Context: an optimization exercise on an open-source flow, tuned for small area. The choices shown serve that exercise and are no tape-out recipe. Where RTL was checked, it was by simulation tests only, not by an equivalence proof against the original. Not every run is shown, and edits may drop behaviour that the tests do not exercise. Function not checked in runs 6 to 9: the RTL went through the layout flow alone. Power and IR drop assume default switching activity. The flow treats the clock pin as an ideal source, which a real chip does not have.

==> flow/design.v <==
module EQComparator_16bit#(
    parameter WORD_WIDTH = 16
)(
    input logic             [WORD_WIDTH-1:0]    inA,
    input logic             [WORD_WIDTH-1:0]    inB,
    output logic                                out
);
    assign out = (inA == inB);
endmodule
`timescale 1ns / 1ps
module QTU_FMB #(
    parameter MEM_DEPTH = 2048,
    parameter MEM_WIDTH = 8,
    parameter WORD_WIDTH = 16
)(
    input logic                             clk,
    input logic                             nrst,
    input logic                             en,
    input logic                             iAmDestination,
    input logic                             HB_Reset,
    input logic         [WORD_WIDTH-1:0]    fSourceID,
    input logic         [WORD_WIDTH-1:0]    fSourceHops,
    input logic         [WORD_WIDTH-1:0]    fQValue,
    input logic         [WORD_WIDTH-1:0]    fEnergyLeft,
    input logic         [WORD_WIDTH-1:0]    fHopsFromCH,
    input logic         [WORD_WIDTH-1:0]    fChosenCH,
    input logic         [WORD_WIDTH-1:0]    chosenCH,
    input logic         [WORD_WIDTH-1:0]    hopsFromCH,
    input logic         [WORD_WIDTH-1:0]    myQValue,
    output logic        [WORD_WIDTH-1:0]    nodeID,
    output logic        [WORD_WIDTH-1:0]    nodeHops,
    output logic        [WORD_WIDTH-1:0]    nodeEnergy,
    output logic        [WORD_WIDTH-1:0]    nodeQValue,
    output logic        [4:0]               neighborIndex,
    output logic        [WORD_WIDTH-1:0]    chosenHop,
    output logic        [4:0]               neighborCount,
    output logic                            QTUFMB_done
);
    localparam logic [1:0] s_idle    = 2'b00;
    localparam logic [1:0] s_process = 2'b01;
    localparam logic [1:0] s_output  = 2'b10;
    localparam logic [1:0] s_HBreset = 2'b11;
    logic [1:0]            state;
    logic [31:0]           valid;
    logic [31:0]           written;
    logic [WORD_WIDTH-1:0] ids [31:0];
    logic [WORD_WIDTH-1:0] hopsNeeded;
    logic [WORD_WIDTH-1:0] maxQValue;
    logic [WORD_WIDTH-1:0] bestNeighbor;
    logic [31:0] hit;
    logic        fzero;
    assign fzero = (fSourceID == '0);
    genvar g;
    generate
        for (g = 0; g < 32; g++) begin : cam
            logic eq;
            EQComparator_16bit C (.inA(fSourceID), .inB(ids[g]), .out(eq));
            assign hit[g] = written[g] ? eq : fzero;
        end
    endgenerate
    logic       one;
    logic [4:0] idx;
    always_comb begin
        logic [15:0] a1, m1;
        logic [7:0]  a2, m2;
        logic [3:0]  a3, m3;
        logic [1:0]  a4, m4;
        for (int i = 0; i < 16; i++) begin
            a1[i] = hit[2*i] | hit[2*i+1];
            m1[i] = hit[2*i] & hit[2*i+1];
        end
        for (int i = 0; i < 8; i++) begin
            a2[i] = a1[2*i] | a1[2*i+1];
            m2[i] = m1[2*i] | m1[2*i+1] | (a1[2*i] & a1[2*i+1]);
        end
        for (int i = 0; i < 4; i++) begin
            a3[i] = a2[2*i] | a2[2*i+1];
            m3[i] = m2[2*i] | m2[2*i+1] | (a2[2*i] & a2[2*i+1]);
        end
        for (int i = 0; i < 2; i++) begin
            a4[i] = a3[2*i] | a3[2*i+1];
            m4[i] = m3[2*i] | m3[2*i+1] | (a3[2*i] & a3[2*i+1]);
        end
        one = (a4[0] | a4[1]) & ~(m4[0] | m4[1] | (a4[0] & a4[1]));
        idx = '0;
        for (int i = 0; i < 32; i++)
            if (hit[i]) idx = idx | 5'(i);
    end
    logic same, newEntry;
    assign same     = (fChosenCH == chosenCH);
    assign newEntry = same & (~one | ~valid[neighborIndex]);
    logic wr;
    assign wr = (state == s_output) & newEntry;
    always_ff @(posedge clk or negedge nrst) begin
        if (!nrst) state <= s_idle;
        else case (state)
            s_idle:    state <= HB_Reset ? s_HBreset : (en ? s_process : s_idle);
            s_process: state <= same ? s_output : s_idle;
            default:   state <= s_idle;
        endcase
    end
    always_ff @(posedge clk or negedge nrst) begin
        if (!nrst) begin
            valid   <= '0;
            written <= '0;
        end else begin
            for (int i = 0; i < 32; i++) begin
                if (wr && neighborIndex == 5'(i)) begin
                    valid[i]   <= 1'b1;
                    written[i] <= 1'b1;
                end else if (state == s_HBreset) begin
                    valid[i]   <= 1'b0;
                end
            end
        end
    end
    always_ff @(posedge clk) begin
        for (int i = 0; i < 32; i++)
            if (wr && neighborIndex == 5'(i))
                ids[i] <= fSourceID;
    end
    always_ff @(posedge clk or negedge nrst) begin
        if (!nrst) neighborCount <= '0;
        else if (state == s_HBreset) neighborCount <= '0;
        else if (wr) neighborCount <= neighborCount + 5'd1;
    end
    always_ff @(posedge clk or negedge nrst) begin
        if (!nrst) neighborIndex <= '0;
        else if (state == s_process)
            neighborIndex <= newEntry ? neighborCount : (one ? idx : 5'd0);
    end
    always_ff @(posedge clk or negedge nrst) begin
        if (!nrst) begin
            nodeID     <= 16'h0000;
            nodeHops   <= 16'hFFFF;
            nodeEnergy <= 16'h0000;
            nodeQValue <= 16'h0000;
        end else if (state == s_output) begin
            nodeID     <= fSourceID;
            nodeHops   <= fSourceHops;
            nodeEnergy <= fEnergyLeft;
            nodeQValue <= fQValue;
        end
    end
    always_ff @(posedge clk or negedge nrst) begin
        if (!nrst) QTUFMB_done <= 1'b0;
        else QTUFMB_done <= (state == s_output);
    end
    always_ff @(posedge clk or negedge nrst) begin
        if (!nrst) hopsNeeded <= 16'hFFFF;
        else hopsNeeded <= HB_Reset ? 16'hFFFF : hopsFromCH - 16'd1;
    end
    logic hopMatch, qGreater, qEqual;
    assign hopMatch = (fHopsFromCH == hopsNeeded);
    assign qGreater = (fQValue > maxQValue);
    assign qEqual   = (fQValue == maxQValue);
    always_ff @(posedge clk or negedge nrst) begin
        if (!nrst) begin
            maxQValue    <= 16'h0000;
            bestNeighbor <= 16'hFFFF;
        end else if (state == s_HBreset) begin
            maxQValue    <= 16'h0000;
            bestNeighbor <= 16'hFFFF;
        end else if (state == s_output && iAmDestination) begin
            if (hopMatch && qGreater) maxQValue <= fQValue;
            if (hopsNeeded == 16'h0000) bestNeighbor <= chosenCH;
            else if (hopMatch && (qGreater || (qEqual && fSourceID < bestNeighbor)))
                bestNeighbor <= fSourceID;
        end
    end
    assign chosenHop = bestNeighbor;
endmodule
==> flow/run.sh <==
#!/bin/bash
# synth_recipe.tcl (not shown) runs the flow's synth.tcl, then flattens the netlist and writes it again
# the make line also repeats each setting of config.mk as NAME=value (left out here)
make -C /OpenROAD-flow-scripts/flow DESIGN_CONFIG=/design/flow/config.mk WORK_HOME=/design/flow/orfs CLKGATE_MAP_FILE= SYNTH_SCRIPT=/design/flow/synth_recipe.tcl finish
==> flow/config.mk <==
export PLATFORM = sky130hd
export DESIGN_NAME = QTU_FMB
export DESIGN_NICKNAME = QTU_FMB
export VERILOG_FILES = /design/flow/design.v
export SDC_FILE = /design/flow/constraint.sdc
export NUM_CORES = 4
export LEC_CHECK = 0
export CAP_MARGIN = 20
export CORE_MARGIN = 2
export CORE_UTILIZATION = 40
export SLEW_MARGIN = 20
==> flow/constraint.sdc <==
create_clock -name core_clock -period 10.0 [get_ports {clk}]
set_input_delay 2.0000 -clock core_clock [delete_from_list [all_inputs] [get_ports {clk}]]
set_output_delay 2.0000 -clock core_clock [all_outputs]
set_load 0.01 [all_outputs]
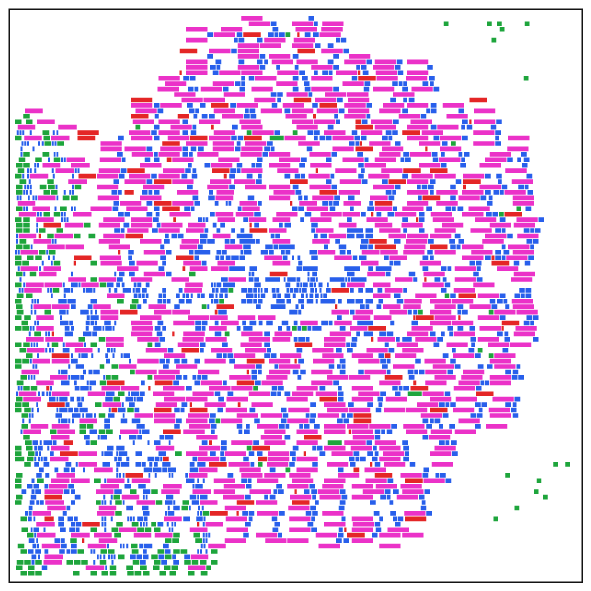
**Above:** run 1 (placed cells, one colour a class).
(2 px per um)
[blue] all other logic | cells: 1,438 | share of their area: 30%
[green] other buffers and delay cells | cells: 256 | share of their area: 7.0%
[red] clock drivers and dummy loads | cells: 139 | share of their area: 6.7%
[magenta] flops | cells: 701 | share of their area: 56%

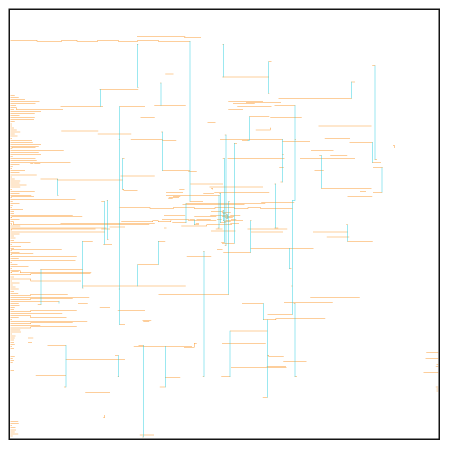
**Above:** run 1 (routed metal, one colour a layer).
(1.5 px per um) Only two layers are drawn.
[cyan] met4 | wire length: 1,620 um
[orange] met3 | wire length: 4,580 um

==> impl_metrics.toml, run 1 <==
[outcome]
outcome = "complete, no violations"

[yosys]
synth_edf_count = 512
yosys.area.top_type = "edfxtp_1"
synth_async_sr_flop_share_pct = 27.0
seq_area_frac_synth_pct = 63.5
synth_most_common_cell = "edfxtp_1"
synth_warnings = 3
synth_top_family_by_area = "XOR/XNOR gates"
ys_ff_latch = 701
muxShareOfSynthArea_pct = 3.38
synthSimpleGateAreaFrac_pct = 10.6
synth_area_leaders = "edfxtp_1, xor2_1, dfrtp_1, dfstp_2, nand2_1"
ys_types = 68

[worst_setup_path]
timing.critical_path.cells = "buf_4 -> buf_4 -> xor2_1 -> nor4_1 -> nand4_1 -> mux2i_1 -> nor4_4 -> and4b_1 -> nor3_1 -> a21o_1 -> o31a_4 -> and3_1"
timing.rr.start = "neighborIndex[0]"
crit_start = "fSourceID[10]"
cp.depth = 12
critPathCapture = "ids[4][3]"
crit_slowest_cell = "and3_1"
rr_endpoint = "ids[4][3]"
critical_path.max_stage_delay_ps = 840
critPathMostFrequentCell = "buf_4"
critical_path.top_delay_family = "simple AND/OR/NAND/NOR gates"
critPathBufInv = 2

[global_routing]
grt_pass1_vias = 19177
grt_util_all_layers_pct = 18.5
grt_busiest_layer = "met2"
globalRouteMet1Util_pct = 24.0
grt_pass1_wl_mm = 116

[cells_and_area]
reg.largest.list = "ids (512), valid (32), written (32)"
non_clock_inverter_count = 38
area_delta_synth_final_pct = 16.6
finalNonFillerCells = 3586
clock_buffers = 101
multi_input_comb_cells = 1400
nNetsFinal = 2655
dominant_cells = "flip-flops and latches"
multiInputGateArea_um2 = 10500
clkCellAreaFrac_pct = 6.44
multi_input_area_share_pct = 28.4

[floorplanning]
core_area_um2 = 78700
die_h_um = 286
dieWidth_um = 286
rows = 103

[clocking]
clock_latency_ps = 620
clock_path_buffers = 3

[pwr]
peakVddDrop_mv = 0.175
power.group.top = "registers"
p_sw_share_pct = 25.3
power_w = 0.00740
power_density_nw_per_um2 = 200
seq_power_w = 0.00352
clockPowerShare_pct = 36.3

[sta]
clock_skew_ps = 18.8
period_share_pct = 62.7
hold_viol = 0
max_freq_mhz = 160
finalCriticalPeriod_ps = 6270
tns_ps = 0
setup_violations = 0

[detailed_routing]
vias = 18329
wl_met3_mm = 4.58
ant_nets = 0
dr.pass1.iters = 6
vias_per_cell = 5.11
drcViolationCount = 0
wl_met2_mm = 36.1

[place]
pre_cts_ws_ps = 3050
dp_cells = 3445
placed_area_um2 = 34600

[min_path]
min_to = "nodeHops[9]"
hold_class = "reg -> reg"
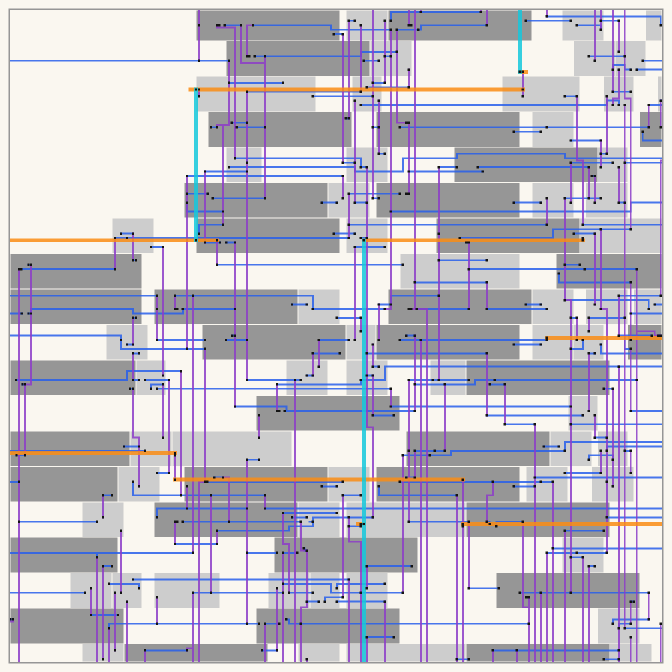
**Above:** run 1 (zoomed window).
Region (46, 189) to (96, 239) um. Cells in grey, sequential cells in the stronger grey; small squares are vias.
[blue] met1
[orange] met3
[purple] met2
[cyan] met4
sequential cells in the window: 34
most frequent: edfxtp_1 (34), xnor2_1 (26), xor2_1 (9)
cells with their middle in the window: 90
netlist names of flops here include: ids (34)

## Run 2: what changed since run 1
--- a/flow/config.mk
+++ b/flow/config.mk
@@ -8,4 +8,5 @@
 export CAP_MARGIN = 20
 export CORE_MARGIN = 2
 export CORE_UTILIZATION = 40
+export CTS_BUF_LIST = sky130_fd_sc_hd__clkbuf_4
 export SLEW_MARGIN = 20
==> run 2 against run 1 <==
  * Via count rose by 3.4%
  * Area after synthesis did not move
  * Core utilization up 0.090 points
  * Clock power down 4%
  * Fmax up 6.5%
  * Sequential power hardly changed
  * Count of clock-buffer cells in the layout rose by 179
  * Critical path depth unchanged
  * Setup slack better by 380 ps
  * Register-to-register slack about the same
  * Critical endpoint is now ids[4][4]
==> impl_metrics.toml, run 2 <==
[outcome]
outcome = "complete, no violations"

[pwr]
power_density_nw_per_um2 = 197
power_w = 0.00729
peakVddDrop_mv = 0.134
p_sw_share_pct = 26.1
p_comb_w = 0.00119
comb_power_share_pct = 16.4
seq_power_w = 0.00352
p_switching_w = 0.00190
power.group.top = "registers"
clockPowerShare_pct = 35.3
intPower_w = 0.00538
seqPwrFrac_pct = 48.3

[clocking]
cts_hold_buf = 0
cts_htree_levels = 4
post-cts-setup-buffers = 0
clk_pin_slew_ps = 60
clock_latency_ps = 1040
clock_path_buffers = 3
cts_sinks = 701
cts_tree = "done"
cts-root-buf = "clkbuf_4"

[detailed_routing]
ant_nets = 0
drcViolationCount = 0
vias = 18957
drt-initial-drc-count = 1192
wl_met2_mm = 36.5
wl_met3_mm = 4.71
vias_per_cell = 5.03
dr.pass1.iters = 6

[global_routing]
grt_pass1_wl_mm = 117
grt_util_all_layers_pct = 18.9
use_met3_pct = 5.89
globalRouteMet1Util_pct = 23.8
grt_pass1_vias = 20036
grt_busiest_layer = "met2"
antenna_found_initial = 3
grt_use_met2_pct = 30.9
grt_start_max_net_pins = 123
grt-ovfl-total = 0

[yosys]
seq_area_frac_synth_pct = 63.5
synth_top_family_by_area = "XOR/XNOR gates"
synthSimpleGateAreaFrac_pct = 10.6
syn-instance-count = 2244
yosys.area.top_type = "edfxtp_1"
synthesis.area_um2 = 31700
synth_warnings = 3
synth_async_sr_flop_share_pct = 27.0
synth_area_leaders = "edfxtp_1, xor2_1, dfrtp_1, dfstp_2, nand2_1"
ys_ff_latch = 701
synth_fa_ha_area_share_pct = 1.34
synth_area_per_cell_um2 = 14.1
muxShareOfSynthArea_pct = 3.38
synth_most_common_cell = "edfxtp_1"
synth_compound_area_share_pct = 2.42
ys_types = 68
synth_edf_count = 512

[min_path]
min_path_cells = 2
min_to = "nodeHops[9]"
hold_class = "reg -> reg"
hold_path_startpoint = "nodeHops[9]"

[place]
io_buffer_count = 223
place_congestion = 0.873
hpwl_mm = 46.2
pre_cts_ws_ps = 3050
placed_area_um2 = 34600
dp_cells = 3445

[sta]
period_share_pct = 58.8
hold_viol = 0
clock_skew_ps = 74.4
finalCriticalPeriod_ps = 5880
worstMarginPinSlew_ps = 1090
maxSlewHeadroom_pct = 26.9
rsz0062_at_grt = "false"
tns_ps = 0
setup_violations = 0
max_freq_mhz = 170

[cells_and_area]
antenna_cells = 6
finalNonFillerCells = 3772
multiInputGateArea_um2 = 10500
seq_cells = 701
signal_buffers = 256
multi_input_comb_cells = 1400
reg.largest.list = "ids (512), valid (32), written (32)"
dominant_cells = "flip-flops and latches"
multi_input_area_share_pct = 28.4
seq_area_share_pct = 54.4
nNetsFinal = 2757
fin_util_pct = 47.1
drive_above_1_share_pct = 16.9
non_clock_inverter_count = 38
layout_common_cells = "edfxtp_1, xor2_1, clkbuf_4"
area_delta_synth_final_pct = 16.8
largest_reg_flops = 512
final_common_cell = "edfxtp_1"
buffer_area_share_pct = 6.69
clkCellAreaFrac_pct = 6.59
clock_buffers = 280
seq_area_um2 = 20200

[worst_setup_path]
rr_endpoint = "ids[4][4]"
cp.depth = 12
crit_start = "fSourceID[10]"
critical_path.top_delay_family = "simple AND/OR/NAND/NOR gates"
critPathBufInv = 2
critPathCapture = "ids[4][4]"
critPathMaxFanout = 40
timing.critical_path.cells = "buf_4 -> buf_4 -> xor2_1 -> nor4_1 -> nand4_1 -> mux2i_1 -> nor4_4 -> and4b_1 -> nor3_1 -> a21o_1 -> o31a_4 -> and3_1"
crit_slowest_cell = "and3_1"
crit_path_end_kind = "register"
r2r_slack_ps = 5790
timing.rr.start = "neighborIndex[0]"
critPathMostFrequentCell = "buf_4"
crit_path_start_kind = "input pin"
critical_path.max_stage_delay_ps = 820

[floorplanning]
initial_core_util_pct = 40.3
die_h_um = 286
dieWidth_um = 286
core_area_um2 = 78700
io_pins = 240
rows = 103

[run]
max_cap_viol_count = 0
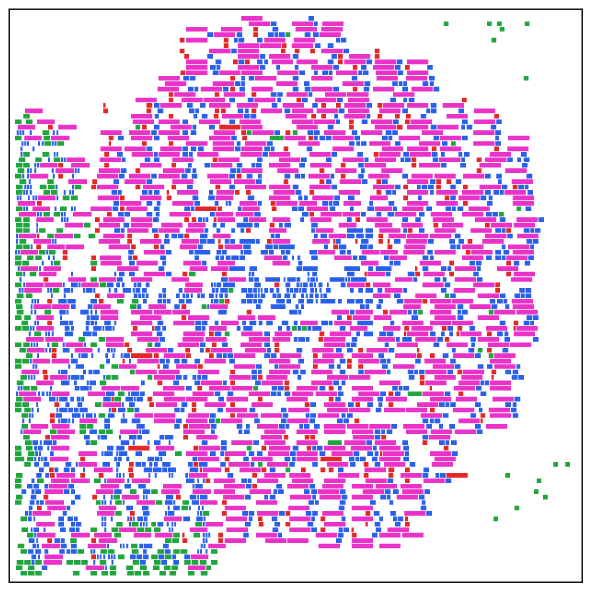
**Above:** run 2 (placed cells, one colour a class).
(2 px per um)
[green] other buffers and delay cells | cells: 256 | share of their area: 6.9%
[magenta] flops | cells: 701 | share of their area: 56%
[blue] all other logic | cells: 1,438 | share of their area: 30%
[red] clock drivers and dummy loads | cells: 321 | share of their area: 6.8%

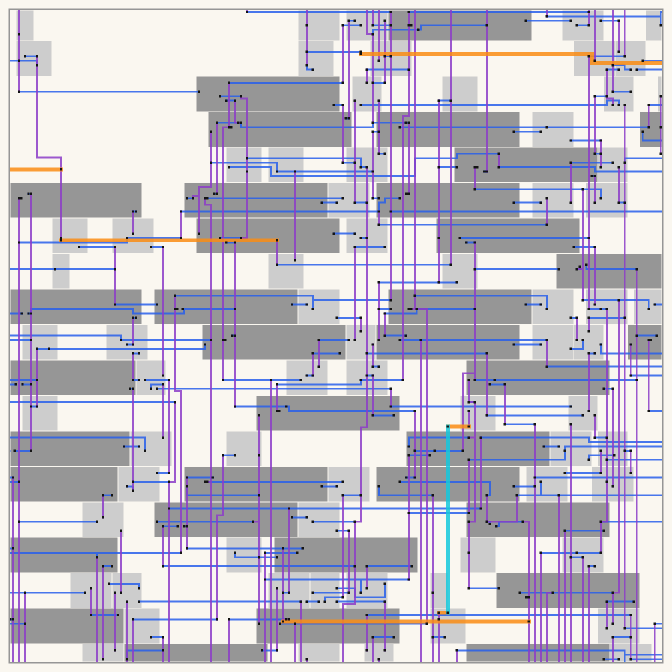
**Above:** run 2 (zoomed window).
Region (46, 189) to (96, 239) um. Cells in grey, sequential cells in the stronger grey; small squares are vias.
[purple] met2
[orange] met3
[blue] met1
[cyan] met4
sequential cells in the window: 33
netlist names of flops here include: ids (33)
cells with their middle in the window: 100
most frequent: edfxtp_1 (33), xnor2_1 (26), clkbuf_4 (15)

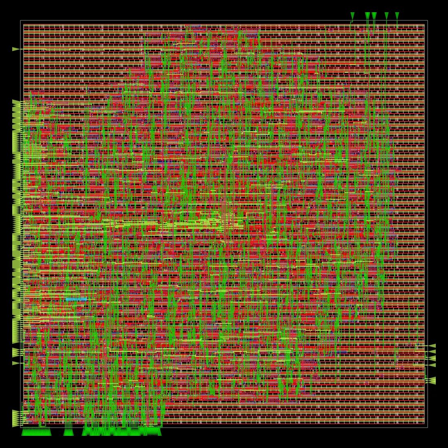
**Above:** run 2 (signal routing as the flow saved it).
met1 WL: 32.9 mm
wire length per cell: 20.2 um
Max Used Layer: met5
Routed WL: 76.1 mm

## Run 3: what changed since run 2
--- a/flow/config.mk
+++ b/flow/config.mk
@@ -8,5 +8,6 @@
 export CAP_MARGIN = 20
 export CORE_MARGIN = 2
 export CORE_UTILIZATION = 40
-export CTS_BUF_LIST = sky130_fd_sc_hd__clkbuf_4
+export CTS_CLUSTER_DIAMETER = 60
+export CTS_CLUSTER_SIZE = 30
 export SLEW_MARGIN = 20
==> run 3 against run 2 <==
  * Total power decreased by 6.8%
  * Sequential power about the same
  * Critical path type unchanged
  * Fmax fell by 6.2%
  * Cell count shrank 6.3%
  * Clock skew shrank 36 ps
  * Highest routed layer unchanged
  * Sequential share of layout area increased by 1.2 points
  * Combinational power about the same
  * Still clean
==> impl_metrics.toml, run 3 <==
[outcome]
outcome = "complete, no violations"

[clocking]
clk_pin_slew_ps = 90
cts-root-buf = "clkbuf_16"
post-cts-setup-buffers = 0
clock_path_buffers = 3
cts_htree_levels = 2
cts_tree = "done"
cts_hold_buf = 0
cts_sinks = 701

[yosys]
yosys.area.top_type = "edfxtp_1"
synthesis.area_um2 = 31700
synth_fa_ha_area_share_pct = 1.34
synth_compound_area_share_pct = 2.42
synth_async_sr_flop_share_pct = 27.0
seq_area_frac_synth_pct = 63.5
synth_top_family_by_area = "XOR/XNOR gates"
synthSimpleGateAreaFrac_pct = 10.6
synth_most_common_cell = "edfxtp_1"
syn-instance-count = 2244
ys_types = 68
synth_area_leaders = "edfxtp_1, xor2_1, dfrtp_1, dfstp_2, nand2_1"
ys_ff_latch = 701
muxShareOfSynthArea_pct = 3.38
synth_edf_count = 512

[sta]
clock_skew_ps = 37.9
hold_viol = 0
period_share_pct = 62.7
tns_ps = 0
rsz0062_at_grt = "false"
max_freq_mhz = 160

[global_routing]
grt_pass1_wl_mm = 114
antenna_found_initial = 1
grt_busiest_layer = "met2"
grt-ovfl-total = 0
grt_start_max_net_pins = 123
globalRouteMet1Util_pct = 24.0
use_met3_pct = 3.89
grt_pass1_vias = 18789
grt_util_all_layers_pct = 18.3
grt_use_met2_pct = 30.9

[pwr]
seqPwrFrac_pct = 51.8
clockPowerShare_pct = 30.7
p_comb_w = 0.00119
p_switching_w = 0.00180
comb_power_share_pct = 17.6
intPower_w = 0.00500
power_density_nw_per_um2 = 187
power_w = 0.00679
peakVddDrop_mv = 0.187

[cells_and_area]
clock_buffers = 54
signal_buffers = 256
clkCellAreaFrac_pct = 4.50
nNetsFinal = 2626
multi_input_area_share_pct = 29.0
multiInputGateArea_um2 = 10500
seq_cells = 701
layout_common_cells = "edfxtp_1, xor2_1, nand2_1"
reg.largest.list = "ids (512), valid (32), written (32)"
dominant_cells = "flip-flops and latches"
antenna_cells = 1
fin_util_pct = 46.0
largest_reg_flops = 512
finalNonFillerCells = 3533
seq_area_um2 = 20200
buffer_area_share_pct = 6.84
drive_above_1_share_pct = 9.71
seq_area_share_pct = 55.6

[worst_setup_path]
crit_path_start_kind = "input pin"
critPathCapture = "ids[4][3]"
crit_path_end_kind = "register"
critical_path.top_delay_family = "simple AND/OR/NAND/NOR gates"
critical_path.max_stage_delay_ps = 820
critPathMostFrequentCell = "buf_4"
crit_slowest_cell = "and3_1"
critPathMaxFanout = 40
critPathBufInv = 2

[detailed_routing]
wl_met3_mm = 4.11
drcViolationCount = 0
wl_met2_mm = 35.9
vias = 18023
wl_per_cell_um = 21.0
dr.pass1.iters = 5
wl_met1_mm = 32.6
routed_wl_mm = 74.3
ant_nets = 0
top_layer = "met5"

[floorplanning]
dieWidth_um = 286
core_area_um2 = 78700
io_pins = 240
initial_core_util_pct = 40.3
rows = 103

[min_path]
hold_class = "reg -> reg"
hold_path_startpoint = "nodeHops[9]"
min_path_cells = 2

[place]
placed_area_um2 = 34600
io_buffer_count = 223
dp_cells = 3445
pre_cts_ws_ps = 3050
hpwl_mm = 46.2
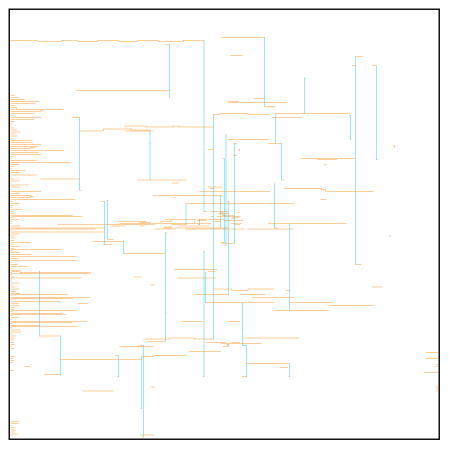
**Above:** run 3 (routed metal, one colour a layer).
(1.5 px per um) Only two layers are drawn.
[cyan] met4 | wire length: 1,570 um
[orange] met3 | wire length: 4,110 um

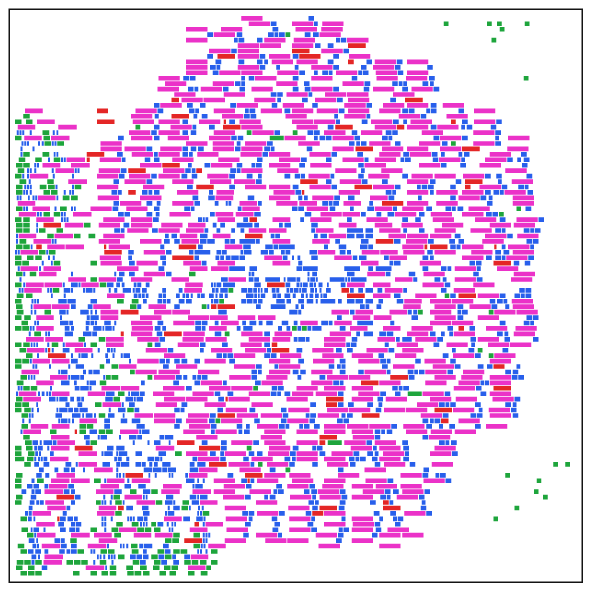
**Above:** run 3 (placed cells, one colour a class).
(2 px per um)
[blue] all other logic | cells: 1,438 | share of their area: 31%
[magenta] flops | cells: 701 | share of their area: 58%
[green] other buffers and delay cells | cells: 256 | share of their area: 7.1%
[red] clock drivers and dummy loads | cells: 87 | share of their area: 4.7%

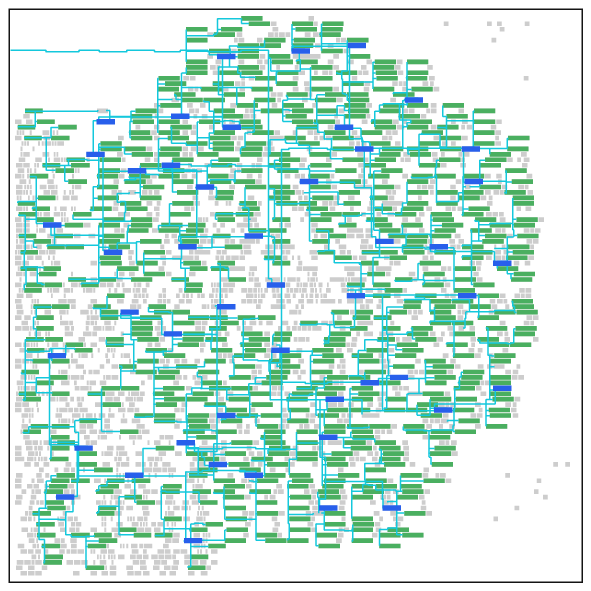
**Above:** run 3 (clock distribution).
(2 px per um)
[cyan] clock wires | length: 7,790 um
[blue] cells driving clock nets | count: 47
[green] flip-flops | count: 701
flops lie: all over the die
routed clock nets: 48

## Run 4: what changed since run 3
--- a/flow/config.mk
+++ b/flow/config.mk
@@ -8,6 +8,6 @@
 export CAP_MARGIN = 20
 export CORE_MARGIN = 2
 export CORE_UTILIZATION = 40
-export CTS_CLUSTER_DIAMETER = 60
+export CTS_CLUSTER_DIAMETER = 90
 export CTS_CLUSTER_SIZE = 30
 export SLEW_MARGIN = 20
==> run 4 against run 3 <==
  * Sequential cell count is the same
  * Via count fell by 0.11%
  * Setup slack gained 3.5 ps
  * Critical path depth did not move
  * Sequential share of layout area grew 1.0 points
  * Clock skew decreased by 14 ps
  * Final area shrank 1.8%
  * Global-route usage is 0.25 points lower
  * Core utilization down 0.85 points
  * Count of clock-buffer cells in the layout shrank 11
  * Worst hold slack gained 3.5 ps
  * Critical path type unchanged
  * Largest power group unchanged
==> impl_metrics.toml, run 4 <==
[outcome]
outcome = "complete, no violations"

[worst_setup_path]
rr_endpoint = "ids[9][4]"
critPathBufInv = 2
crit_start = "fSourceID[10]"
crit_path_start_kind = "input pin"
timing.rr.start = "neighborIndex[0]"
critPathCapture = "ids[9][4]"
critPathMaxFanout = 40
critical_path.top_delay_family = "simple AND/OR/NAND/NOR gates"
crit_path_end_kind = "register"
critical_path.max_stage_delay_ps = 850
r2r_slack_ps = 5790

[cells_and_area]
multi_input_area_share_pct = 29.6
multi_input_comb_cells = 1400
multiInputGateArea_um2 = 10500
nNetsFinal = 2609
area_delta_synth_final_pct = 12.1
seq_area_um2 = 20200
final_common_cell = "edfxtp_1"
buffer_area_share_pct = 6.97
seq_area_share_pct = 56.7
dominant_cells = "flip-flops and latches"
non_clock_inverter_count = 38
largest_reg_flops = 512
clock_buffers = 43
signal_buffers = 256
layout_common_cells = "edfxtp_1, xor2_1, nand2_1"

[yosys]
muxShareOfSynthArea_pct = 3.38
ys_ff_latch = 701
synth_edf_count = 512
synth_top_family_by_area = "XOR/XNOR gates"
synth_fa_ha_area_share_pct = 1.34
synthesis.area_um2 = 31700
synth_async_sr_flop_share_pct = 27.0
synth_warnings = 3
synth_area_leaders = "edfxtp_1, xor2_1, dfrtp_1, dfstp_2, nand2_1"
synth_most_common_cell = "edfxtp_1"
seq_area_frac_synth_pct = 63.5
yosys.area.top_type = "edfxtp_1"
synth_compound_area_share_pct = 2.42
syn-instance-count = 2244
synth_area_per_cell_um2 = 14.1

[detailed_routing]
routed_wl_mm = 73.8
dr.pass1.iters = 6
drcViolationCount = 0
drt-initial-drc-count = 1146
vias_per_cell = 5.14

[clocking]
numCtsBuffers = 30
cts-root-buf = "clkbuf_16"
clock_latency_ps = 630
cts_hold_buf = 0
clock_path_buffers = 3
clk_pin_slew_ps = 110

[floorplanning]
initial_core_util_pct = 40.3
io_pins = 240
dieWidth_um = 286
rows = 103
die_h_um = 286

[place]
hpwl_mm = 46.2
placed_area_um2 = 34600
dp_cells = 3445
place_congestion = 0.873
io_buffer_count = 223
pre_cts_ws_ps = 3050

[global_routing]
globalRouteMet1Util_pct = 24.0
use_met3_pct = 3.55
grt-ovfl-total = 0
grt_pass1_vias = 18558
antenna_found_initial = 1
grt_pass1_wl_mm = 114
grt_use_met2_pct = 30.7
grt_start_max_net_pins = 123

[pwr]
peakVddDrop_mv = 0.135
power_w = 0.00623
power_density_nw_per_um2 = 175
power.group.top = "registers"
comb_power_share_pct = 19.2
seqPwrFrac_pct = 56.4
clockPowerShare_pct = 24.4
p_comb_w = 0.00119
seq_power_w = 0.00351

[sta]
tns_ps = 0
period_share_pct = 62.6
finalCriticalPeriod_ps = 6260
maxSlewHeadroom_pct = 28.2
max_freq_mhz = 160
hold_viol = 0
rsz0062_at_grt = "false"
clock_skew_ps = 24.2
worstMarginPinSlew_ps = 1070

[min_path]
min_path_cells = 2
hold_path_startpoint = "nodeHops[9]"
min_to = "nodeHops[9]"
hold_class = "reg -> reg"

[run]
max_cap_viol_count = 0
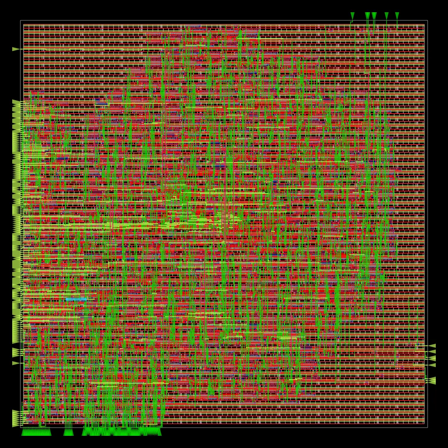
**Above:** run 4 (signal routing as the flow saved it).
met1 WL: 32.4 mm
met3 WL: 4.40 mm
met2 wire length: 35.7 mm
gr usage total: 18.0%
wire length per cell: 21.1 um

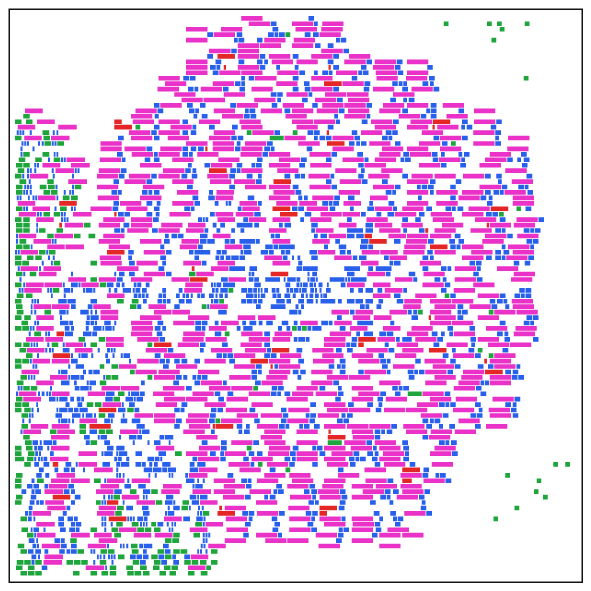
**Above:** run 4 (placed cells, one colour a class).
(2 px per um)
final core utilization: 45.2%
Core ar.: 78,700 um2

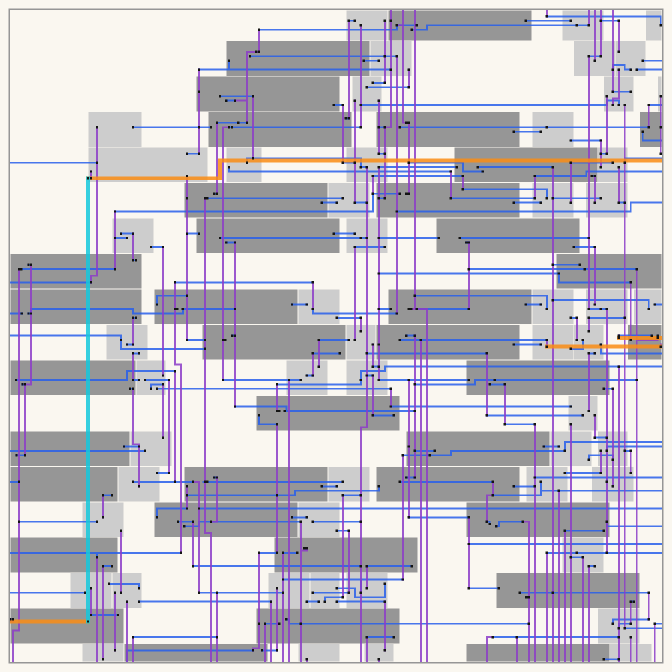
**Above:** run 4 (zoomed window).
Region (46, 189) to (96, 239) um. Cells in grey, sequential cells in the stronger grey; small squares are vias.
[purple] met2
[blue] met1
[cyan] met4
[orange] met3
cells with their middle in the window: 84
netlist names of flops here include: ids (34)
sequential cells in the window: 34
most frequent: edfxtp_1 (34), xnor2_1 (26), xor2_1 (9)

## Run 5: what changed since run 4
--- a/flow/config.mk
+++ b/flow/config.mk
@@ -8,6 +8,7 @@
 export CAP_MARGIN = 20
 export CORE_MARGIN = 2
 export CORE_UTILIZATION = 40
-export CTS_CLUSTER_DIAMETER = 90
-export CTS_CLUSTER_SIZE = 30
+export CTS_BUF_LIST = sky130_fd_sc_hd__clkbuf_8
+export CTS_CLUSTER_DIAMETER = 50
+export CTS_CLUSTER_SIZE = 20
 export SLEW_MARGIN = 20
==> run 5 against run 4 <==
  * Final area rose by 2.3%
  * Still clean on timing, DRC and antenna
  * Total power up 9.9%
  * Setup slack improved by 90 ps
  * Register-to-register slack hardly changed
  * Largest cell class unchanged
  * Non-clock buffer count unchanged
  * First-iteration DRC count is 4.6% higher
  * Via count grew 1.8%
  * Sequential cell count stayed put
  * Area after synthesis unchanged
  * Sequential share of layout area down 1.3 points
==> impl_metrics.toml, run 5 <==
[floorplanning]
io_pins = 240
die_h_um = 286
rows = 103
dieWidth_um = 286
initial_core_util_pct = 40.3
core_area_um2 = 78700

[yosys]
synth_warnings = 3
synth_compound_area_share_pct = 2.42
syn-instance-count = 2244
synthSimpleGateAreaFrac_pct = 10.6
muxShareOfSynthArea_pct = 3.38
synth_area_per_cell_um2 = 14.1
synth_async_sr_flop_share_pct = 27.0
seq_area_frac_synth_pct = 63.5
ys_types = 68
synth_most_common_cell = "edfxtp_1"
synthesis.area_um2 = 31700
synth_edf_count = 512
ys_ff_latch = 701
synth_top_family_by_area = "XOR/XNOR gates"

[clocking]
clk_pin_slew_ps = 90
cts_htree_levels = 3
clock_latency_ps = 700
cts-root-buf = "clkbuf_8"
post-cts-setup-buffers = 0
cts_hold_buf = 0
clock_path_buffers = 3
cts_sinks = 701
numCtsBuffers = 76

[cells_and_area]
non_clock_inverter_count = 38
multiInputGateArea_um2 = 10500
clkCellAreaFrac_pct = 4.89
seq_area_share_pct = 55.4
dominant_cells = "flip-flops and latches"
nNetsFinal = 2655
buffer_area_share_pct = 6.81
reg.largest.list = "ids (512), valid (32), written (32)"
largest_reg_flops = 512
seq_cells = 701
antenna_cells = 3
signal_buffers = 256
multi_input_comb_cells = 1400

[pwr]
p_comb_w = 0.00119
p_sw_share_pct = 28.2
clockPowerShare_pct = 31.3
p_switching_w = 0.00193
comb_power_share_pct = 17.4
seqPwrFrac_pct = 51.3
intPower_w = 0.00492
seq_power_w = 0.00352
power_density_nw_per_um2 = 188
power.group.top = "registers"

[worst_setup_path]
rr_endpoint = "ids[4][4]"
critPathMaxFanout = 40
r2r_slack_ps = 5780
critical_path.max_stage_delay_ps = 830
cp.depth = 12
critPathMostFrequentCell = "buf_4"
crit_start = "fSourceID[10]"
critPathBufInv = 2
timing.critical_path.cells = "buf_4 -> buf_4 -> xor2_1 -> nor4_1 -> nand4_1 -> mux2i_1 -> nor4_4 -> and4b_1 -> nor3_1 -> a21o_1 -> o31a_4 -> and3_1"
timing.rr.start = "neighborIndex[0]"
critical_path.top_delay_family = "simple AND/OR/NAND/NOR gates"
critPathCapture = "ids[4][4]"

[global_routing]
globalRouteMet1Util_pct = 24.0
grt_use_met2_pct = 30.8
grt_busiest_layer = "met2"
grt_pass1_vias = 19130
use_met3_pct = 4.08

[place]
placed_area_um2 = 34600
dp_cells = 3445
pre_cts_ws_ps = 3050
hpwl_mm = 46.2
io_buffer_count = 223

[detailed_routing]
drt-initial-drc-count = 1199
wl_met1_mm = 32.7
top_layer = "met5"
ant_nets = 0
drcViolationCount = 0
wl_met2_mm = 36.0
dr.pass1.iters = 6

[sta]
worstMarginPinSlew_ps = 1070
setup_violations = 0
finalCriticalPeriod_ps = 6170
clock_skew_ps = 41.8
max_freq_mhz = 162
rsz0062_at_grt = "false"
hold_viol = 0
maxSlewHeadroom_pct = 28.4

[run]
max_cap_viol_count = 0

[min_path]
hold_path_startpoint = "nodeHops[9]"
min_path_cells = 2

[outcome]
outcome = "complete, no violations"
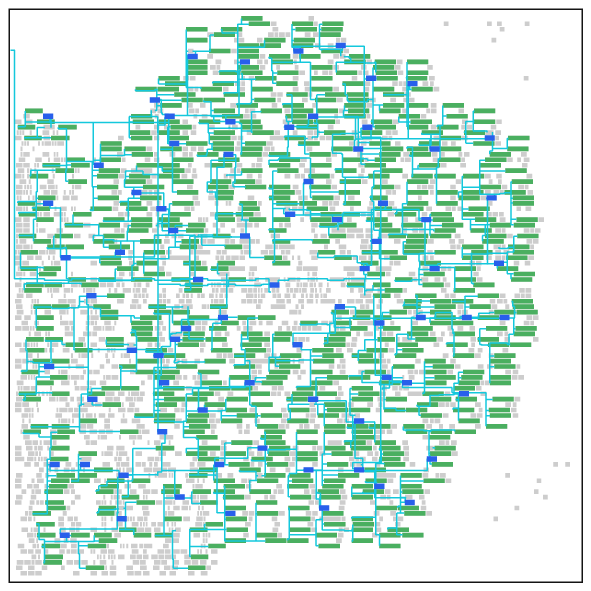
**Above:** run 5 (clock distribution).
(2 px per um)
[green] flip-flops | count: 701
[blue] cells driving clock nets | count: 76
[cyan] clock wires | length: 8,300 um
flops lie: all over the die
routed clock nets: 77

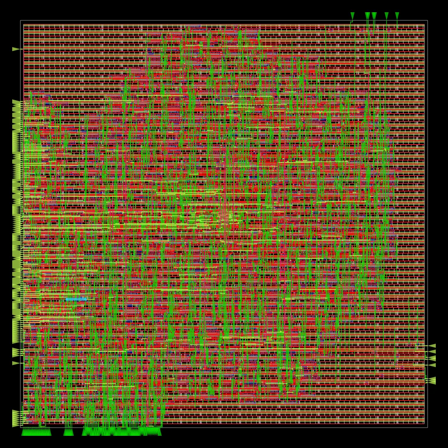
**Above:** run 5 (signal routing as the flow saved it).
wire length per cell: 20.9 um
met3 WL: 4.47 mm
gr usage total: 18.4%

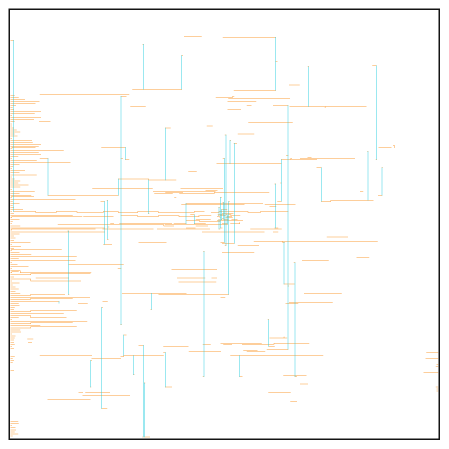
**Above:** run 5 (routed metal, one colour a layer).
(1.5 px per um) Only two layers are drawn.
DR vias: 18,328
Routed WL: 74.9 mm

## Run 6: what changed since run 5
--- a/flow/design.v
+++ b/flow/design.v
@@ -150,9 +150,16 @@
         if (!nrst) hopsNeeded <= 16'hFFFF;
         else hopsNeeded <= HB_Reset ? 16'hFFFF : hopsFromCH - 16'd1;
     end
+    function automatic logic gt16(input logic [15:0] a, input logic [15:0] b);
+        logic g;
+        g = 1'b0;
+        for (int i = 0; i < 16; i++)
+            g = (a[i] & ~b[i]) | (~(a[i] ^ b[i]) & g);
+        gt16 = g;
+    endfunction
     logic hopMatch, qGreater, qEqual;
     assign hopMatch = (fHopsFromCH == hopsNeeded);
-    assign qGreater = (fQValue > maxQValue);
+    assign qGreater = gt16(fQValue, maxQValue);
     assign qEqual   = (fQValue == maxQValue);
     always_ff @(posedge clk or negedge nrst) begin
         if (!nrst) begin
@@ -164,7 +171,7 @@
         end else if (state == s_output && iAmDestination) begin
             if (hopMatch && qGreater) maxQValue <= fQValue;
             if (hopsNeeded == 16'h0000) bestNeighbor <= chosenCH;
-            else if (hopMatch && (qGreater || (qEqual && fSourceID < bestNeighbor)))
+            else if (hopMatch && (qGreater || (qEqual && gt16(bestNeighbor, fSourceID))))
                 bestNeighbor <= fSourceID;
         end
     end
==> flow/flow/run.sh (new file) <==
#!/bin/bash
export BUFFER_PORTS_ARGS="-buffer_cell sky130_fd_sc_hd__buf_1"
export RECOVER_POWER=100
bash standard.sh > standard.log 2>&1
==> flow/standard.sh (new file) <==
#!/bin/bash
# synth_recipe.tcl (not shown) runs the flow's synth.tcl, then flattens the netlist and writes it again
# the make line also repeats each setting of config.mk as NAME=value (left out here)
make -C /OpenROAD-flow-scripts/flow DESIGN_CONFIG=/design/flow/config.mk WORK_HOME=/design/flow/orfs CLKGATE_MAP_FILE= SYNTH_SCRIPT=/design/flow/synth_recipe.tcl "${@:-finish}"
--- a/flow/config.mk
+++ b/flow/config.mk
@@ -8,7 +8,6 @@
 export CAP_MARGIN = 20
 export CORE_MARGIN = 2
 export CORE_UTILIZATION = 40
-export CTS_BUF_LIST = sky130_fd_sc_hd__clkbuf_8
-export CTS_CLUSTER_DIAMETER = 50
-export CTS_CLUSTER_SIZE = 20
+export CTS_CLUSTER_DIAMETER = 60
+export CTS_CLUSTER_SIZE = 30
 export SLEW_MARGIN = 20
removed: flow/run.sh
==> run 6 against run 5 <==
  * Now fails the layout checks on capacitance limit, slew limit
  * Worst hold slack hardly changed
  * Final area decreased by 4.7%
  * Area after synthesis decreased by 0.55%
  * Sequential cell count is the same
  * Non-clock buffer count is 2 higher
  * Via count down 0.51%
  * Setup slack got worse by 2200 ps
  * Register-to-register slack lost 1000 ps
  * Critical endpoint is now ids[20][0]
  * Largest cell class unchanged
==> impl_metrics.toml, run 6 <==
[outcome]
so.violations = "capacitance limit, slew limit"
outcome = "finished with violations"

[global_routing]
grt_pass1_wl_mm = 115
grt_start_max_net_pins = 82
grt_busiest_layer = "met2"
grt-ovfl-total = 0
use_met3_pct = 2.55
antenna_found_initial = 2
globalRouteMet1Util_pct = 25.1

[cells_and_area]
area_delta_synth_final_pct = 9.96
seq_area_share_pct = 58.1
clock_buffers = 49
signal_buffers = 258
reg.largest.list = "ids (512), valid (32), written (32)"
antenna_cells = 2
non_clock_inverter_count = 38
drive_above_1_share_pct = 7.93
seq_area_um2 = 20200
fin_util_pct = 44.2
layout_common_cells = "edfxtp_1, xor2_1, buf_1"
buffer_area_share_pct = 3.11
nNetsFinal = 2616
multiInputGateArea_um2 = 10300
multi_input_comb_cells = 1388
multi_input_area_share_pct = 29.6
final_common_cell = "edfxtp_1"

[place]
place_congestion = 0.936
io_buffer_count = 223
hpwl_mm = 47.5
placed_area_um2 = 33100
dp_cells = 3434
pre_cts_ws_ps = 2130

[floorplanning]
initial_core_util_pct = 40.2

[run]
max_cap_viol_count = 23

[worst_setup_path]
crit_path_start_kind = "input pin"
crit_slowest_cell = "clkbuf_1"
crit_start = "fSourceID[12]"
critical_path.top_delay_family = "buffers and inverters"
critPathBufInv = 3
critical_path.max_stage_delay_ps = 1750
critPathMaxFanout = 39
cp.depth = 13
critPathCapture = "ids[20][0]"
crit_path_end_kind = "register"

[yosys]
synth_area_leaders = "edfxtp_1, xor2_1, dfrtp_1, dfstp_2, xnor2_1"
ys_ff_latch = 701
synth_async_sr_flop_share_pct = 27.0
seq_area_frac_synth_pct = 63.9
synth_compound_area_share_pct = 3.19
synth_edf_count = 512
synthSimpleGateAreaFrac_pct = 10.3
yosys.area.top_type = "edfxtp_1"
synth_fa_ha_area_share_pct = 1.37
syn-instance-count = 2231

[min_path]
min_to = "nodeHops[13]"
hold_path_startpoint = "nodeHops[13]"
hold_class = "reg -> reg"

[sta]
setup_violations = 0
worstMarginPinSlew_ps = 3930
slew_violations = 857
clock_skew_ps = 33.8
hold_viol = 0
tns_ps = 0
rsz0062_at_grt = "false"
max_freq_mhz = 120
maxSlewHeadroom_pct = -162
period_share_pct = 83.5
finalCriticalPeriod_ps = 8350

[detailed_routing]
drcViolationCount = 0
dr.pass1.iters = 5
vias_per_cell = 5.17
ant_nets = 0
top_layer = "met5"
routed_wl_mm = 74.7
wl_per_cell_um = 21.2
vias = 18235
wl_met2_mm = 36.3
wl_met1_mm = 34.2

[clocking]
cts-root-buf = "clkbuf_16"
numCtsBuffers = 47
post-cts-setup-buffers = 0
cts_tree = "done"
cts_hold_buf = 0
clock_path_buffers = 3
cts_htree_levels = 2

[pwr]
power.group.top = "registers"
seqPwrFrac_pct = 53.4
clockPowerShare_pct = 33.0
p_switching_w = 0.00184
p_comb_w = 0.000885
power_w = 0.00650
intPower_w = 0.00467
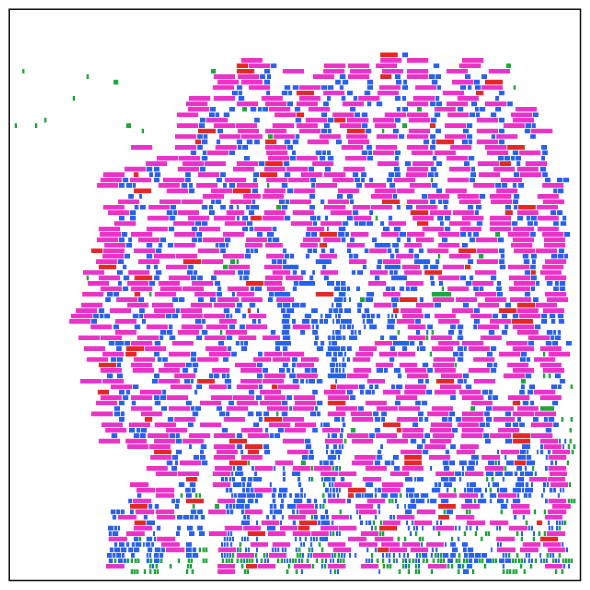
**Above:** run 6 (placed cells, one colour a class).
(2 px per um)
[red] clock drivers and dummy loads | cells: 87 | share of their area: 5.2%
[green] other buffers and delay cells | cells: 258 | share of their area: 3.2%
[magenta] flops | cells: 701 | share of their area: 60%
[blue] all other logic | cells: 1,426 | share of their area: 31%

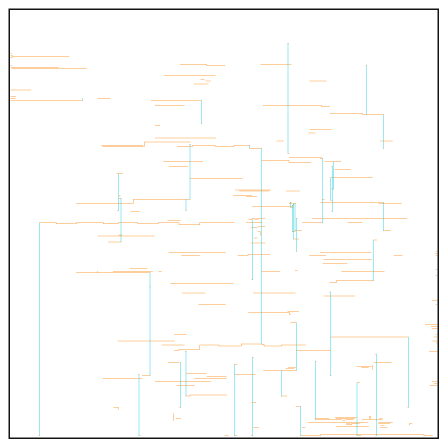
**Above:** run 6 (routed metal, one colour a layer).
(1.5 px per um) Only two layers are drawn.
[orange] met3 | wire length: 2,780 um
[cyan] met4 | wire length: 1,360 um

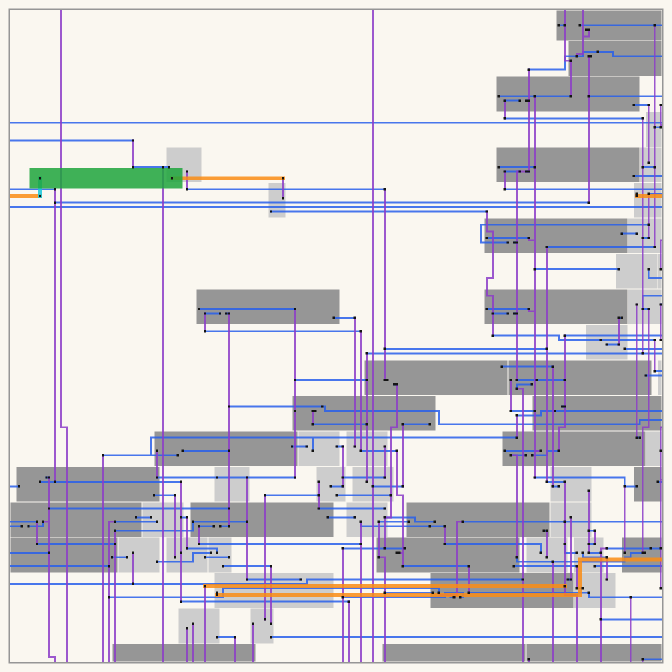
**Above:** run 6 (zoomed window).
Region (46, 189) to (96, 239) um. Cells in grey, sequential cells in the stronger grey; small squares are vias.
[cyan] met4
[green] met5
[blue] met1
[purple] met2
[orange] met3
netlist names of flops here include: ids (23)
sequential cells in the window: 23
cells with their middle in the window: 48
most frequent: edfxtp_1 (23), xor2_1 (12), xnor2_1 (4)

## Run 7: what changed since run 6
==> flow/flow/run.sh (replaced) <==
#!/bin/bash
export BUFFER_PORTS_ARGS="-buffer_cell sky130_fd_sc_hd__buf_1"
export CTS_ARGS="-sink_clustering_enable -repair_clock_nets -sink_clustering_size 30 -sink_clustering_max_diameter 100 -dont_use_dummy_load"
bash standard.sh > standard.log 2>&1
--- a/flow/config.mk
+++ b/flow/config.mk
@@ -8,6 +8,4 @@
 export CAP_MARGIN = 20
 export CORE_MARGIN = 2
 export CORE_UTILIZATION = 40
-export CTS_CLUSTER_DIAMETER = 60
-export CTS_CLUSTER_SIZE = 30
 export SLEW_MARGIN = 20
==> run 7 against run 6 <==
  * The run now finishes clean
  * Register-to-register slack better by 440 ps
  * Sequential cell count is the same
  * Cell count is 1.7% lower
  * First-iteration DRC count fell by 8.4%
  * Synthesized cell count did not move
  * Critical endpoint is now ids[28][13]
==> impl_metrics.toml, run 7 <==
[outcome]
outcome = "complete, no violations"

[worst_setup_path]
critPathBufInv = 2
critPathMaxFanout = 35
critical_path.top_delay_family = "simple AND/OR/NAND/NOR gates"
crit_path_start_kind = "input pin"
critPathCapture = "ids[28][13]"
crit_path_end_kind = "register"
crit_start = "fSourceID[7]"
cp.depth = 12
crit_slowest_cell = "a311oi_4"
critical_path.max_stage_delay_ps = 940
rr_endpoint = "ids[28][13]"
r2r_slack_ps = 5180

[run]
max_cap_viol_count = 0

[detailed_routing]
wl_met3_mm = 2.57
vias_per_cell = 5.19
wl_per_cell_um = 21.4
wl_met1_mm = 34.2
top_layer = "met5"
dr.pass1.iters = 5
drcViolationCount = 0
routed_wl_mm = 74.0
drt-initial-drc-count = 1189
ant_nets = 0

[pwr]
power_density_nw_per_um2 = 168
seqPwrFrac_pct = 61.0
peakVddDrop_mv = 0.110
p_comb_w = 0.000886
power.group.top = "registers"
intPower_w = 0.00417
power_w = 0.00570
p_switching_w = 0.00153
clockPowerShare_pct = 23.4
seq_power_w = 0.00348
p_sw_share_pct = 26.8

[global_routing]
grt_use_met2_pct = 30.5
globalRouteMet1Util_pct = 24.9
grt_start_max_net_pins = 82
grt_util_all_layers_pct = 17.9
antenna_found_initial = 2
grt_pass1_vias = 18539
grt_pass1_wl_mm = 113
grt-ovfl-total = 0

[sta]
setup_violations = 0
finalCriticalPeriod_ps = 6970
tns_ps = 0
period_share_pct = 69.7
maxSlewHeadroom_pct = 28.4
worstMarginPinSlew_ps = 1070
slew_violations = 0
max_freq_mhz = 144
clock_skew_ps = 60.0
rsz0062_at_grt = "false"
hold_viol = 0

[cells_and_area]
seq_cells = 701
seq_area_um2 = 20200
signal_buffers = 258
drive_above_1_share_pct = 8.50
antenna_cells = 1
layout_common_cells = "edfxtp_1, xor2_1, buf_1"
final_common_cell = "edfxtp_1"
reg.largest.list = "ids (512), valid (32), written (32)"
finalNonFillerCells = 3464
multi_input_comb_cells = 1388
buffer_area_share_pct = 3.53
fin_util_pct = 43.1
non_clock_inverter_count = 38
dominant_cells = "flip-flops and latches"
multi_input_area_share_pct = 30.6
largest_reg_flops = 512
area_delta_synth_final_pct = 7.32
seq_area_share_pct = 59.5

[yosys]
synth_compound_area_share_pct = 3.19
synth_fa_ha_area_share_pct = 1.37
synth_area_leaders = "edfxtp_1, xor2_1, dfrtp_1, dfstp_2, xnor2_1"
seq_area_frac_synth_pct = 63.9
muxShareOfSynthArea_pct = 2.53
synth_area_per_cell_um2 = 14.1
synthesis.area_um2 = 31600
synth_top_family_by_area = "XOR/XNOR gates"
syn-instance-count = 2231
ys_ff_latch = 701
yosys.area.top_type = "edfxtp_1"
synth_edf_count = 512
synth_most_common_cell = "edfxtp_1"
synth_warnings = 3
synthSimpleGateAreaFrac_pct = 10.3

[place]
hpwl_mm = 47.5
place_congestion = 0.936
pre_cts_ws_ps = 2130
placed_area_um2 = 33100
dp_cells = 3434

[clocking]
post-cts-setup-buffers = 0
clock_path_buffers = 3
numCtsBuffers = 28
cts_tree = "done"
cts_sinks = 701
cts-root-buf = "clkbuf_16"
cts_hold_buf = 0

[floorplanning]
die_h_um = 285
core_area_um2 = 78600
initial_core_util_pct = 40.2
io_pins = 240

[min_path]
hold_class = "reg -> reg"
min_path_cells = 2
min_to = "nodeHops[13]"
hold_path_startpoint = "nodeHops[13]"
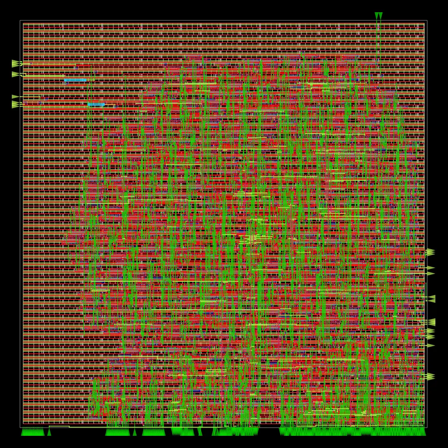
**Above:** run 7 (signal routing as the flow saved it).
met2 wire length: 35.9 mm
DR vias: 17,977

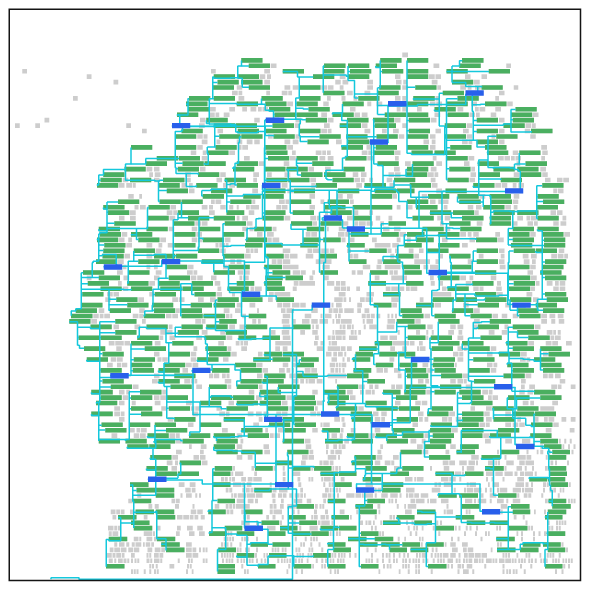
**Above:** run 7 (clock distribution).
(2 px per um)
[green] flip-flops | count: 701
[blue] cells driving clock nets | count: 28
[cyan] clock wires | length: 7,220 um
flops lie: all over the die
routed clock nets: 29

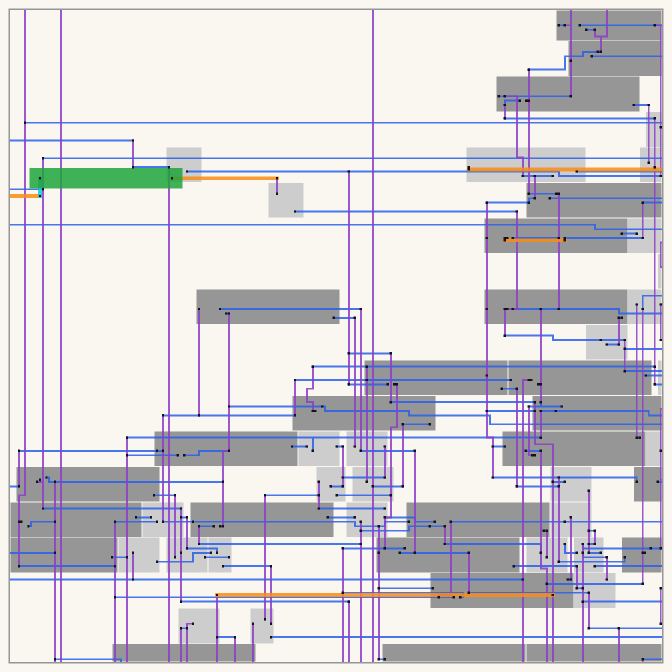
**Above:** run 7 (zoomed window).
Region (46, 189) to (96, 239) um. Cells in grey, sequential cells in the stronger grey; small squares are vias.
[green] met5
[purple] met2
[orange] met3
[blue] met1
[cyan] met4
sequential cells in the window: 23
most frequent: edfxtp_1 (23), xor2_1 (12), xnor2_1 (4)
cells with their middle in the window: 46
netlist names of flops here include: ids (23)

## Run 8: what changed since run 7
--- a/flow/design.v
+++ b/flow/design.v
@@ -146,10 +146,8 @@
         if (!nrst) QTUFMB_done <= 1'b0;
         else QTUFMB_done <= (state == s_output);
     end
-    always_ff @(posedge clk or negedge nrst) begin
-        if (!nrst) hopsNeeded <= 16'hFFFF;
-        else hopsNeeded <= HB_Reset ? 16'hFFFF : hopsFromCH - 16'd1;
-    end
+    always_ff @(posedge clk)
+        hopsNeeded <= HB_Reset ? 16'hFFFF : hopsFromCH - 16'd1;
     function automatic logic gt16(input logic [15:0] a, input logic [15:0] b);
         logic g;
         g = 1'b0;
==> run 8 against run 7 <==
  * First-iteration DRC count increased by 10%
  * Critical path depth is 2 higher
  * Setup slack got worse by 250 ps
  * Non-clock buffer count is 30 higher
  * Count of clock-buffer cells in the layout increased by 1
  * Final area rose by 2.3%
  * Worst hold slack worse by 1.9 ps
  * Via count increased by 5.2%
  * Fmax fell by 3.4%
  * Synthesized cell count is 5.5% higher
  * Clock power about the same
  * Sequential cell count is the same
==> impl_metrics.toml, run 8 <==
[outcome]
outcome = "complete, no violations"

[pwr]
power.group.top = "registers"
power_w = 0.00585
power_density_nw_per_um2 = 169
seq_power_w = 0.00351
p_sw_share_pct = 27.2
p_comb_w = 0.000973

[clocking]
cts-root-buf = "clkbuf_16"
cts_htree_levels = 1
cts_sinks = 701
cts_hold_buf = 0
clk_pin_slew_ps = 100

[worst_setup_path]
crit_slowest_cell = "o21ai_4"
r2r_slack_ps = 4920
critical_path.max_stage_delay_ps = 710
critical_path.top_delay_family = "compound AO/OA/AOI/OAI gates"
timing.rr.start = "ids[19][6]"
crit_path_start_kind = "input pin"
critPathCapture = "ids[22][7]"
crit_path_end_kind = "register"
crit_start = "fSourceID[8]"
timing.critical_path.cells = "clkbuf_4 -> buf_4 -> nor4_1 -> nand4_2 -> nor2_1 -> a21oi_1 -> nand4_1 -> nor4_1 -> a21boi_0 -> o21ai_1 -> o21ai_4 -> buf_4 -> nor3_2 -> buf_6"
rr_endpoint = "ids[22][7]"

[floorplanning]
initial_core_util_pct = 40.3
dieWidth_um = 286
die_h_um = 286
io_pins = 240
core_area_um2 = 78900
rows = 103

[place]
hpwl_mm = 48.9
io_buffer_count = 223
place_congestion = 0.867
pre_cts_ws_ps = 2370
placed_area_um2 = 33700

[sta]
period_share_pct = 72.1
rsz0062_at_grt = "false"
finalCriticalPeriod_ps = 7210
slew_violations = 0
hold_viol = 0
worstMarginPinSlew_ps = 1170
max_freq_mhz = 139

[global_routing]
grt-ovfl-total = 0
antenna_found_initial = 0
grt_use_met2_pct = 30.2
grt_pass1_vias = 19161
grt_util_all_layers_pct = 18.2
grt_pass1_wl_mm = 117
use_met3_pct = 1.75

[yosys]
synth_compound_area_share_pct = 4.24
ys_types = 63
muxShareOfSynthArea_pct = 2.41
synthesis.area_um2 = 31800
synth_warnings = 3
seq_area_frac_synth_pct = 63.1
synth_async_sr_flop_share_pct = 24.7
ys_ff_latch = 701
synth_most_common_cell = "xnor2_1"
synth_area_leaders = "edfxtp_1, xnor2_1, dfrtp_1, nand2_1, nand4_1"
yosys.area.top_type = "edfxtp_1"
synth_fa_ha_area_share_pct = 1.30
synth_area_per_cell_um2 = 13.5
synth_top_family_by_area = "XOR/XNOR gates"
synth_edf_count = 512

[detailed_routing]
wl_met2_mm = 35.9
drt-initial-drc-count = 1308
dr.pass1.iters = 6
wl_met1_mm = 34.8
wl_met3_mm = 3.38
drcViolationCount = 0
vias_per_cell = 5.26
ant_nets = 0

[cells_and_area]
nNetsFinal = 2728
dominant_cells = "flip-flops and latches"
buffer_area_share_pct = 4.30
largest_reg_flops = 512
final_common_cell = "xnor2_1"
clock_buffers = 29
area_delta_synth_final_pct = 8.93
fin_util_pct = 43.9
seq_area_share_pct = 57.9
drive_above_1_share_pct = 9.24
multiInputGateArea_um2 = 10900

[min_path]
hold_path_startpoint = "nodeHops[15]"
min_to = "nodeHops[15]"
hold_class = "reg -> reg"
min_path_cells = 2
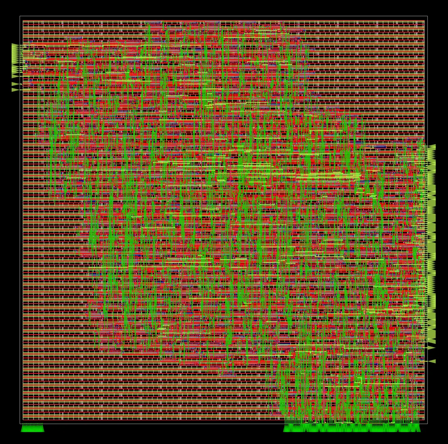
**Above:** run 8 (signal routing as the flow saved it).
wire length per cell: 20.9 um
Routed WL: 75.2 mm

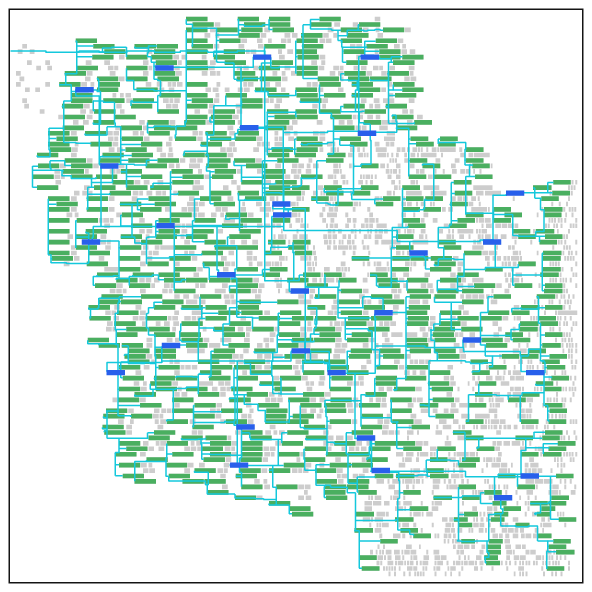
**Above:** run 8 (clock distribution).
(2 px per um)
Final Skew: 59.6 ps
clk latency of the worst-skew pair: 640 ps
clock share of power: 23.3%
Clk power: 0.00136 W

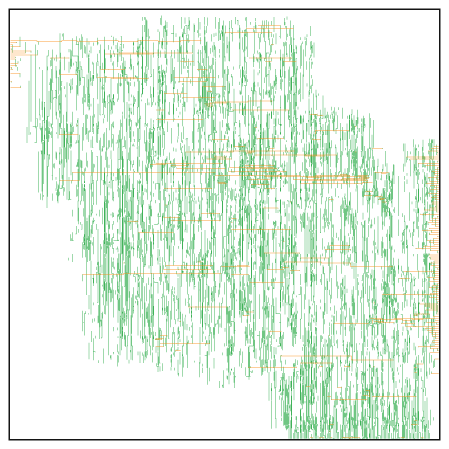
**Above:** run 8 (routed metal, one colour a layer).
(1.5 px per um) Only two layers are drawn.
[green] met2 | wire length: 35.9 mm
[orange] met3 | wire length: 3,380 um

## Run 9: what changed since run 8
--- a/flow/design.v
+++ b/flow/design.v
@@ -43,19 +43,21 @@
     logic [1:0]            state;
     logic [31:0]           valid;
     logic [31:0]           written;
-    logic [WORD_WIDTH-1:0] ids [31:0];
+    logic                  wr;
     logic [WORD_WIDTH-1:0] hopsNeeded;
     logic [WORD_WIDTH-1:0] maxQValue;
     logic [WORD_WIDTH-1:0] bestNeighbor;
     logic [31:0] hit;
+    logic [31:0] we, weN;
     logic        fzero;
     assign fzero = (fSourceID == '0);
     genvar g;
     generate
         for (g = 0; g < 32; g++) begin : cam
-            logic eq;
-            EQComparator_16bit C (.inA(fSourceID), .inB(ids[g]), .out(eq));
-            assign hit[g] = written[g] ? eq : fzero;
+            assign we[g]  = wr & (neighborIndex == 5'(g));
+            assign weN[g] = ~we[g];
+            QTU_cam_entry e (.clk(clk), .we(we[g]), .weN(weN[g]), .f(fSourceID),
+                             .fzero(fzero), .written(written[g]), .hit(hit[g]));
         end
     endgenerate
     logic       one;
@@ -89,7 +91,6 @@
     logic same, newEntry;
     assign same     = (fChosenCH == chosenCH);
     assign newEntry = same & (~one | ~valid[neighborIndex]);
-    logic wr;
     assign wr = (state == s_output) & newEntry;
     always_ff @(posedge clk or negedge nrst) begin
         if (!nrst) state <= s_idle;
@@ -105,7 +106,7 @@
             written <= '0;
         end else begin
             for (int i = 0; i < 32; i++) begin
-                if (wr && neighborIndex == 5'(i)) begin
+                if (we[i]) begin
                     valid[i]   <= 1'b1;
                     written[i] <= 1'b1;
                 end else if (state == s_HBreset) begin
@@ -113,11 +114,6 @@
                 end
             end
         end
-    end
-    always_ff @(posedge clk) begin
-        for (int i = 0; i < 32; i++)
-            if (wr && neighborIndex == 5'(i))
-                ids[i] <= fSourceID;
     end
     always_ff @(posedge clk or negedge nrst) begin
         if (!nrst) neighborCount <= '0;
@@ -175,3 +171,17 @@
     end
     assign chosenHop = bestNeighbor;
 endmodule
+module QTU_cam_entry (
+    input  logic        clk,
+    input  logic        we,
+    input  logic        weN,
+    input  logic [15:0] f,
+    input  logic        fzero,
+    input  logic        written,
+    output logic        hit
+);
+    logic [15:0] id;
+    always_ff @(posedge clk)
+        id <= ({16{we}} & f) | ({16{weN}} & id);
+    assign hit = written ? (id == f) : fzero;
+endmodule
--- a/flow/config.mk
+++ b/flow/config.mk
@@ -9,3 +9,4 @@
 export CORE_MARGIN = 2
 export CORE_UTILIZATION = 40
 export SLEW_MARGIN = 20
+export SYNTH_HIERARCHICAL = 1
==> run 9 against run 8 <==
  * Count of clock-buffer cells in the layout rose by 2
  * Clock skew rose by 17 ps
  * Combinational power down 11%
  * Sequential share of layout area shrank 14 points
  * Critical path type unchanged
  * Largest cell class is now multi-input combinational cells
==> impl_metrics.toml, run 9 <==
[outcome]
outcome = "complete, no violations"

[place]
place_congestion = 0.879
hpwl_mm = 55.5
dp_cells = 3901
io_buffer_count = 223

[cells_and_area]
multi_input_comb_cells = 1829
reg.largest.list = "cam.e.id (512), valid (32), written (32)"
antenna_cells = 0
area_delta_synth_final_pct = 8.92
nNetsFinal = 3077
dominant_cells = "multi-input combinational cells"
layout_common_cells = "xnor2_1, dfxtp_1, a22o_1"
clock_buffers = 31
largest_reg_flops = 512
seq_area_share_pct = 44.2
final_common_cell = "xnor2_1"

[clocking]
cts_sinks = 701
post-cts-setup-buffers = 0
clock_latency_ps = 650
clock_path_buffers = 3
numCtsBuffers = 31
clk_pin_slew_ps = 100
cts_hold_buf = 0
cts_htree_levels = 1

[detailed_routing]
vias = 22499
wl_per_cell_um = 21.7
ant_nets = 0
dr.pass1.iters = 5
drt-initial-drc-count = 1398
wl_met1_mm = 38.3
drcViolationCount = 0
wl_met2_mm = 39.5
top_layer = "met5"

[floorplanning]
io_pins = 240
core_area_um2 = 77100
dieWidth_um = 283

[yosys]
synth_area_per_cell_um2 = 11.3
synth_warnings = 8
synth_async_sr_flop_share_pct = 24.7
seq_area_frac_synth_pct = 48.1
ys_types = 62
ys_ff_latch = 701
synth_compound_area_share_pct = 18.4
synth_area_leaders = "dfxtp_1, xnor2_1, a22o_1, dfrtp_1, mux2_2"
synth_top_family_by_area = "compound AO/OA/AOI/OAI gates"

[global_routing]
grt_pass1_vias = 22672
grt_use_met2_pct = 34.8
grt_start_max_net_pins = 73
antenna_found_initial = 2
grt_busiest_layer = "met2"

[worst_setup_path]
crit_slowest_cell = "a2111oi_4"
timing.critical_path.cells = "clkbuf_4 -> buf_4 -> xnor2_1 -> nand4_1 -> nor4_1 -> mux2_2 -> or4_1 -> nor4_1 -> xor2_1 -> nor4_1 -> a2111oi_4 -> buf_4 -> nand3_1 -> a22o_1"
rr_endpoint = "cam[22].e.id[3]"
cp.depth = 14
critPathMostFrequentCell = "nor4_1"
timing.rr.start = "cam[0].e.id[13]"
crit_path_end_kind = "register"
critPathBufInv = 3
critPathMaxFanout = 41
r2r_slack_ps = 5210
crit_path_start_kind = "input pin"

[pwr]
peakVddDrop_mv = 0.159
p_comb_w = 0.000864
comb_power_share_pct = 15.9
power_w = 0.00544
seq_power_w = 0.00315
clockPowerShare_pct = 26.2
p_switching_w = 0.00150

[sta]
maxSlewHeadroom_pct = 26.9
setup_violations = 0
finalCriticalPeriod_ps = 7110
clock_skew_ps = 76.2
rsz0062_at_grt = "false"
max_freq_mhz = 141
worstMarginPinSlew_ps = 1090

[min_path]
hold_path_startpoint = "written[24]"
hold_class = "reg -> reg"
min_path_cells = 1
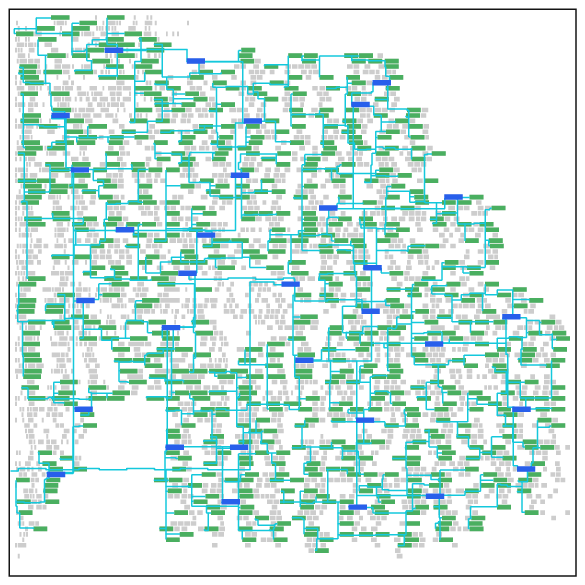
**Above:** run 9 (clock distribution).
(2 px per um)
[blue] cells driving clock nets | count: 31
[green] flip-flops | count: 701
[cyan] clock wires | length: 7,540 um
routed clock nets: 32
flops lie: all over the die

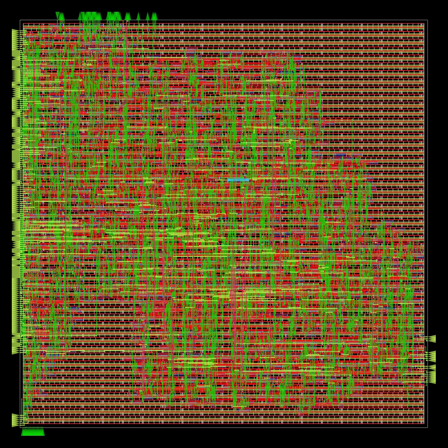
**Above:** run 9 (signal routing as the flow saved it).
met3 WL: 5.38 mm
Routed WL: 85.3 mm

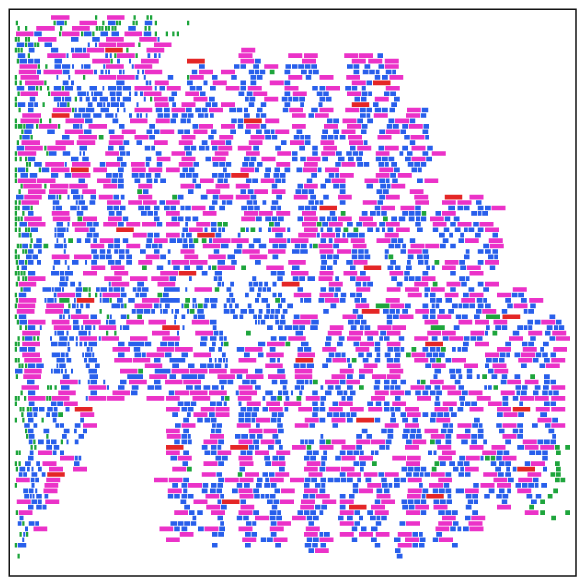
**Above:** run 9 (placed cells, one colour a class).
(2 px per um)
[red] cells driving clock nets | cells: 31 | share of their area: 2.4%
[magenta] flops | cells: 701 | share of their area: 46%
[green] other buffers and delay cells | cells: 293 | share of their area: 4.5%
[blue] all other logic | cells: 1,868 | share of their area: 47%

## Run 10: files that changed since run 9, shown whole
==> flow/design.v <==
module EQComparator_16bit#(
    parameter WORD_WIDTH = 16
)(
    input logic             [WORD_WIDTH-1:0]    inA,
    input logic             [WORD_WIDTH-1:0]    inB,
    output logic                                out
);
    assign out = (inA == inB);
endmodule
`timescale 1ns / 1ps
module QTU_FMB #(
    parameter MEM_DEPTH = 2048,
    parameter MEM_WIDTH = 8,
    parameter WORD_WIDTH = 16
)(
    input logic                             clk,
    input logic                             nrst,
    input logic                             en,
    input logic                             iAmDestination,
    input logic                             HB_Reset,
    input logic         [WORD_WIDTH-1:0]    fSourceID,
    input logic         [WORD_WIDTH-1:0]    fSourceHops,
    input logic         [WORD_WIDTH-1:0]    fQValue,
    input logic         [WORD_WIDTH-1:0]    fEnergyLeft,
    input logic         [WORD_WIDTH-1:0]    fHopsFromCH,
    input logic         [WORD_WIDTH-1:0]    fChosenCH,
    input logic         [WORD_WIDTH-1:0]    chosenCH,
    input logic         [WORD_WIDTH-1:0]    hopsFromCH,
    input logic         [WORD_WIDTH-1:0]    myQValue,
    output logic        [WORD_WIDTH-1:0]    nodeID,
    output logic        [WORD_WIDTH-1:0]    nodeHops,
    output logic        [WORD_WIDTH-1:0]    nodeEnergy,
    output logic        [WORD_WIDTH-1:0]    nodeQValue,
    output logic        [4:0]               neighborIndex,
    output logic        [WORD_WIDTH-1:0]    chosenHop,
    output logic        [4:0]               neighborCount,
    output logic                            QTUFMB_done
);
    localparam logic [1:0] s_idle    = 2'b00;
    localparam logic [1:0] s_process = 2'b01;
    localparam logic [1:0] s_output  = 2'b10;
    localparam logic [1:0] s_HBreset = 2'b11;
    logic [1:0]            state;
    logic                  clr;
    logic [31:0]           valid;
    logic                  wr;
    logic [WORD_WIDTH-1:0] hopsNeeded;
    logic [WORD_WIDTH-1:0] maxQValue;
    logic [WORD_WIDTH-1:0] bestNeighbor;
    always_ff @(posedge clk or negedge nrst) begin
        if (!nrst) clr <= 1'b1;
        else clr <= 1'b0;
    end
    logic [31:0] hit;
    logic [31:0] we, keep;
    genvar g;
    generate
        for (g = 0; g < 32; g++) begin : cam
            assign we[g]   = wr & (neighborIndex == 5'(g));
            assign keep[g] = ~(we[g] | clr);
            QTU_cam_entry e (.clk(clk), .we(we[g]), .keep(keep[g]), .f(fSourceID), .hit(hit[g]));
        end
    endgenerate
    logic       one;
    logic [4:0] idx, nidx;
    always_comb begin
        for (int k = 0; k < 5; k++) begin
            idx[k]  = 1'b0;
            nidx[k] = 1'b0;
            for (int i = 0; i < 32; i++) begin
                if (i & (1 << k)) idx[k]  = idx[k]  | hit[i];
                else              nidx[k] = nidx[k] | hit[i];
            end
        end
        one = (idx[0] | nidx[0]) & ~|(idx & nidx);
    end
    logic same, newEntry;
    EQComparator_16bit c_same (.inA(fChosenCH), .inB(chosenCH), .out(same));
    assign newEntry = same & (~one | ~valid[neighborIndex]);
    assign wr = (state == s_output) & newEntry;
    always_ff @(posedge clk or negedge nrst) begin
        if (!nrst) state <= s_idle;
        else case (state)
            s_idle:    state <= HB_Reset ? s_HBreset : (en ? s_process : s_idle);
            s_process: state <= same ? s_output : s_idle;
            default:   state <= s_idle;
        endcase
    end
    logic hbr;
    assign hbr = (state == s_HBreset);
    always_ff @(posedge clk) begin
        for (int i = 0; i < 32; i++)
            valid[i] <= ~(hbr | clr) & (we[i] | valid[i]);
    end
    always_ff @(posedge clk or negedge nrst) begin
        if (!nrst) neighborCount <= '0;
        else if (hbr) neighborCount <= '0;
        else if (wr) neighborCount <= neighborCount + 5'd1;
    end
    always_ff @(posedge clk or negedge nrst) begin
        if (!nrst) neighborIndex <= '0;
        else if (state == s_process)
            neighborIndex <= newEntry ? neighborCount : (one ? idx : 5'd0);
    end
    logic outEn, outEnN;
    assign outEn  = (state == s_output);
    assign outEnN = ~outEn;
    QTU_ereg #(.RV(16'h0000)) r_nodeID     (.clk(clk), .nrst(nrst), .en(outEn), .enN(outEnN), .d(fSourceID),   .q(nodeID));
    QTU_ereg #(.RV(16'hFFFF)) r_nodeHops   (.clk(clk), .nrst(nrst), .en(outEn), .enN(outEnN), .d(fSourceHops), .q(nodeHops));
    QTU_ereg #(.RV(16'h0000)) r_nodeEnergy (.clk(clk), .nrst(nrst), .en(outEn), .enN(outEnN), .d(fEnergyLeft), .q(nodeEnergy));
    QTU_ereg #(.RV(16'h0000)) r_nodeQValue (.clk(clk), .nrst(nrst), .en(outEn), .enN(outEnN), .d(fQValue),     .q(nodeQValue));
    always_ff @(posedge clk or negedge nrst) begin
        if (!nrst) QTUFMB_done <= 1'b0;
        else QTUFMB_done <= outEn;
    end
    always_ff @(posedge clk)
        hopsNeeded <= HB_Reset ? 16'hFFFF : hopsFromCH - 16'd1;
    function automatic logic gt16(input logic [15:0] a, input logic [15:0] b);
        logic g;
        g = 1'b0;
        for (int i = 0; i < 16; i++)
            g = (a[i] & ~b[i]) | (~(a[i] ^ b[i]) & g);
        gt16 = g;
    endfunction
    logic hopMatch, qGreater, qEqual, fmb;
    assign hopMatch = (fHopsFromCH == hopsNeeded);
    assign qGreater = gt16(fQValue, maxQValue);
    assign qEqual   = (fQValue == maxQValue);
    assign fmb      = outEn & iAmDestination;
    always_ff @(posedge clk) begin
        if (hbr || clr) maxQValue <= 16'h0000;
        else if (fmb && hopMatch && qGreater) maxQValue <= fQValue;
    end
    always_ff @(posedge clk or negedge nrst) begin
        if (!nrst) bestNeighbor <= 16'hFFFF;
        else if (hbr) bestNeighbor <= 16'hFFFF;
        else if (fmb) begin
            if (hopsNeeded == 16'h0000) bestNeighbor <= chosenCH;
            else if (hopMatch && (qGreater || (qEqual && gt16(bestNeighbor, fSourceID))))
                bestNeighbor <= fSourceID;
        end
    end
    assign chosenHop = bestNeighbor;
endmodule
module QTU_cam_entry (
    input  logic        clk,
    input  logic        we,
    input  logic        keep,
    input  logic [15:0] f,
    output logic        hit
);
    logic [15:0] id;
    always_ff @(posedge clk)
        id <= ({16{we}} & f) | ({16{keep}} & id);
    EQComparator_16bit c (.inA(f), .inB(id), .out(hit));
endmodule
module QTU_ereg #(
    parameter logic [15:0] RV = 16'h0000
)(
    input  logic        clk,
    input  logic        nrst,
    input  logic        en,
    input  logic        enN,
    input  logic [15:0] d,
    output logic [15:0] q
);
    always_ff @(posedge clk or negedge nrst)
        if (!nrst) q <= RV;
        else       q <= ({16{en}} & d) | ({16{enN}} & q);
endmodule
==> flow/config.mk <==
export PLATFORM = sky130hd
export DESIGN_NAME = QTU_FMB
export DESIGN_NICKNAME = QTU_FMB
export VERILOG_FILES = /design/flow/design.v
export SDC_FILE = /design/flow/constraint.sdc
export NUM_CORES = 4
export LEC_CHECK = 0
export CAP_MARGIN = 5
export CORE_MARGIN = 2
export CORE_UTILIZATION = 40
export GPL_TIMING_DRIVEN = 0
export SLEW_MARGIN = 5
export SYNTH_HIERARCHICAL = 1
==> run 10 against run 9 <==
  * Area after synthesis fell by 1.8%
  * Sequential share of layout area fell by 3.2 points
  * Synthesized cell count fell by 2.3%
  * Largest cell class unchanged
  * Non-clock buffer count rose by 149
  * Total power fell by 2.9%
  * Clock power fell by 3%
  * Via count fell by 1.3%
  * Still clean
  * Combinational power rose by 5.9%
  * Sequential cell count fell by 31
  * Fmax rose by 11%
  * Critical path depth rose by 2
==> impl_metrics.toml, run 10 <==
[outcome]
outcome = "complete, no violations"

[sta]
max_freq_mhz = 157
rsz0062_at_grt = "false"
hold-worst-slack_ps = 464
period_share_pct = 63.8
finalCriticalPeriod_ps = 6380
setup_violations = 0
tns_ps = 0
slew_violations = 0
fin_ws_ps = 3620
clock_skew_ps = 51.7
hold_viol = 0
maxSlewHeadroom_pct = 14.7
worstMarginPinSlew_ps = 1280

[worst_setup_path]
timing.critical_path.cells = "buf_2 -> buf_12 -> buf_16 -> xnor2_1 -> nand4_1 -> nor4_2 -> nor4_1 -> nand4_1 -> a22oi_1 -> o2111a_1 -> a211oi_2 -> nand2_1 -> nor3_1 -> buf_6 -> buf_6 -> a22o_1"
crit_start = "fSourceID[1]"
critPathMaxFanout = 26
r2r_slack_ps = 5790
critPathBufInv = 5
rr_endpoint = "cam[15].e.id[5]"
crit_path_start_kind = "input pin"
critPathKind = "in -> reg"
critical_path.max_stage_delay_ps = 710
ff2ff_path_depth = 13
crit_path_end_kind = "register"
critical_path.top_delay_family = "simple AND/OR/NAND/NOR gates"
critPathCapture = "cam[15].e.id[5]"
timing.rr.start = "cam[29].e.id[14]"
crit_slowest_cell = "nor4_2"
cp.depth = 16

[min_path]
hold_class = "reg -> reg"
hold_path_startpoint = "valid[0]"
min_to = "valid[0]"
min_path_cells = 2

[global_routing]
grt_pass1_vias = 22361
grt_util_all_layers_pct = 21.6
globalRouteMet1Util_pct = 29.5
grt_pass1_wl_mm = 134
use_met3_pct = 2.81
grt-ovfl-total = 0
antenna_found_initial = 0
grt_start_max_net_pins = 41
grt_busiest_layer = "met2"
grt_use_met2_pct = 37.1

[pwr]
clockPowerShare_pct = 26.0
comb_power_share_pct = 17.3
powerClk_w = 0.00138
power.group.top = "registers"
seqPwrFrac_pct = 56.6
power_w = 0.00528
peakVddDrop_mv = 0.119
p_comb_w = 0.000915
intPower_w = 0.00378
p_sw_share_pct = 28.5
power_density_nw_per_um2 = 155
p_switching_w = 0.00150
seq_power_w = 0.00299

[run]
max_cap_viol_count = 0

[yosys]
synth_warnings = 10
synth_async_sr_flop_share_pct = 14.0
yosys-top-cells-count = "a22o_1, dfxtp_1, xnor2_1"
syn-instance-count = 2692
ys.flop_type = "dfxtp_1"
seq_area_frac_synth_pct = 45.7
muxShareOfSynthArea_pct = 1.29
synthesis.area_um2 = 30500
synth_edf_count = 0
ys_types = 60
synth_top_family_by_area = "compound AO/OA/AOI/OAI gates"
synth_fa_ha_area_share_pct = 1.35
synth_area_per_cell_um2 = 11.3
synth_top_area_share_pct = 37.8
ys_ff_latch = 670
synth_compound_area_share_pct = 19.7
synth-xor-area-share_pct = 16.0
synthSimpleGateAreaFrac_pct = 9.60
yosys.area.top_type = "dfxtp_1"
synth_area_leaders = "dfxtp_1, a22o_1, xnor2_1, buf_6, dfrtp_1"

[cells_and_area]
buffer_area_share_pct = 9.85
non_clock_inverter_count = 40
drive_above_1_share_pct = 11.4
area_delta_synth_final_pct = 11.6
clkCellAreaFrac_pct = 2.21
multi_input_area_share_pct = 43.0
signal_buffers = 442
finalNonFillerCells = 3957
layout_common_cells = "a22o_1, dfxtp_1, xnor2_1"
seq_area_um2 = 13900
top_register = "cam.e.id"
antenna_cells = 0
reg.largest.list = "cam.e.id (512), valid (32)"
dominant_cells = "multi-input combinational cells"
fillCellCount = 7010
nNetsFinal = 3163
fin_util_pct = 44.9
largest_reg_flops = 512
clock_buffers = 30
seq_area_share_pct = 40.9
multiInputGateArea_um2 = 14600
multi_input_comb_cells = 1797
seq_cells = 670

[detailed_routing]
vias = 22215
ant_nets = 0
drcViolationCount = 0
wl_met3_mm = 3.87
dr.pass1.iters = 5
drt-initial-drc-count = 1302
wl_met2_mm = 41.3
top_layer = "met4"
wl_per_cell_um = 21.9
wl_met1_mm = 40.3
routed_wl_mm = 86.7
vias_per_cell = 5.61

[floorplanning]
rows = 101
die-area_um2 = 78400
well_tap_count = 978
dieWidth_um = 280
die_h_um = 280
io_pins = 240
initial_core_util_pct = 40.3

[clocking]
cts_tree = "done"
post-cts-setup-buffers = 0
numCtsBuffers = 30
clock_path_buffers = 3
cts-root-buf = "clkbuf_16"
cts_sinks = 670
cts_htree_levels = 1
clock_latency_ps = 640
clk_pin_slew_ps = 100
cts_hold_buf = 0

[place]
placed_area_um2 = 33300
hpwl_mm = 62.5
dp_cells = 3927
pre_cts_ws_ps = 3050
place_congestion = 0.910
io_buffer_count = 223
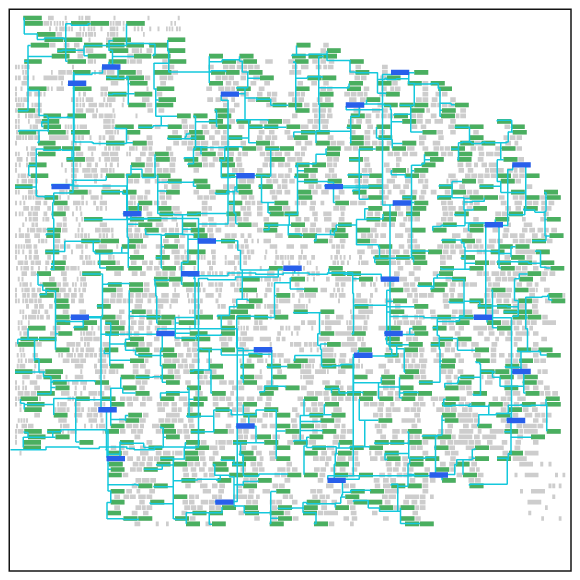
**Above:** run 10 (clock distribution).
(2 px per um)
[blue] cells driving clock nets | count: 30
[cyan] clock wires | length: 7,380 um
[green] flip-flops | count: 670
flops lie: all over the die
routed clock nets: 31

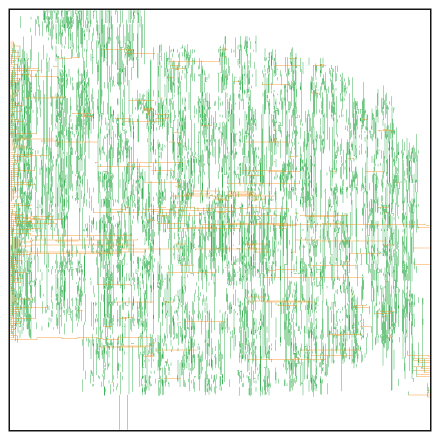
**Above:** run 10 (routed metal, one colour a layer).
(1.5 px per um) Only two layers are drawn.
[green] met2 | wire length: 41.3 mm
[orange] met3 | wire length: 3,870 um

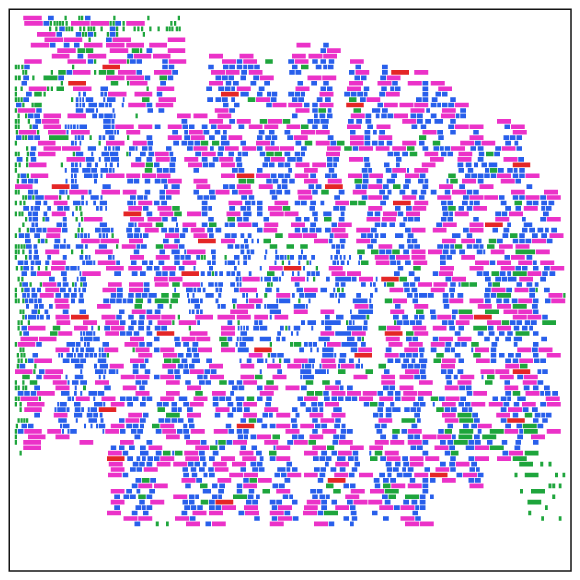
**Above:** run 10 (placed cells, one colour a class).
(2 px per um)
Design Area, Final: 34,000 um2
Core ar.: 75,700 um2

## Run 11: what changed since run 10
==> flow/config.mk (replaced) <==
export PLATFORM = sky130hd
export DESIGN_NAME = QTU_FMB
export DESIGN_NICKNAME = QTU_FMB
export VERILOG_FILES = /design/flow/design.v
export SDC_FILE = /design/flow/constraint.sdc
export NUM_CORES = 4
export LEC_CHECK = 0
export CAP_MARGIN = 20
export CORE_MARGIN = 2
export CORE_UTILIZATION = 40
export SLEW_MARGIN = 20
export SYNTH_HIERARCHICAL = 1
==> run 11 against run 10 <==
  * Area after synthesis unchanged
  * Count of clock-buffer cells in the layout decreased by 1
  * Sequential cell count stayed put
  * First-iteration DRC count grew 14%
  * Sequential share of layout area grew 2.6 points
  * Cell count fell by 4.2%
  * Via count shrank 2.0%
  * Global-route usage fell by 1.4 points
==> impl_metrics.toml, run 11 <==
[outcome]
outcome = "complete, no violations"

[yosys]
yosys.area.top_type = "dfxtp_1"
yosys-top-cells-count = "a22o_1, dfxtp_1, xnor2_1"
synth_compound_area_share_pct = 19.7
synth_area_leaders = "dfxtp_1, a22o_1, xnor2_1, buf_6, dfrtp_1"
synth_fa_ha_area_share_pct = 1.35
syn-instance-count = 2692
ys_types = 60
synth-xor-area-share_pct = 16.0
synth_edf_count = 0
synthesis.area_um2 = 30500
ys_ff_latch = 670
synth_async_sr_flop_share_pct = 14.0
synth_top_family_by_area = "compound AO/OA/AOI/OAI gates"
seq_area_frac_synth_pct = 45.7
synth_top_area_share_pct = 37.8
synthSimpleGateAreaFrac_pct = 9.60
ys.flop_type = "dfxtp_1"
muxShareOfSynthArea_pct = 1.29
synth_area_per_cell_um2 = 11.3
synth_warnings = 10

[detailed_routing]
wl_met3_mm = 5.01
routed_wl_mm = 81.9
wl_met2_mm = 38.1
drcViolationCount = 0
ant_nets = 0
wl_per_cell_um = 21.6
top_layer = "met4"
dr.pass1.iters = 5
vias_per_cell = 5.74
drt-initial-drc-count = 1478

[pwr]
power_density_nw_per_um2 = 161
peakVddDrop_mv = 0.118
seq_power_w = 0.00300
clockPowerShare_pct = 26.1
p_leak_nw = 10.9
p_comb_w = 0.000817
powerClk_w = 0.00135
p_switching_w = 0.00146
p_sw_share_pct = 28.3
comb_power_share_pct = 15.8
power_w = 0.00516
power.group.top = "registers"
intPower_w = 0.00370
seqPwrFrac_pct = 58.0

[cells_and_area]
buffer_area_share_pct = 4.06
finalNonFillerCells = 3790
nNetsFinal = 2996
antenna_cells = 0
fin_util_pct = 42.3
drive_above_1_share_pct = 8.21
clock_buffers = 29
layout_common_cells = "a22o_1, dfxtp_1, xnor2_1"
clkCellAreaFrac_pct = 2.27
seq_cells = 670
multi_input_area_share_pct = 45.9
seq_area_um2 = 13900
non_clock_inverter_count = 40
reg.largest.list = "cam.e.id (512), valid (32)"
fin_area_um2 = 32000
multi_input_comb_cells = 1797
dominant_cells = "multi-input combinational cells"
multiInputGateArea_um2 = 14700
area_delta_synth_final_pct = 4.99
seq_area_share_pct = 43.5
fillCellCount = 7085
signal_buffers = 276
largest_reg_flops = 512
top_register = "cam.e.id"

[sta]
slew_violations = 0
finalCriticalPeriod_ps = 7170
clock_skew_ps = 66.5
rsz0062_at_grt = "false"
fin_ws_ps = 2830
hold_viol = 0
tns_ps = 0
worstMarginPinSlew_ps = 1120
maxSlewHeadroom_pct = 24.9
period_share_pct = 71.7
max_freq_mhz = 139
setup_violations = 0
hold-worst-slack_ps = 460

[clocking]
cts_hold_buf = 0
clock_path_buffers = 3
cts-root-buf = "clkbuf_16"
cts_sinks = 670
cts_resized = 0
cts_htree_levels = 1
clk_pin_slew_ps = 100
clock_latency_ps = 630
cts_tree = "done"
numCtsBuffers = 29
post-cts-setup-buffers = 0

[worst_setup_path]
crit_path_end_kind = "register"
critical_path_required_ps = 10500
cp.depth = 13
timing.critical_path.cells = "clkbuf_4 -> buf_4 -> xnor2_1 -> nand4_1 -> nor4_2 -> nor4_1 -> nand4_1 -> xor2_1 -> o2111a_1 -> a211o_2 -> nor4_4 -> nor2_1 -> a22o_1"
critPathBufInv = 2
timing.rr.start = "cam[13].e.id[9]"
critPathArrivalTime_ps = 7670
critical_path.max_stage_delay_ps = 920
crit_path_start_kind = "input pin"
ff2ff_path_depth = 11
critPathKind = "in -> reg"
crit_slowest_cell = "nor4_4"
critical_path.top_delay_family = "simple AND/OR/NAND/NOR gates"
critPathMaxFanout = 41
r2r_slack_ps = 5060
critPathCapture = "cam[24].e.id[3]"
crit_start = "fSourceID[14]"
critPathMostFrequentCell = "nand4_1"
rr_endpoint = "cam[24].e.id[3]"

[floorplanning]
dieWidth_um = 280
die_h_um = 280
well_tap_count = 978
core_area_um2 = 75700
io_pins = 240
rows = 101
initial_core_util_pct = 40.3
die-area_um2 = 78400

[place]
pre_cts_ws_ps = 2290
place_congestion = 0.900
hpwl_mm = 53.0
dp_cells = 3760
io_buffer_count = 223
placed_area_um2 = 31200

[global_routing]
grt_pass1_wl_mm = 127
antenna_found_initial = 0
grt_start_max_net_pins = 68
grt-ovfl-total = 0
grt_busiest_layer = "met2"
globalRouteMet1Util_pct = 26.8
grt_util_all_layers_pct = 20.2
use_met3_pct = 3.72
grt_pass1_vias = 21984
grt_use_met2_pct = 33.8

[min_path]
min_path_cells = 2
hold_class = "reg -> reg"
hold_path_startpoint = "valid[30]"
min_to = "valid[30]"

[run]
max_cap_viol_count = 0
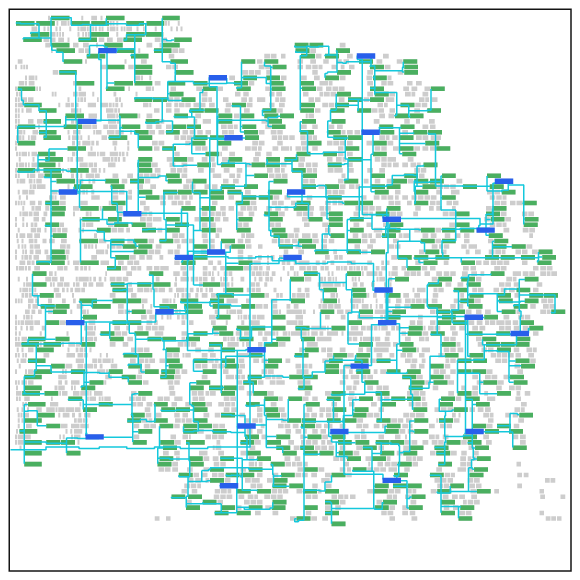
**Above:** run 11 (clock distribution).
(2 px per um)
[cyan] clock wires | length: 7,240 um
[green] flip-flops | count: 670
[blue] cells driving clock nets | count: 29
flops lie: all over the die
routed clock nets: 30

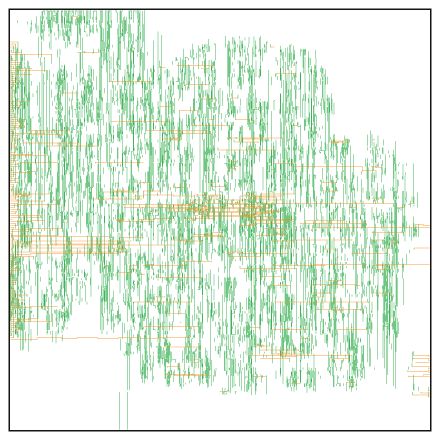
**Above:** run 11 (routed metal, one colour a layer).
(1.5 px per um) Only two layers are drawn.
[orange] met3 | wire length: 5,010 um
[green] met2 | wire length: 38.1 mm

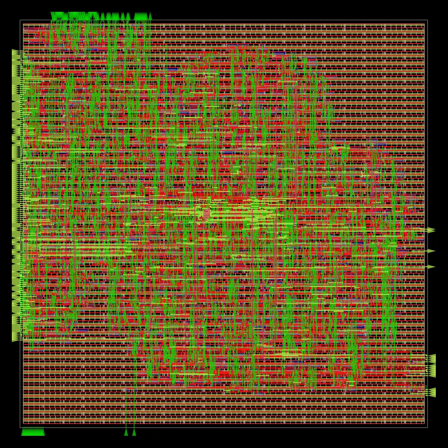
**Above:** run 11 (signal routing as the flow saved it).
met1 WL: 36.7 mm
DR vias: 21,763

## Run 12: what changed since run 11
--- a/flow/design.v
+++ b/flow/design.v
@@ -115,17 +115,11 @@
     end
     always_ff @(posedge clk)
         hopsNeeded <= HB_Reset ? 16'hFFFF : hopsFromCH - 16'd1;
-    function automatic logic gt16(input logic [15:0] a, input logic [15:0] b);
-        logic g;
-        g = 1'b0;
-        for (int i = 0; i < 16; i++)
-            g = (a[i] & ~b[i]) | (~(a[i] ^ b[i]) & g);
-        gt16 = g;
-    endfunction
-    logic hopMatch, qGreater, qEqual, fmb;
-    assign hopMatch = (fHopsFromCH == hopsNeeded);
-    assign qGreater = gt16(fQValue, maxQValue);
-    assign qEqual   = (fQValue == maxQValue);
+    logic hopMatch, qGreater, qEqual, idLess, fmb;
+    EQComparator_16bit c_hop (.inA(fHopsFromCH), .inB(hopsNeeded), .out(hopMatch));
+    EQComparator_16bit c_qeq (.inA(fQValue), .inB(maxQValue), .out(qEqual));
+    QTU_gt16 c_qgt (.a(fQValue), .b(maxQValue), .gt(qGreater));
+    QTU_gt16 c_idlt (.a(bestNeighbor), .b(fSourceID), .gt(idLess));
     assign fmb      = outEn & iAmDestination;
     always_ff @(posedge clk) begin
         if (hbr || clr) maxQValue <= 16'h0000;
@@ -136,7 +130,7 @@
         else if (hbr) bestNeighbor <= 16'hFFFF;
         else if (fmb) begin
             if (hopsNeeded == 16'h0000) bestNeighbor <= chosenCH;
-            else if (hopMatch && (qGreater || (qEqual && gt16(bestNeighbor, fSourceID))))
+            else if (hopMatch && (qGreater || (qEqual && idLess)))
                 bestNeighbor <= fSourceID;
         end
     end
@@ -168,3 +162,17 @@
         if (!nrst) q <= RV;
         else       q <= ({16{en}} & d) | ({16{enN}} & q);
 endmodule
+module QTU_gt16 (
+    input  logic [15:0] a,
+    input  logic [15:0] b,
+    output logic        gt
+);
+    logic [16:0] c;
+    assign c[0] = 1'b0;
+    for (genvar i = 0; i < 16; i++) begin : g
+        logic bn;
+        assign bn = ~b[i];
+        assign c[i+1] = (a[i] & bn) | (a[i] & c[i]) | (bn & c[i]);
+    end
+    assign gt = c[16];
+endmodule
==> flow/flow/run.sh (replaced) <==
#!/bin/bash
export REMOVE_ABC_BUFFERS=1
export BUFFER_PORTS_ARGS="-buffer_cell sky130_fd_sc_hd__buf_1"
export CTS_ARGS="-sink_clustering_enable -repair_clock_nets -sink_clustering_size 30 -sink_clustering_max_diameter 100 -dont_use_dummy_load"
bash standard.sh > standard.log 2>&1
--- a/flow/config.mk
+++ b/flow/config.mk
@@ -8,5 +8,6 @@
 export CAP_MARGIN = 20
 export CORE_MARGIN = 2
 export CORE_UTILIZATION = 40
+export GPL_TIMING_DRIVEN = 0
 export SLEW_MARGIN = 20
 export SYNTH_HIERARCHICAL = 1
==> run 12 against run 11 <==
  * Count of clock-buffer cells in the layout decreased by 2
  * Critical endpoint is now cam[18].e.id[10]
  * Register-to-register slack improved by 450 ps
  * Largest power group unchanged
  * Fmax up 8.9%
  * Final area is 2.5% higher
  * Die area decreased by 0.36%
  * Clock power down 3%
  * Largest cell class unchanged
  * Sequential cell count unchanged
  * Non-clock buffer count increased by 14
==> impl_metrics.toml, run 12 <==
[pwr]
p_comb_w = 0.000898
seq_power_w = 0.00301
p_sw_share_pct = 28.5
power_density_nw_per_um2 = 159
power_w = 0.00522
p_leak_nw = 11.2
power.group.top = "registers"
intPower_w = 0.00373
seqPwrFrac_pct = 57.8
comb_power_share_pct = 17.2
powerClk_w = 0.00131
peakVddDrop_mv = 0.143
clockPowerShare_pct = 25.1
p_switching_w = 0.00149

[yosys]
synth_area_leaders = "dfxtp_1, a22o_1, xnor2_1, buf_6, dfrtp_1"
synth-xor-area-share_pct = 16.5
synthSimpleGateAreaFrac_pct = 9.35
synth_top_area_share_pct = 38.0
synth_fa_ha_area_share_pct = 0.420
synth_edf_count = 0
seq_area_frac_synth_pct = 45.8
synth_warnings = 10
ys.flop_type = "dfxtp_1"
yosys-top-cells-count = "a22o_1, dfxtp_1, xnor2_1"
ys_types = 64
synth_top_family_by_area = "compound AO/OA/AOI/OAI gates"
muxShareOfSynthArea_pct = 1.19
synth_most_common_cell = "a22o_1"
syn-instance-count = 2707
ys_ff_latch = 670
synth_compound_area_share_pct = 20.3
synth_area_per_cell_um2 = 11.2
synth_async_sr_flop_share_pct = 14.0
yosys.area.top_type = "dfxtp_1"
synthesis.area_um2 = 30400

[cells_and_area]
largest_reg_flops = 512
clkCellAreaFrac_pct = 2.06
non_clock_inverter_count = 33
finalNonFillerCells = 3816
final_common_cell = "a22o_1"
multi_input_comb_cells = 1817
clock_buffers = 27
fin_area_um2 = 32800
multi_input_area_share_pct = 45.1
seq_area_um2 = 13900
signal_buffers = 290
layout_common_cells = "a22o_1, dfxtp_1, xnor2_1"
fillCellCount = 7130
nNetsFinal = 2990
seq_area_share_pct = 42.5
area_delta_synth_final_pct = 8.03
antenna_cells = 1
multiInputGateArea_um2 = 14800
fin_util_pct = 43.4
dominant_cells = "multi-input combinational cells"
seq_cells = 670
buffer_area_share_pct = 6.21
drive_above_1_share_pct = 9.55
top_register = "cam.e.id"
reg.largest.list = "cam.e.id (512), valid (32)"

[detailed_routing]
top_layer = "met4"
drt-initial-drc-count = 1431
drcViolationCount = 0
vias = 21963
routed_wl_mm = 83.4
wl_met2_mm = 40.3
wl_met1_mm = 38.4
vias_per_cell = 5.76
ant_nets = 0
dr.pass1.iters = 5

[global_routing]
grt_busiest_layer = "met2"
grt_pass1_wl_mm = 130
grt_use_met2_pct = 35.8
globalRouteMet1Util_pct = 28.0
grt-ovfl-total = 0
grt_util_all_layers_pct = 20.7
grt_pass1_vias = 22291
antenna_found_initial = 1
use_met3_pct = 1.75
grt_start_max_net_pins = 67

[sta]
setup_violations = 0
hold_viol = 0
rsz0062_at_grt = "false"
slew_violations = 0
maxSlewHeadroom_pct = 23.9
hold-worst-slack_ps = 458
max_freq_mhz = 152
period_share_pct = 65.9
clock_skew_ps = 33.8
worstMarginPinSlew_ps = 1140
tns_ps = 0
fin_ws_ps = 3410
finalCriticalPeriod_ps = 6590

[place]
io_buffer_count = 223
pre_cts_ws_ps = 2900
place_congestion = 0.885
dp_cells = 3788
placed_area_um2 = 32000
hpwl_mm = 59.0

[clocking]
clock_latency_ps = 620
clock_path_buffers = 3
cts_tree = "done"
cts_sinks = 670
cts_htree_levels = 1
post-cts-setup-buffers = 0
numCtsBuffers = 27
clk_pin_slew_ps = 120
cts_hold_buf = 0
cts_resized = 0
cts-root-buf = "clkbuf_16"

[floorplanning]
rows = 101
die-area_um2 = 78200
core_area_um2 = 75600
well_tap_count = 978
initial_core_util_pct = 40.2
io_pins = 240
dieWidth_um = 280
die_h_um = 280

[min_path]
min_path_cells = 2
hold_path_startpoint = "valid[13]"
min_to = "valid[13]"
hold_class = "reg -> reg"

[worst_setup_path]
r2r_slack_ps = 5510
rr_endpoint = "cam[18].e.id[10]"
critical_path_required_ps = 10570
timing.critical_path.cells = "buf_2 -> buf_12 -> buf_12 -> xnor2_1 -> nand4_1 -> nor4_2 -> nor4_4 -> nand4_1 -> a31oi_1 -> o211ai_2 -> o21bai_4 -> nand3_1 -> nor2_1 -> a22o_1"
critical_path.top_delay_family = "simple AND/OR/NAND/NOR gates"
critPathArrivalTime_ps = 7160
crit_path_end_kind = "register"
critical_path.max_stage_delay_ps = 1040
timing.rr.start = "cam[25].e.id[11]"
critPathBufInv = 3
critPathKind = "in -> reg"
crit_start = "fSourceID[5]"
crit_slowest_cell = "nor2_1"
crit_path_start_kind = "input pin"
cp.depth = 14
critPathCapture = "cam[18].e.id[10]"
ff2ff_path_depth = 11
critPathMaxFanout = 25

[run]
max_cap_viol_count = 0

[outcome]
outcome = "complete, no violations"
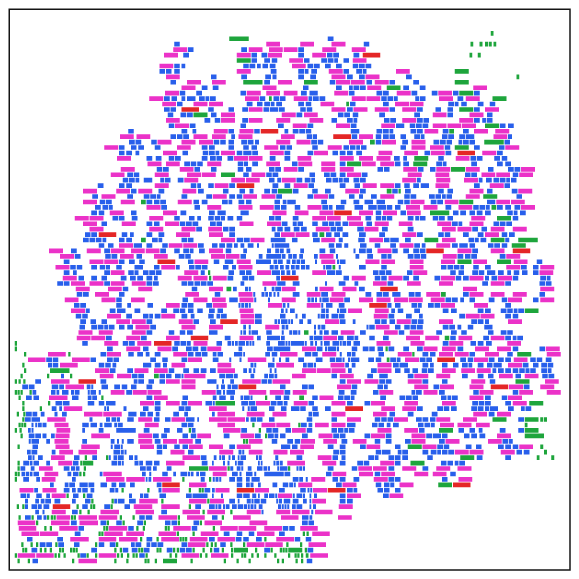
**Above:** run 12 (placed cells, one colour a class).
(2 px per um)
[red] cells driving clock nets | cells: 27 | share of their area: 2.1%
[blue] all other logic | cells: 1,850 | share of their area: 47%
[green] other buffers and delay cells | cells: 290 | share of their area: 6.5%
[magenta] flops | cells: 670 | share of their area: 44%

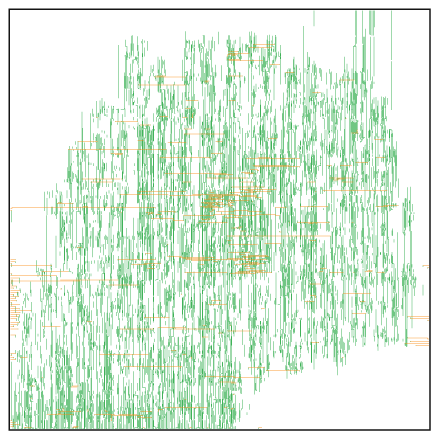
**Above:** run 12 (routed metal, one colour a layer).
(1.5 px per um) Only two layers are drawn.
[green] met2 | wire length: 40.3 mm
[orange] met3 | wire length: 3,000 um

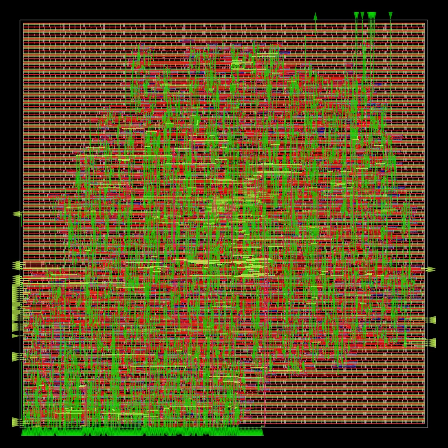
**Above:** run 12 (signal routing as the flow saved it).
wire length per cell: 21.9 um
met3 WL: 3.00 mm

## Run 13: what changed since run 12
==> flow/flow/run.sh (replaced) <==
#!/bin/bash
export BUFFER_PORTS_ARGS="-buffer_cell sky130_fd_sc_hd__buf_1"
export CTS_ARGS="-sink_clustering_enable -repair_clock_nets -sink_clustering_size 30 -sink_clustering_max_diameter 100 -dont_use_dummy_load"
bash standard.sh > standard.log 2>&1
--- a/flow/config.mk
+++ b/flow/config.mk
@@ -8,6 +8,5 @@
 export CAP_MARGIN = 20
 export CORE_MARGIN = 2
 export CORE_UTILIZATION = 40
-export GPL_TIMING_DRIVEN = 0
 export SLEW_MARGIN = 20
 export SYNTH_HIERARCHICAL = 1
==> run 13 against run 12 <==
  * Still clean
  * Critical path depth decreased by 1
  * Clock power about the same
  * Via count about the same
==> impl_metrics.toml, run 13 <==
[outcome]
outcome = "complete, no violations"

[yosys]
synth_top_area_share_pct = 38.0
seq_area_frac_synth_pct = 45.8
yosys.area.top_type = "dfxtp_1"
syn-instance-count = 2707
synth_area_leaders = "dfxtp_1, a22o_1, xnor2_1, buf_6, dfrtp_1"
yosys-top-cells-count = "a22o_1, dfxtp_1, xnor2_1"
synthSimpleGateAreaFrac_pct = 9.35
ys_types = 64
synth_top_family_by_area = "compound AO/OA/AOI/OAI gates"
ys.flop_type = "dfxtp_1"
synth_edf_count = 0
synth_warnings = 10
ys_ff_latch = 670
synth_most_common_cell = "a22o_1"
synthesis.area_um2 = 30400
synth-xor-area-share_pct = 16.5
synth_fa_ha_area_share_pct = 0.420
muxShareOfSynthArea_pct = 1.19
synth_compound_area_share_pct = 20.3
synth_async_sr_flop_share_pct = 14.0
synth_area_per_cell_um2 = 11.2

[pwr]
p_sw_share_pct = 28.6
p_leak_nw = 11.0
p_switching_w = 0.00148
intPower_w = 0.00371
power_w = 0.00519
power_density_nw_per_um2 = 162
comb_power_share_pct = 16.3
powerClk_w = 0.00133
seq_power_w = 0.00302
power.group.top = "registers"
p_comb_w = 0.000847
seqPwrFrac_pct = 58.1
clockPowerShare_pct = 25.6
peakVddDrop_mv = 0.141

[worst_setup_path]
cp.depth = 13
critPathMostFrequentCell = "nand4_1"
critPathArrivalTime_ps = 7450
critical_path.top_delay_family = "simple AND/OR/NAND/NOR gates"
timing.rr.start = "cam[29].e.id[10]"
critical_path_required_ps = 10550
critPathMaxFanout = 45
crit_slowest_cell = "nor2_1"
timing.critical_path.cells = "clkbuf_4 -> buf_4 -> xnor2_1 -> nand4_1 -> nor4_2 -> nor4_4 -> nand4_1 -> a31oi_1 -> o211ai_2 -> o21bai_4 -> nand3_1 -> nor2_1 -> a22o_1"
critPathBufInv = 2
r2r_slack_ps = 5360
crit_path_end_kind = "register"
critPathCapture = "cam[16].e.id[6]"
critical_path.max_stage_delay_ps = 1090
crit_path_start_kind = "input pin"
critPathKind = "in -> reg"
crit_start = "fSourceID[5]"
rr_endpoint = "cam[16].e.id[6]"
ff2ff_path_depth = 11

[sta]
period_share_pct = 69.0
clock_skew_ps = 73.5
finalCriticalPeriod_ps = 6900
worstMarginPinSlew_ps = 1090
slew_violations = 0
fin_ws_ps = 3100
rsz0062_at_grt = "false"
setup_violations = 0
maxSlewHeadroom_pct = 26.9
tns_ps = 0
hold-worst-slack_ps = 459
hold_viol = 0
max_freq_mhz = 145

[cells_and_area]
fin_util_pct = 42.4
reg.largest.list = "cam.e.id (512), valid (32)"
multiInputGateArea_um2 = 14700
seq_cells = 670
multi_input_comb_cells = 1817
clock_buffers = 28
signal_buffers = 287
drive_above_1_share_pct = 8.29
area_delta_synth_final_pct = 5.39
fin_area_um2 = 32000
buffer_area_share_pct = 4.31
nNetsFinal = 2988
largest_reg_flops = 512
seq_area_share_pct = 43.5
final_common_cell = "a22o_1"
dominant_cells = "multi-input combinational cells"
finalNonFillerCells = 3813
non_clock_inverter_count = 33
antenna_cells = 0
clkCellAreaFrac_pct = 2.19
top_register = "cam.e.id"
seq_area_um2 = 13900
layout_common_cells = "a22o_1, dfxtp_1, xnor2_1"
fillCellCount = 7225
multi_input_area_share_pct = 45.8

[global_routing]
grt_pass1_wl_mm = 129
grt_util_all_layers_pct = 20.7
grt_start_max_net_pins = 70
globalRouteMet1Util_pct = 28.7
grt_pass1_vias = 21858
grt-ovfl-total = 0
antenna_found_initial = 0
use_met3_pct = 2.69
grt_use_met2_pct = 34.4
grt_busiest_layer = "met2"

[floorplanning]
initial_core_util_pct = 40.2
die-area_um2 = 78200
die_h_um = 280
well_tap_count = 978
dieWidth_um = 280
rows = 101
core_area_um2 = 75600
io_pins = 240

[clocking]
clock_path_buffers = 3
cts_tree = "done"
post-cts-setup-buffers = 0
numCtsBuffers = 28
clock_latency_ps = 630
clk_pin_slew_ps = 110
cts_resized = 0
cts-root-buf = "clkbuf_16"
cts_sinks = 670
cts_hold_buf = 0
cts_htree_levels = 1

[min_path]
min_path_cells = 2
hold_class = "reg -> reg"
min_to = "valid[28]"
hold_path_startpoint = "valid[28]"

[detailed_routing]
drt-initial-drc-count = 1673
vias_per_cell = 5.76
ant_nets = 0
drcViolationCount = 0
dr.pass1.iters = 5
wl_met1_mm = 38.5
vias = 21959

[place]
io_buffer_count = 223
hpwl_mm = 54.1
pre_cts_ws_ps = 2480
placed_area_um2 = 31200
place_congestion = 0.850
dp_cells = 3783

[run]
max_cap_viol_count = 0
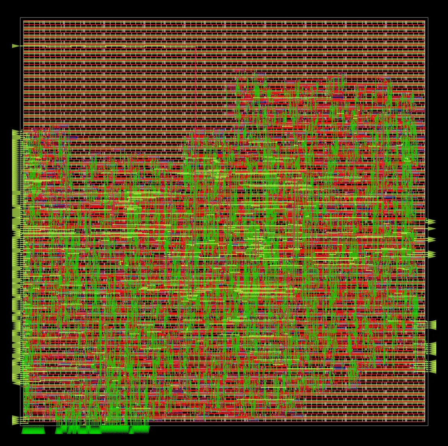
**Above:** run 13 (signal routing as the flow saved it).
Max Used Layer: met4
Routed WL: 83.2 mm
met2 wire length: 38.7 mm
wire length per cell: 21.8 um
met3 WL: 4.67 mm

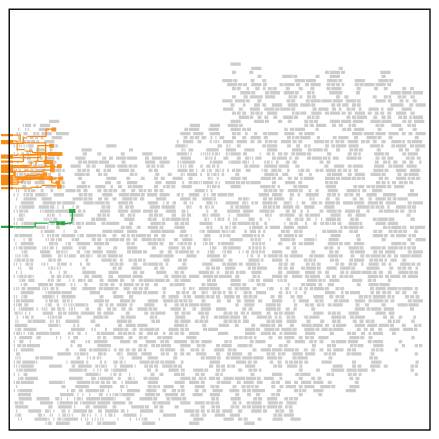
**Above:** run 13 (nets reached from selected ports).
(1.5 px per um)
[green] iAmDestination | bits: 1 | direction: input | end cells: 3 | buffers: 1 | wire: 51.3 um
[orange] fHopsFromCH | bits: 16 | direction: input | end cells: 16 | buffers: 16 | wire: 524 um

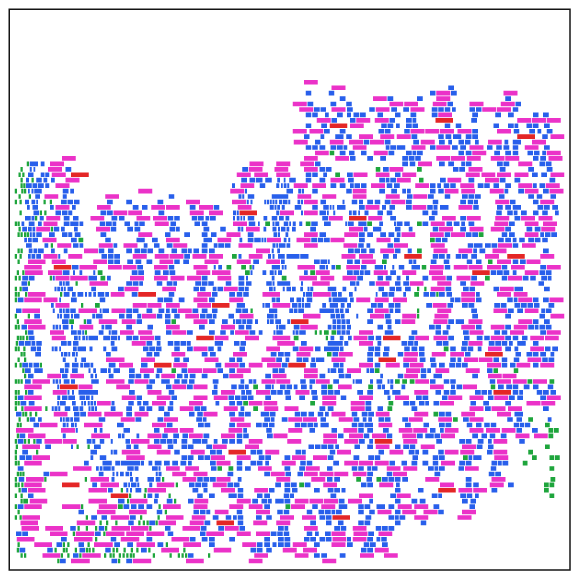
**Above:** run 13 (placed cells, one colour a class).
(2 px per um)
[blue] all other logic | cells: 1,850 | share of their area: 48%
[green] other buffers and delay cells | cells: 287 | share of their area: 4.5%
[magenta] flops | cells: 670 | share of their area: 45%
[red] cells driving clock nets | cells: 28 | share of their area: 2.3%

## Run 14: what changed since run 13
--- a/flow/config.mk
+++ b/flow/config.mk
@@ -5,8 +5,8 @@
 export SDC_FILE = /design/flow/constraint.sdc
 export NUM_CORES = 4
 export LEC_CHECK = 0
-export CAP_MARGIN = 20
+export CAP_MARGIN = 0
 export CORE_MARGIN = 2
 export CORE_UTILIZATION = 40
-export SLEW_MARGIN = 20
+export SLEW_MARGIN = 0
 export SYNTH_HIERARCHICAL = 1
==> run 14 against run 13 <==
  * Critical path depth is the same
  * Final area down 0.43%
  * Total power down 0.43%
  * Synthesized cell count is the same
  * Clock power is essentially flat
  * First-iteration DRC count shrank 13%
  * Sequential cell count unchanged
  * Clock skew fell by 8.3 ps
  * Wire length decreased by 0.30%
  * Area after synthesis did not move
  * Combinational power about the same
  * Global-route usage about the same
  * Largest power group unchanged
==> impl_metrics.toml, run 14 <==
[floorplanning]
well_tap_count = 978
initial_core_util_pct = 40.2
io_pins = 240
die-area_um2 = 78200

[sta]
slew_violations = 0
hold-worst-slack_ps = 458
tns_ps = 0
rsz0062_at_grt = "false"
period_share_pct = 69.8
worstMarginPinSlew_ps = 1360
setup_violations = 0
hold_viol = 0
max_freq_mhz = 143
clock_skew_ps = 65.2

[worst_setup_path]
crit_path_end_kind = "register"
critPathArrivalTime_ps = 7460
critPathMostFrequentCell = "nand4_1"
critPathBufInv = 2
critical_path.top_delay_family = "simple AND/OR/NAND/NOR gates"
timing.rr.start = "state[0]"
critical_path_required_ps = 10480
crit_path_start_kind = "input pin"
critPathMaxFanout = 45
r2r_slack_ps = 5140
critPathKind = "in -> reg"
rr_endpoint = "cam[31].e.id[11]"
ff2ff_path_depth = 7

[cells_and_area]
signal_buffers = 285
fillCellCount = 7163
multi_input_comb_cells = 1817
multi_input_area_share_pct = 45.7
clock_buffers = 27
fin_area_um2 = 31900
nNetsFinal = 2985
area_delta_synth_final_pct = 4.94
reg.largest.list = "cam.e.id (512), valid (32)"
layout_common_cells = "a22o_1, dfxtp_1, xnor2_1"
finalNonFillerCells = 3810
top_register = "cam.e.id"
multiInputGateArea_um2 = 14600
non_clock_inverter_count = 33

[pwr]
powerClk_w = 0.00131
seqPwrFrac_pct = 58.3
comb_power_share_pct = 16.4
peakVddDrop_mv = 0.115
intPower_w = 0.00369
power_w = 0.00517
p_leak_nw = 10.9
power_density_nw_per_um2 = 162
power.group.top = "registers"

[min_path]
min_to = "valid[28]"
hold_path_startpoint = "valid[28]"
hold_class = "reg -> reg"
min_path_cells = 2

[detailed_routing]
wl_met1_mm = 37.4
vias_per_cell = 5.74
drt-initial-drc-count = 1451
wl_met2_mm = 38.1

[global_routing]
antenna_found_initial = 1
grt_pass1_vias = 21907
use_met3_pct = 3.66
grt_use_met2_pct = 34.1
globalRouteMet1Util_pct = 27.9
grt_busiest_layer = "met2"
grt_start_max_net_pins = 70

[yosys]
synthesis.area_um2 = 30400
synth-xor-area-share_pct = 16.5
muxShareOfSynthArea_pct = 1.19
synth_compound_area_share_pct = 20.3
synth_top_family_by_area = "compound AO/OA/AOI/OAI gates"
synth_warnings = 10
ys.flop_type = "dfxtp_1"
synth_fa_ha_area_share_pct = 0.420
ys_ff_latch = 670
synth_area_per_cell_um2 = 11.2
yosys-top-cells-count = "a22o_1, dfxtp_1, xnor2_1"
ys_types = 64
synth_most_common_cell = "a22o_1"
synth_top_area_share_pct = 38.0

[clocking]
numCtsBuffers = 27
clk_pin_slew_ps = 110
cts_sinks = 670
cts-root-buf = "clkbuf_16"
post-cts-setup-buffers = 0
cts_htree_levels = 1
cts_tree = "done"
clock_latency_ps = 630
cts_resized = 0

[place]
placed_area_um2 = 31200
pre_cts_ws_ps = 2480

[run]
max_cap_viol_count = 0

[outcome]
outcome = "complete, no violations"
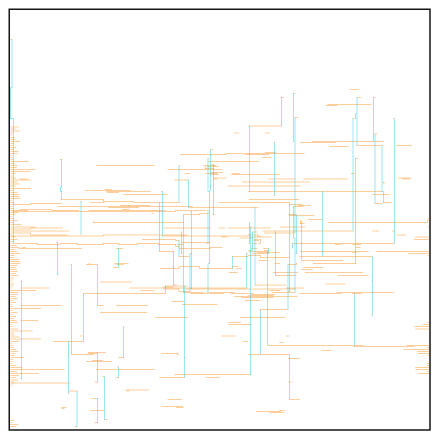
**Above:** run 14 (routed metal, one colour a layer).
(1.5 px per um) Only two layers are drawn.
DR vias: 21,886
gr usage total: 20.7%
wire length per cell: 21.8 um
Routed WL: 83.0 mm

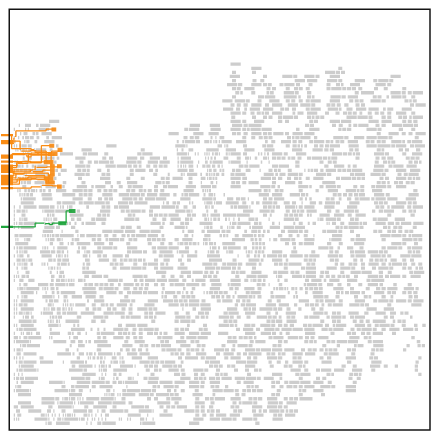
**Above:** run 14 (nets reached from selected ports).
(1.5 px per um)
[orange] fHopsFromCH | bits: 16 | direction: input | end cells: 16 | buffers: 16 | wire: 533 um
[green] iAmDestination | bits: 1 | direction: input | end cells: 3 | buffers: 1 | wire: 52.5 um

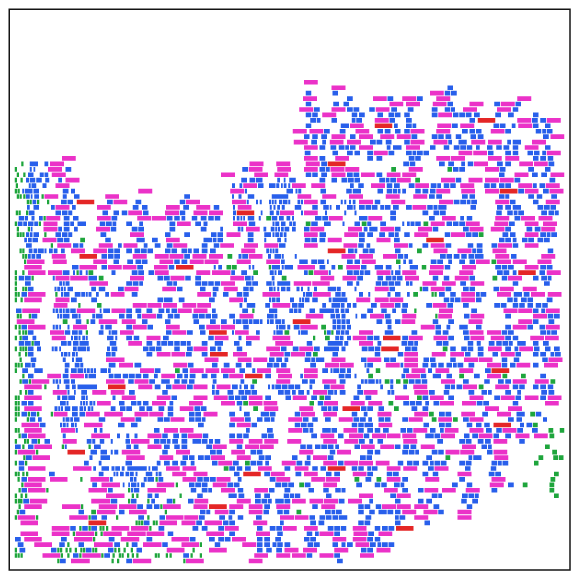
**Above:** run 14 (placed cells, one colour a class).
(2 px per um)
final core utilization: 42.2%
sequential fraction of total cell area: 43.7%
Site Rows: 101
Core ar.: 75,600 um2

## Run 15: what changed since run 14
--- a/flow/config.mk
+++ b/flow/config.mk
@@ -7,6 +7,7 @@
 export LEC_CHECK = 0
 export CAP_MARGIN = 0
 export CORE_MARGIN = 2
-export CORE_UTILIZATION = 40
+export CORE_UTILIZATION = 65
+export PLACE_DENSITY = 0.75
 export SLEW_MARGIN = 0
 export SYNTH_HIERARCHICAL = 1
==> run 15 against run 14 <==
  * Still clean on timing, DRC and antenna
  * Setup slack better by 200 ps
  * Final area shrank 1.8%
  * Core utilization grew 25 points
  * First-iteration DRC count up 25%
  * Non-clock buffer count is 10 lower
  * Clock power shrank 3%
  * Count of clock-buffer cells in the layout fell by 1
  * Clock skew fell by 19 ps
  * Fmax up 3.0%
  * Critical path type unchanged
==> impl_metrics.toml, run 15 <==
[cells_and_area]
fin_util_pct = 67.6
layout_common_cells = "a22o_1, dfxtp_1, xnor2_1"
drive_above_1_share_pct = 6.98
final_common_cell = "a22o_1"
reg.largest.list = "cam.e.id (512), valid (32)"
multi_input_comb_cells = 1817
multi_input_area_share_pct = 46.5
seq_cells = 670
non_clock_inverter_count = 33
fillCellCount = 3556
area_delta_synth_final_pct = 3.10
antenna_cells = 0
clkCellAreaFrac_pct = 2.08
seq_area_share_pct = 44.5
dominant_cells = "multi-input combinational cells"
fin_area_um2 = 31300
seq_area_um2 = 13900
largest_reg_flops = 512
multiInputGateArea_um2 = 14600
nNetsFinal = 2974
signal_buffers = 275
clock_buffers = 26
top_register = "cam.e.id"
finalNonFillerCells = 3428
buffer_area_share_pct = 4.12

[yosys]
ys_ff_latch = 670
synth_warnings = 10
synth_async_sr_flop_share_pct = 14.0
synthesis.area_um2 = 30400
synth_edf_count = 0
synth_compound_area_share_pct = 20.3
synth_fa_ha_area_share_pct = 0.420
synth_top_area_share_pct = 38.0
syn-instance-count = 2707
ys.flop_type = "dfxtp_1"
synth_area_per_cell_um2 = 11.2
synth-xor-area-share_pct = 16.5
muxShareOfSynthArea_pct = 1.19
synth_most_common_cell = "a22o_1"
yosys-top-cells-count = "a22o_1, dfxtp_1, xnor2_1"
synth_area_leaders = "dfxtp_1, a22o_1, xnor2_1, buf_6, dfrtp_1"
yosys.area.top_type = "dfxtp_1"
seq_area_frac_synth_pct = 45.8
synthSimpleGateAreaFrac_pct = 9.35
synth_top_family_by_area = "compound AO/OA/AOI/OAI gates"
ys_types = 64

[detailed_routing]
vias_per_cell = 6.38
drt-initial-drc-count = 1807
routed_wl_mm = 74.7
ant_nets = 0
dr.pass1.iters = 5
top_layer = "met4"
drcViolationCount = 0
wl_per_cell_um = 21.8

[floorplanning]
die-area_um2 = 48500
die_h_um = 220
core_area_um2 = 46400
rows = 79
well_tap_count = 607
io_pins = 240
dieWidth_um = 220
initial_core_util_pct = 65.5

[clocking]
clock_path_buffers = 3
cts_htree_levels = 1
clk_pin_slew_ps = 110
cts_hold_buf = 0
cts_tree = "done"
cts-root-buf = "clkbuf_16"
post-cts-setup-buffers = 0
numCtsBuffers = 26
cts_sinks = 670
clock_latency_ps = 610
cts_resized = 0

[worst_setup_path]
critical_path.top_delay_family = "simple AND/OR/NAND/NOR gates"
critPathMaxFanout = 43
critPathCapture = "cam[19].e.id[10]"
critPathKind = "in -> reg"
crit_slowest_cell = "nor2_1"
r2r_slack_ps = 5430
critPathArrivalTime_ps = 7310
critPathBufInv = 2
cp.depth = 13
crit_path_end_kind = "register"
timing.critical_path.cells = "clkbuf_4 -> buf_4 -> xnor2_1 -> nand4_1 -> nor4_2 -> nor4_1 -> and2_1 -> and4_1 -> o211ai_2 -> o21bai_4 -> nand3_1 -> nor2_1 -> a22o_1"
crit_path_start_kind = "input pin"
crit_start = "fSourceID[10]"
critical_path.max_stage_delay_ps = 1140
critical_path_required_ps = 10540
rr_endpoint = "cam[19].e.id[10]"
timing.rr.start = "cam[15].e.id[10]"
ff2ff_path_depth = 11

[global_routing]
antenna_found_initial = 0
grt_pass1_wl_mm = 117
grt-ovfl-total = 0
use_met3_pct = 3.77
globalRouteMet1Util_pct = 41.6
grt_busiest_layer = "met2"
grt_pass1_vias = 21017
grt_use_met2_pct = 50.6
grt_start_max_net_pins = 70

[pwr]
power.group.top = "registers"
seq_power_w = 0.00301
p_switching_w = 0.00142
p_sw_share_pct = 27.9
peakVddDrop_mv = 0.153
p_leak_nw = 10.9
comb_power_share_pct = 16.0
clockPowerShare_pct = 24.9
power_w = 0.00509
seqPwrFrac_pct = 59.1
power_density_nw_per_um2 = 163
intPower_w = 0.00367
powerClk_w = 0.00127
p_comb_w = 0.000817

[min_path]
hold_class = "reg -> reg"
min_path_cells = 2
min_to = "valid[13]"
hold_path_startpoint = "valid[13]"

[outcome]
outcome = "complete, no violations"

[place]
dp_cells = 3402
pre_cts_ws_ps = 2760
placed_area_um2 = 30700
io_buffer_count = 223
hpwl_mm = 48.1
place_congestion = 0.982

[sta]
setup_violations = 0
tns_ps = 0
worstMarginPinSlew_ps = 1380
hold_viol = 0
finalCriticalPeriod_ps = 6780
rsz0062_at_grt = "false"
hold-worst-slack_ps = 455
fin_ws_ps = 3220
slew_violations = 0
max_freq_mhz = 148
clock_skew_ps = 46.2
period_share_pct = 67.8
maxSlewHeadroom_pct = 7.88

[run]
max_cap_viol_count = 0
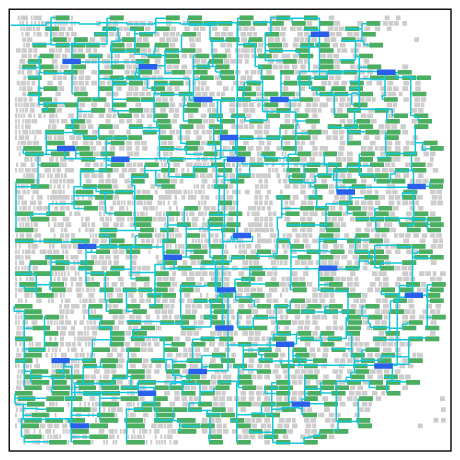
**Above:** run 15 (clock distribution).
(2 px per um)
[cyan] clock wires | length: 6,470 um
[blue] cells driving clock nets | count: 26
[green] flip-flops | count: 670
routed clock nets: 27
flops lie: all over the die

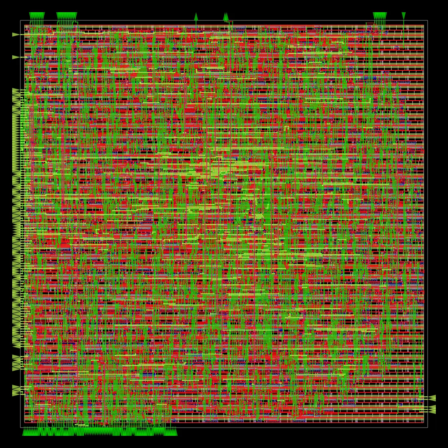
**Above:** run 15 (signal routing as the flow saved it).
met3 WL: 4.61 mm
met2 wire length: 35.8 mm
DR vias: 21,866
met1 WL: 32.8 mm
gr usage total: 30.2%

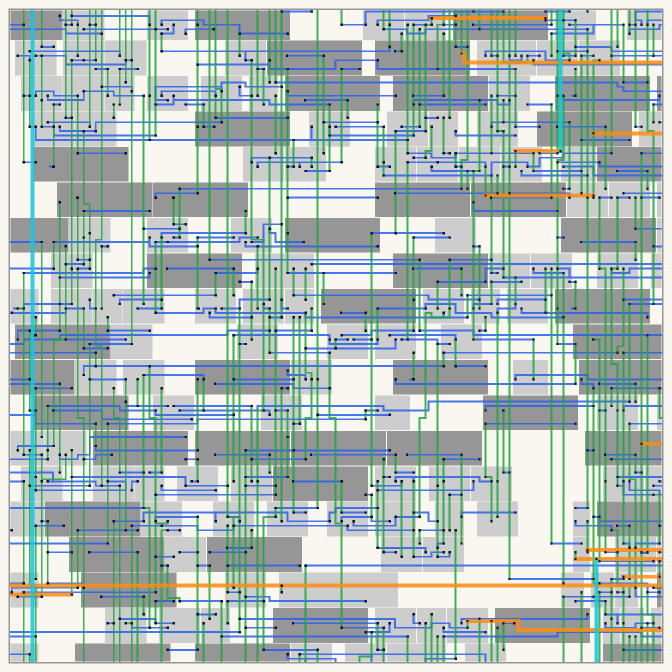
**Above:** run 15 (zoomed window).
Region (30, 140) to (80, 190) um. Cells in grey, sequential cells in the stronger grey; small squares are vias.
[orange] met3
[green] met2
[blue] met1
[cyan] met4
sequential cells in the window: 47
cells with their middle in the window: 158
netlist names of flops here include: cam.e.id (45), valid (2)
most frequent: a22o_1 (48), dfxtp_1 (47), xnor2_1 (38)

-- what the ideal ports hide --
The results above use ideal ports. As a check the final layouts listed here were re-extracted and re-timed, cells and wires unchanged.
Step 1 sets driving cells, clkbuf_16 on the clock port and buf_2 on the other inputs (assumed; they add their load-dependent delay and slew).
Step 2, shift: input delay + t, output delay - t, t = (earliest + latest rising clock arrival at the registers) / 2. This alone moves slack from input paths to output paths.
a / b / c = ideal ports / drivers / drivers and shift; a / b = the first two.
run | t, ns | setup WS [ns]
run 1 | 0.665 | 3.735 / 3.763 / 3.098
run 2 | 1.065 | 4.118 / 4.146 / 3.081
run 3 | 0.660 | 3.732 / 3.761 / 3.101
run 4 | 0.677 | 3.735 / 3.763 / 3.086
run 5 | 0.748 | 3.825 / 3.859 / 3.111
run 6 | 0.671 | 1.651 / 1.671 / 1.000
run 7 | 0.654 | 3.032 / 3.058 / 2.404
run 8 | 0.675 | 2.785 / 2.821 / 2.146
run 9 | 0.674 | 2.889 / 2.923 / 2.249
run 10 | 0.677 | 3.618 / 3.649 / 2.972
run 11 | 0.657 | 2.825 / 2.863 / 2.206
run 12 | 0.656 | 3.411 / 3.432 / 2.776
run 13 | 0.656 | 3.101 / 3.140 / 2.484
run 14 | 0.665 | 3.019 / 3.064 / 2.399
run 15 | 0.653 | 3.223 / 3.266 / 2.612
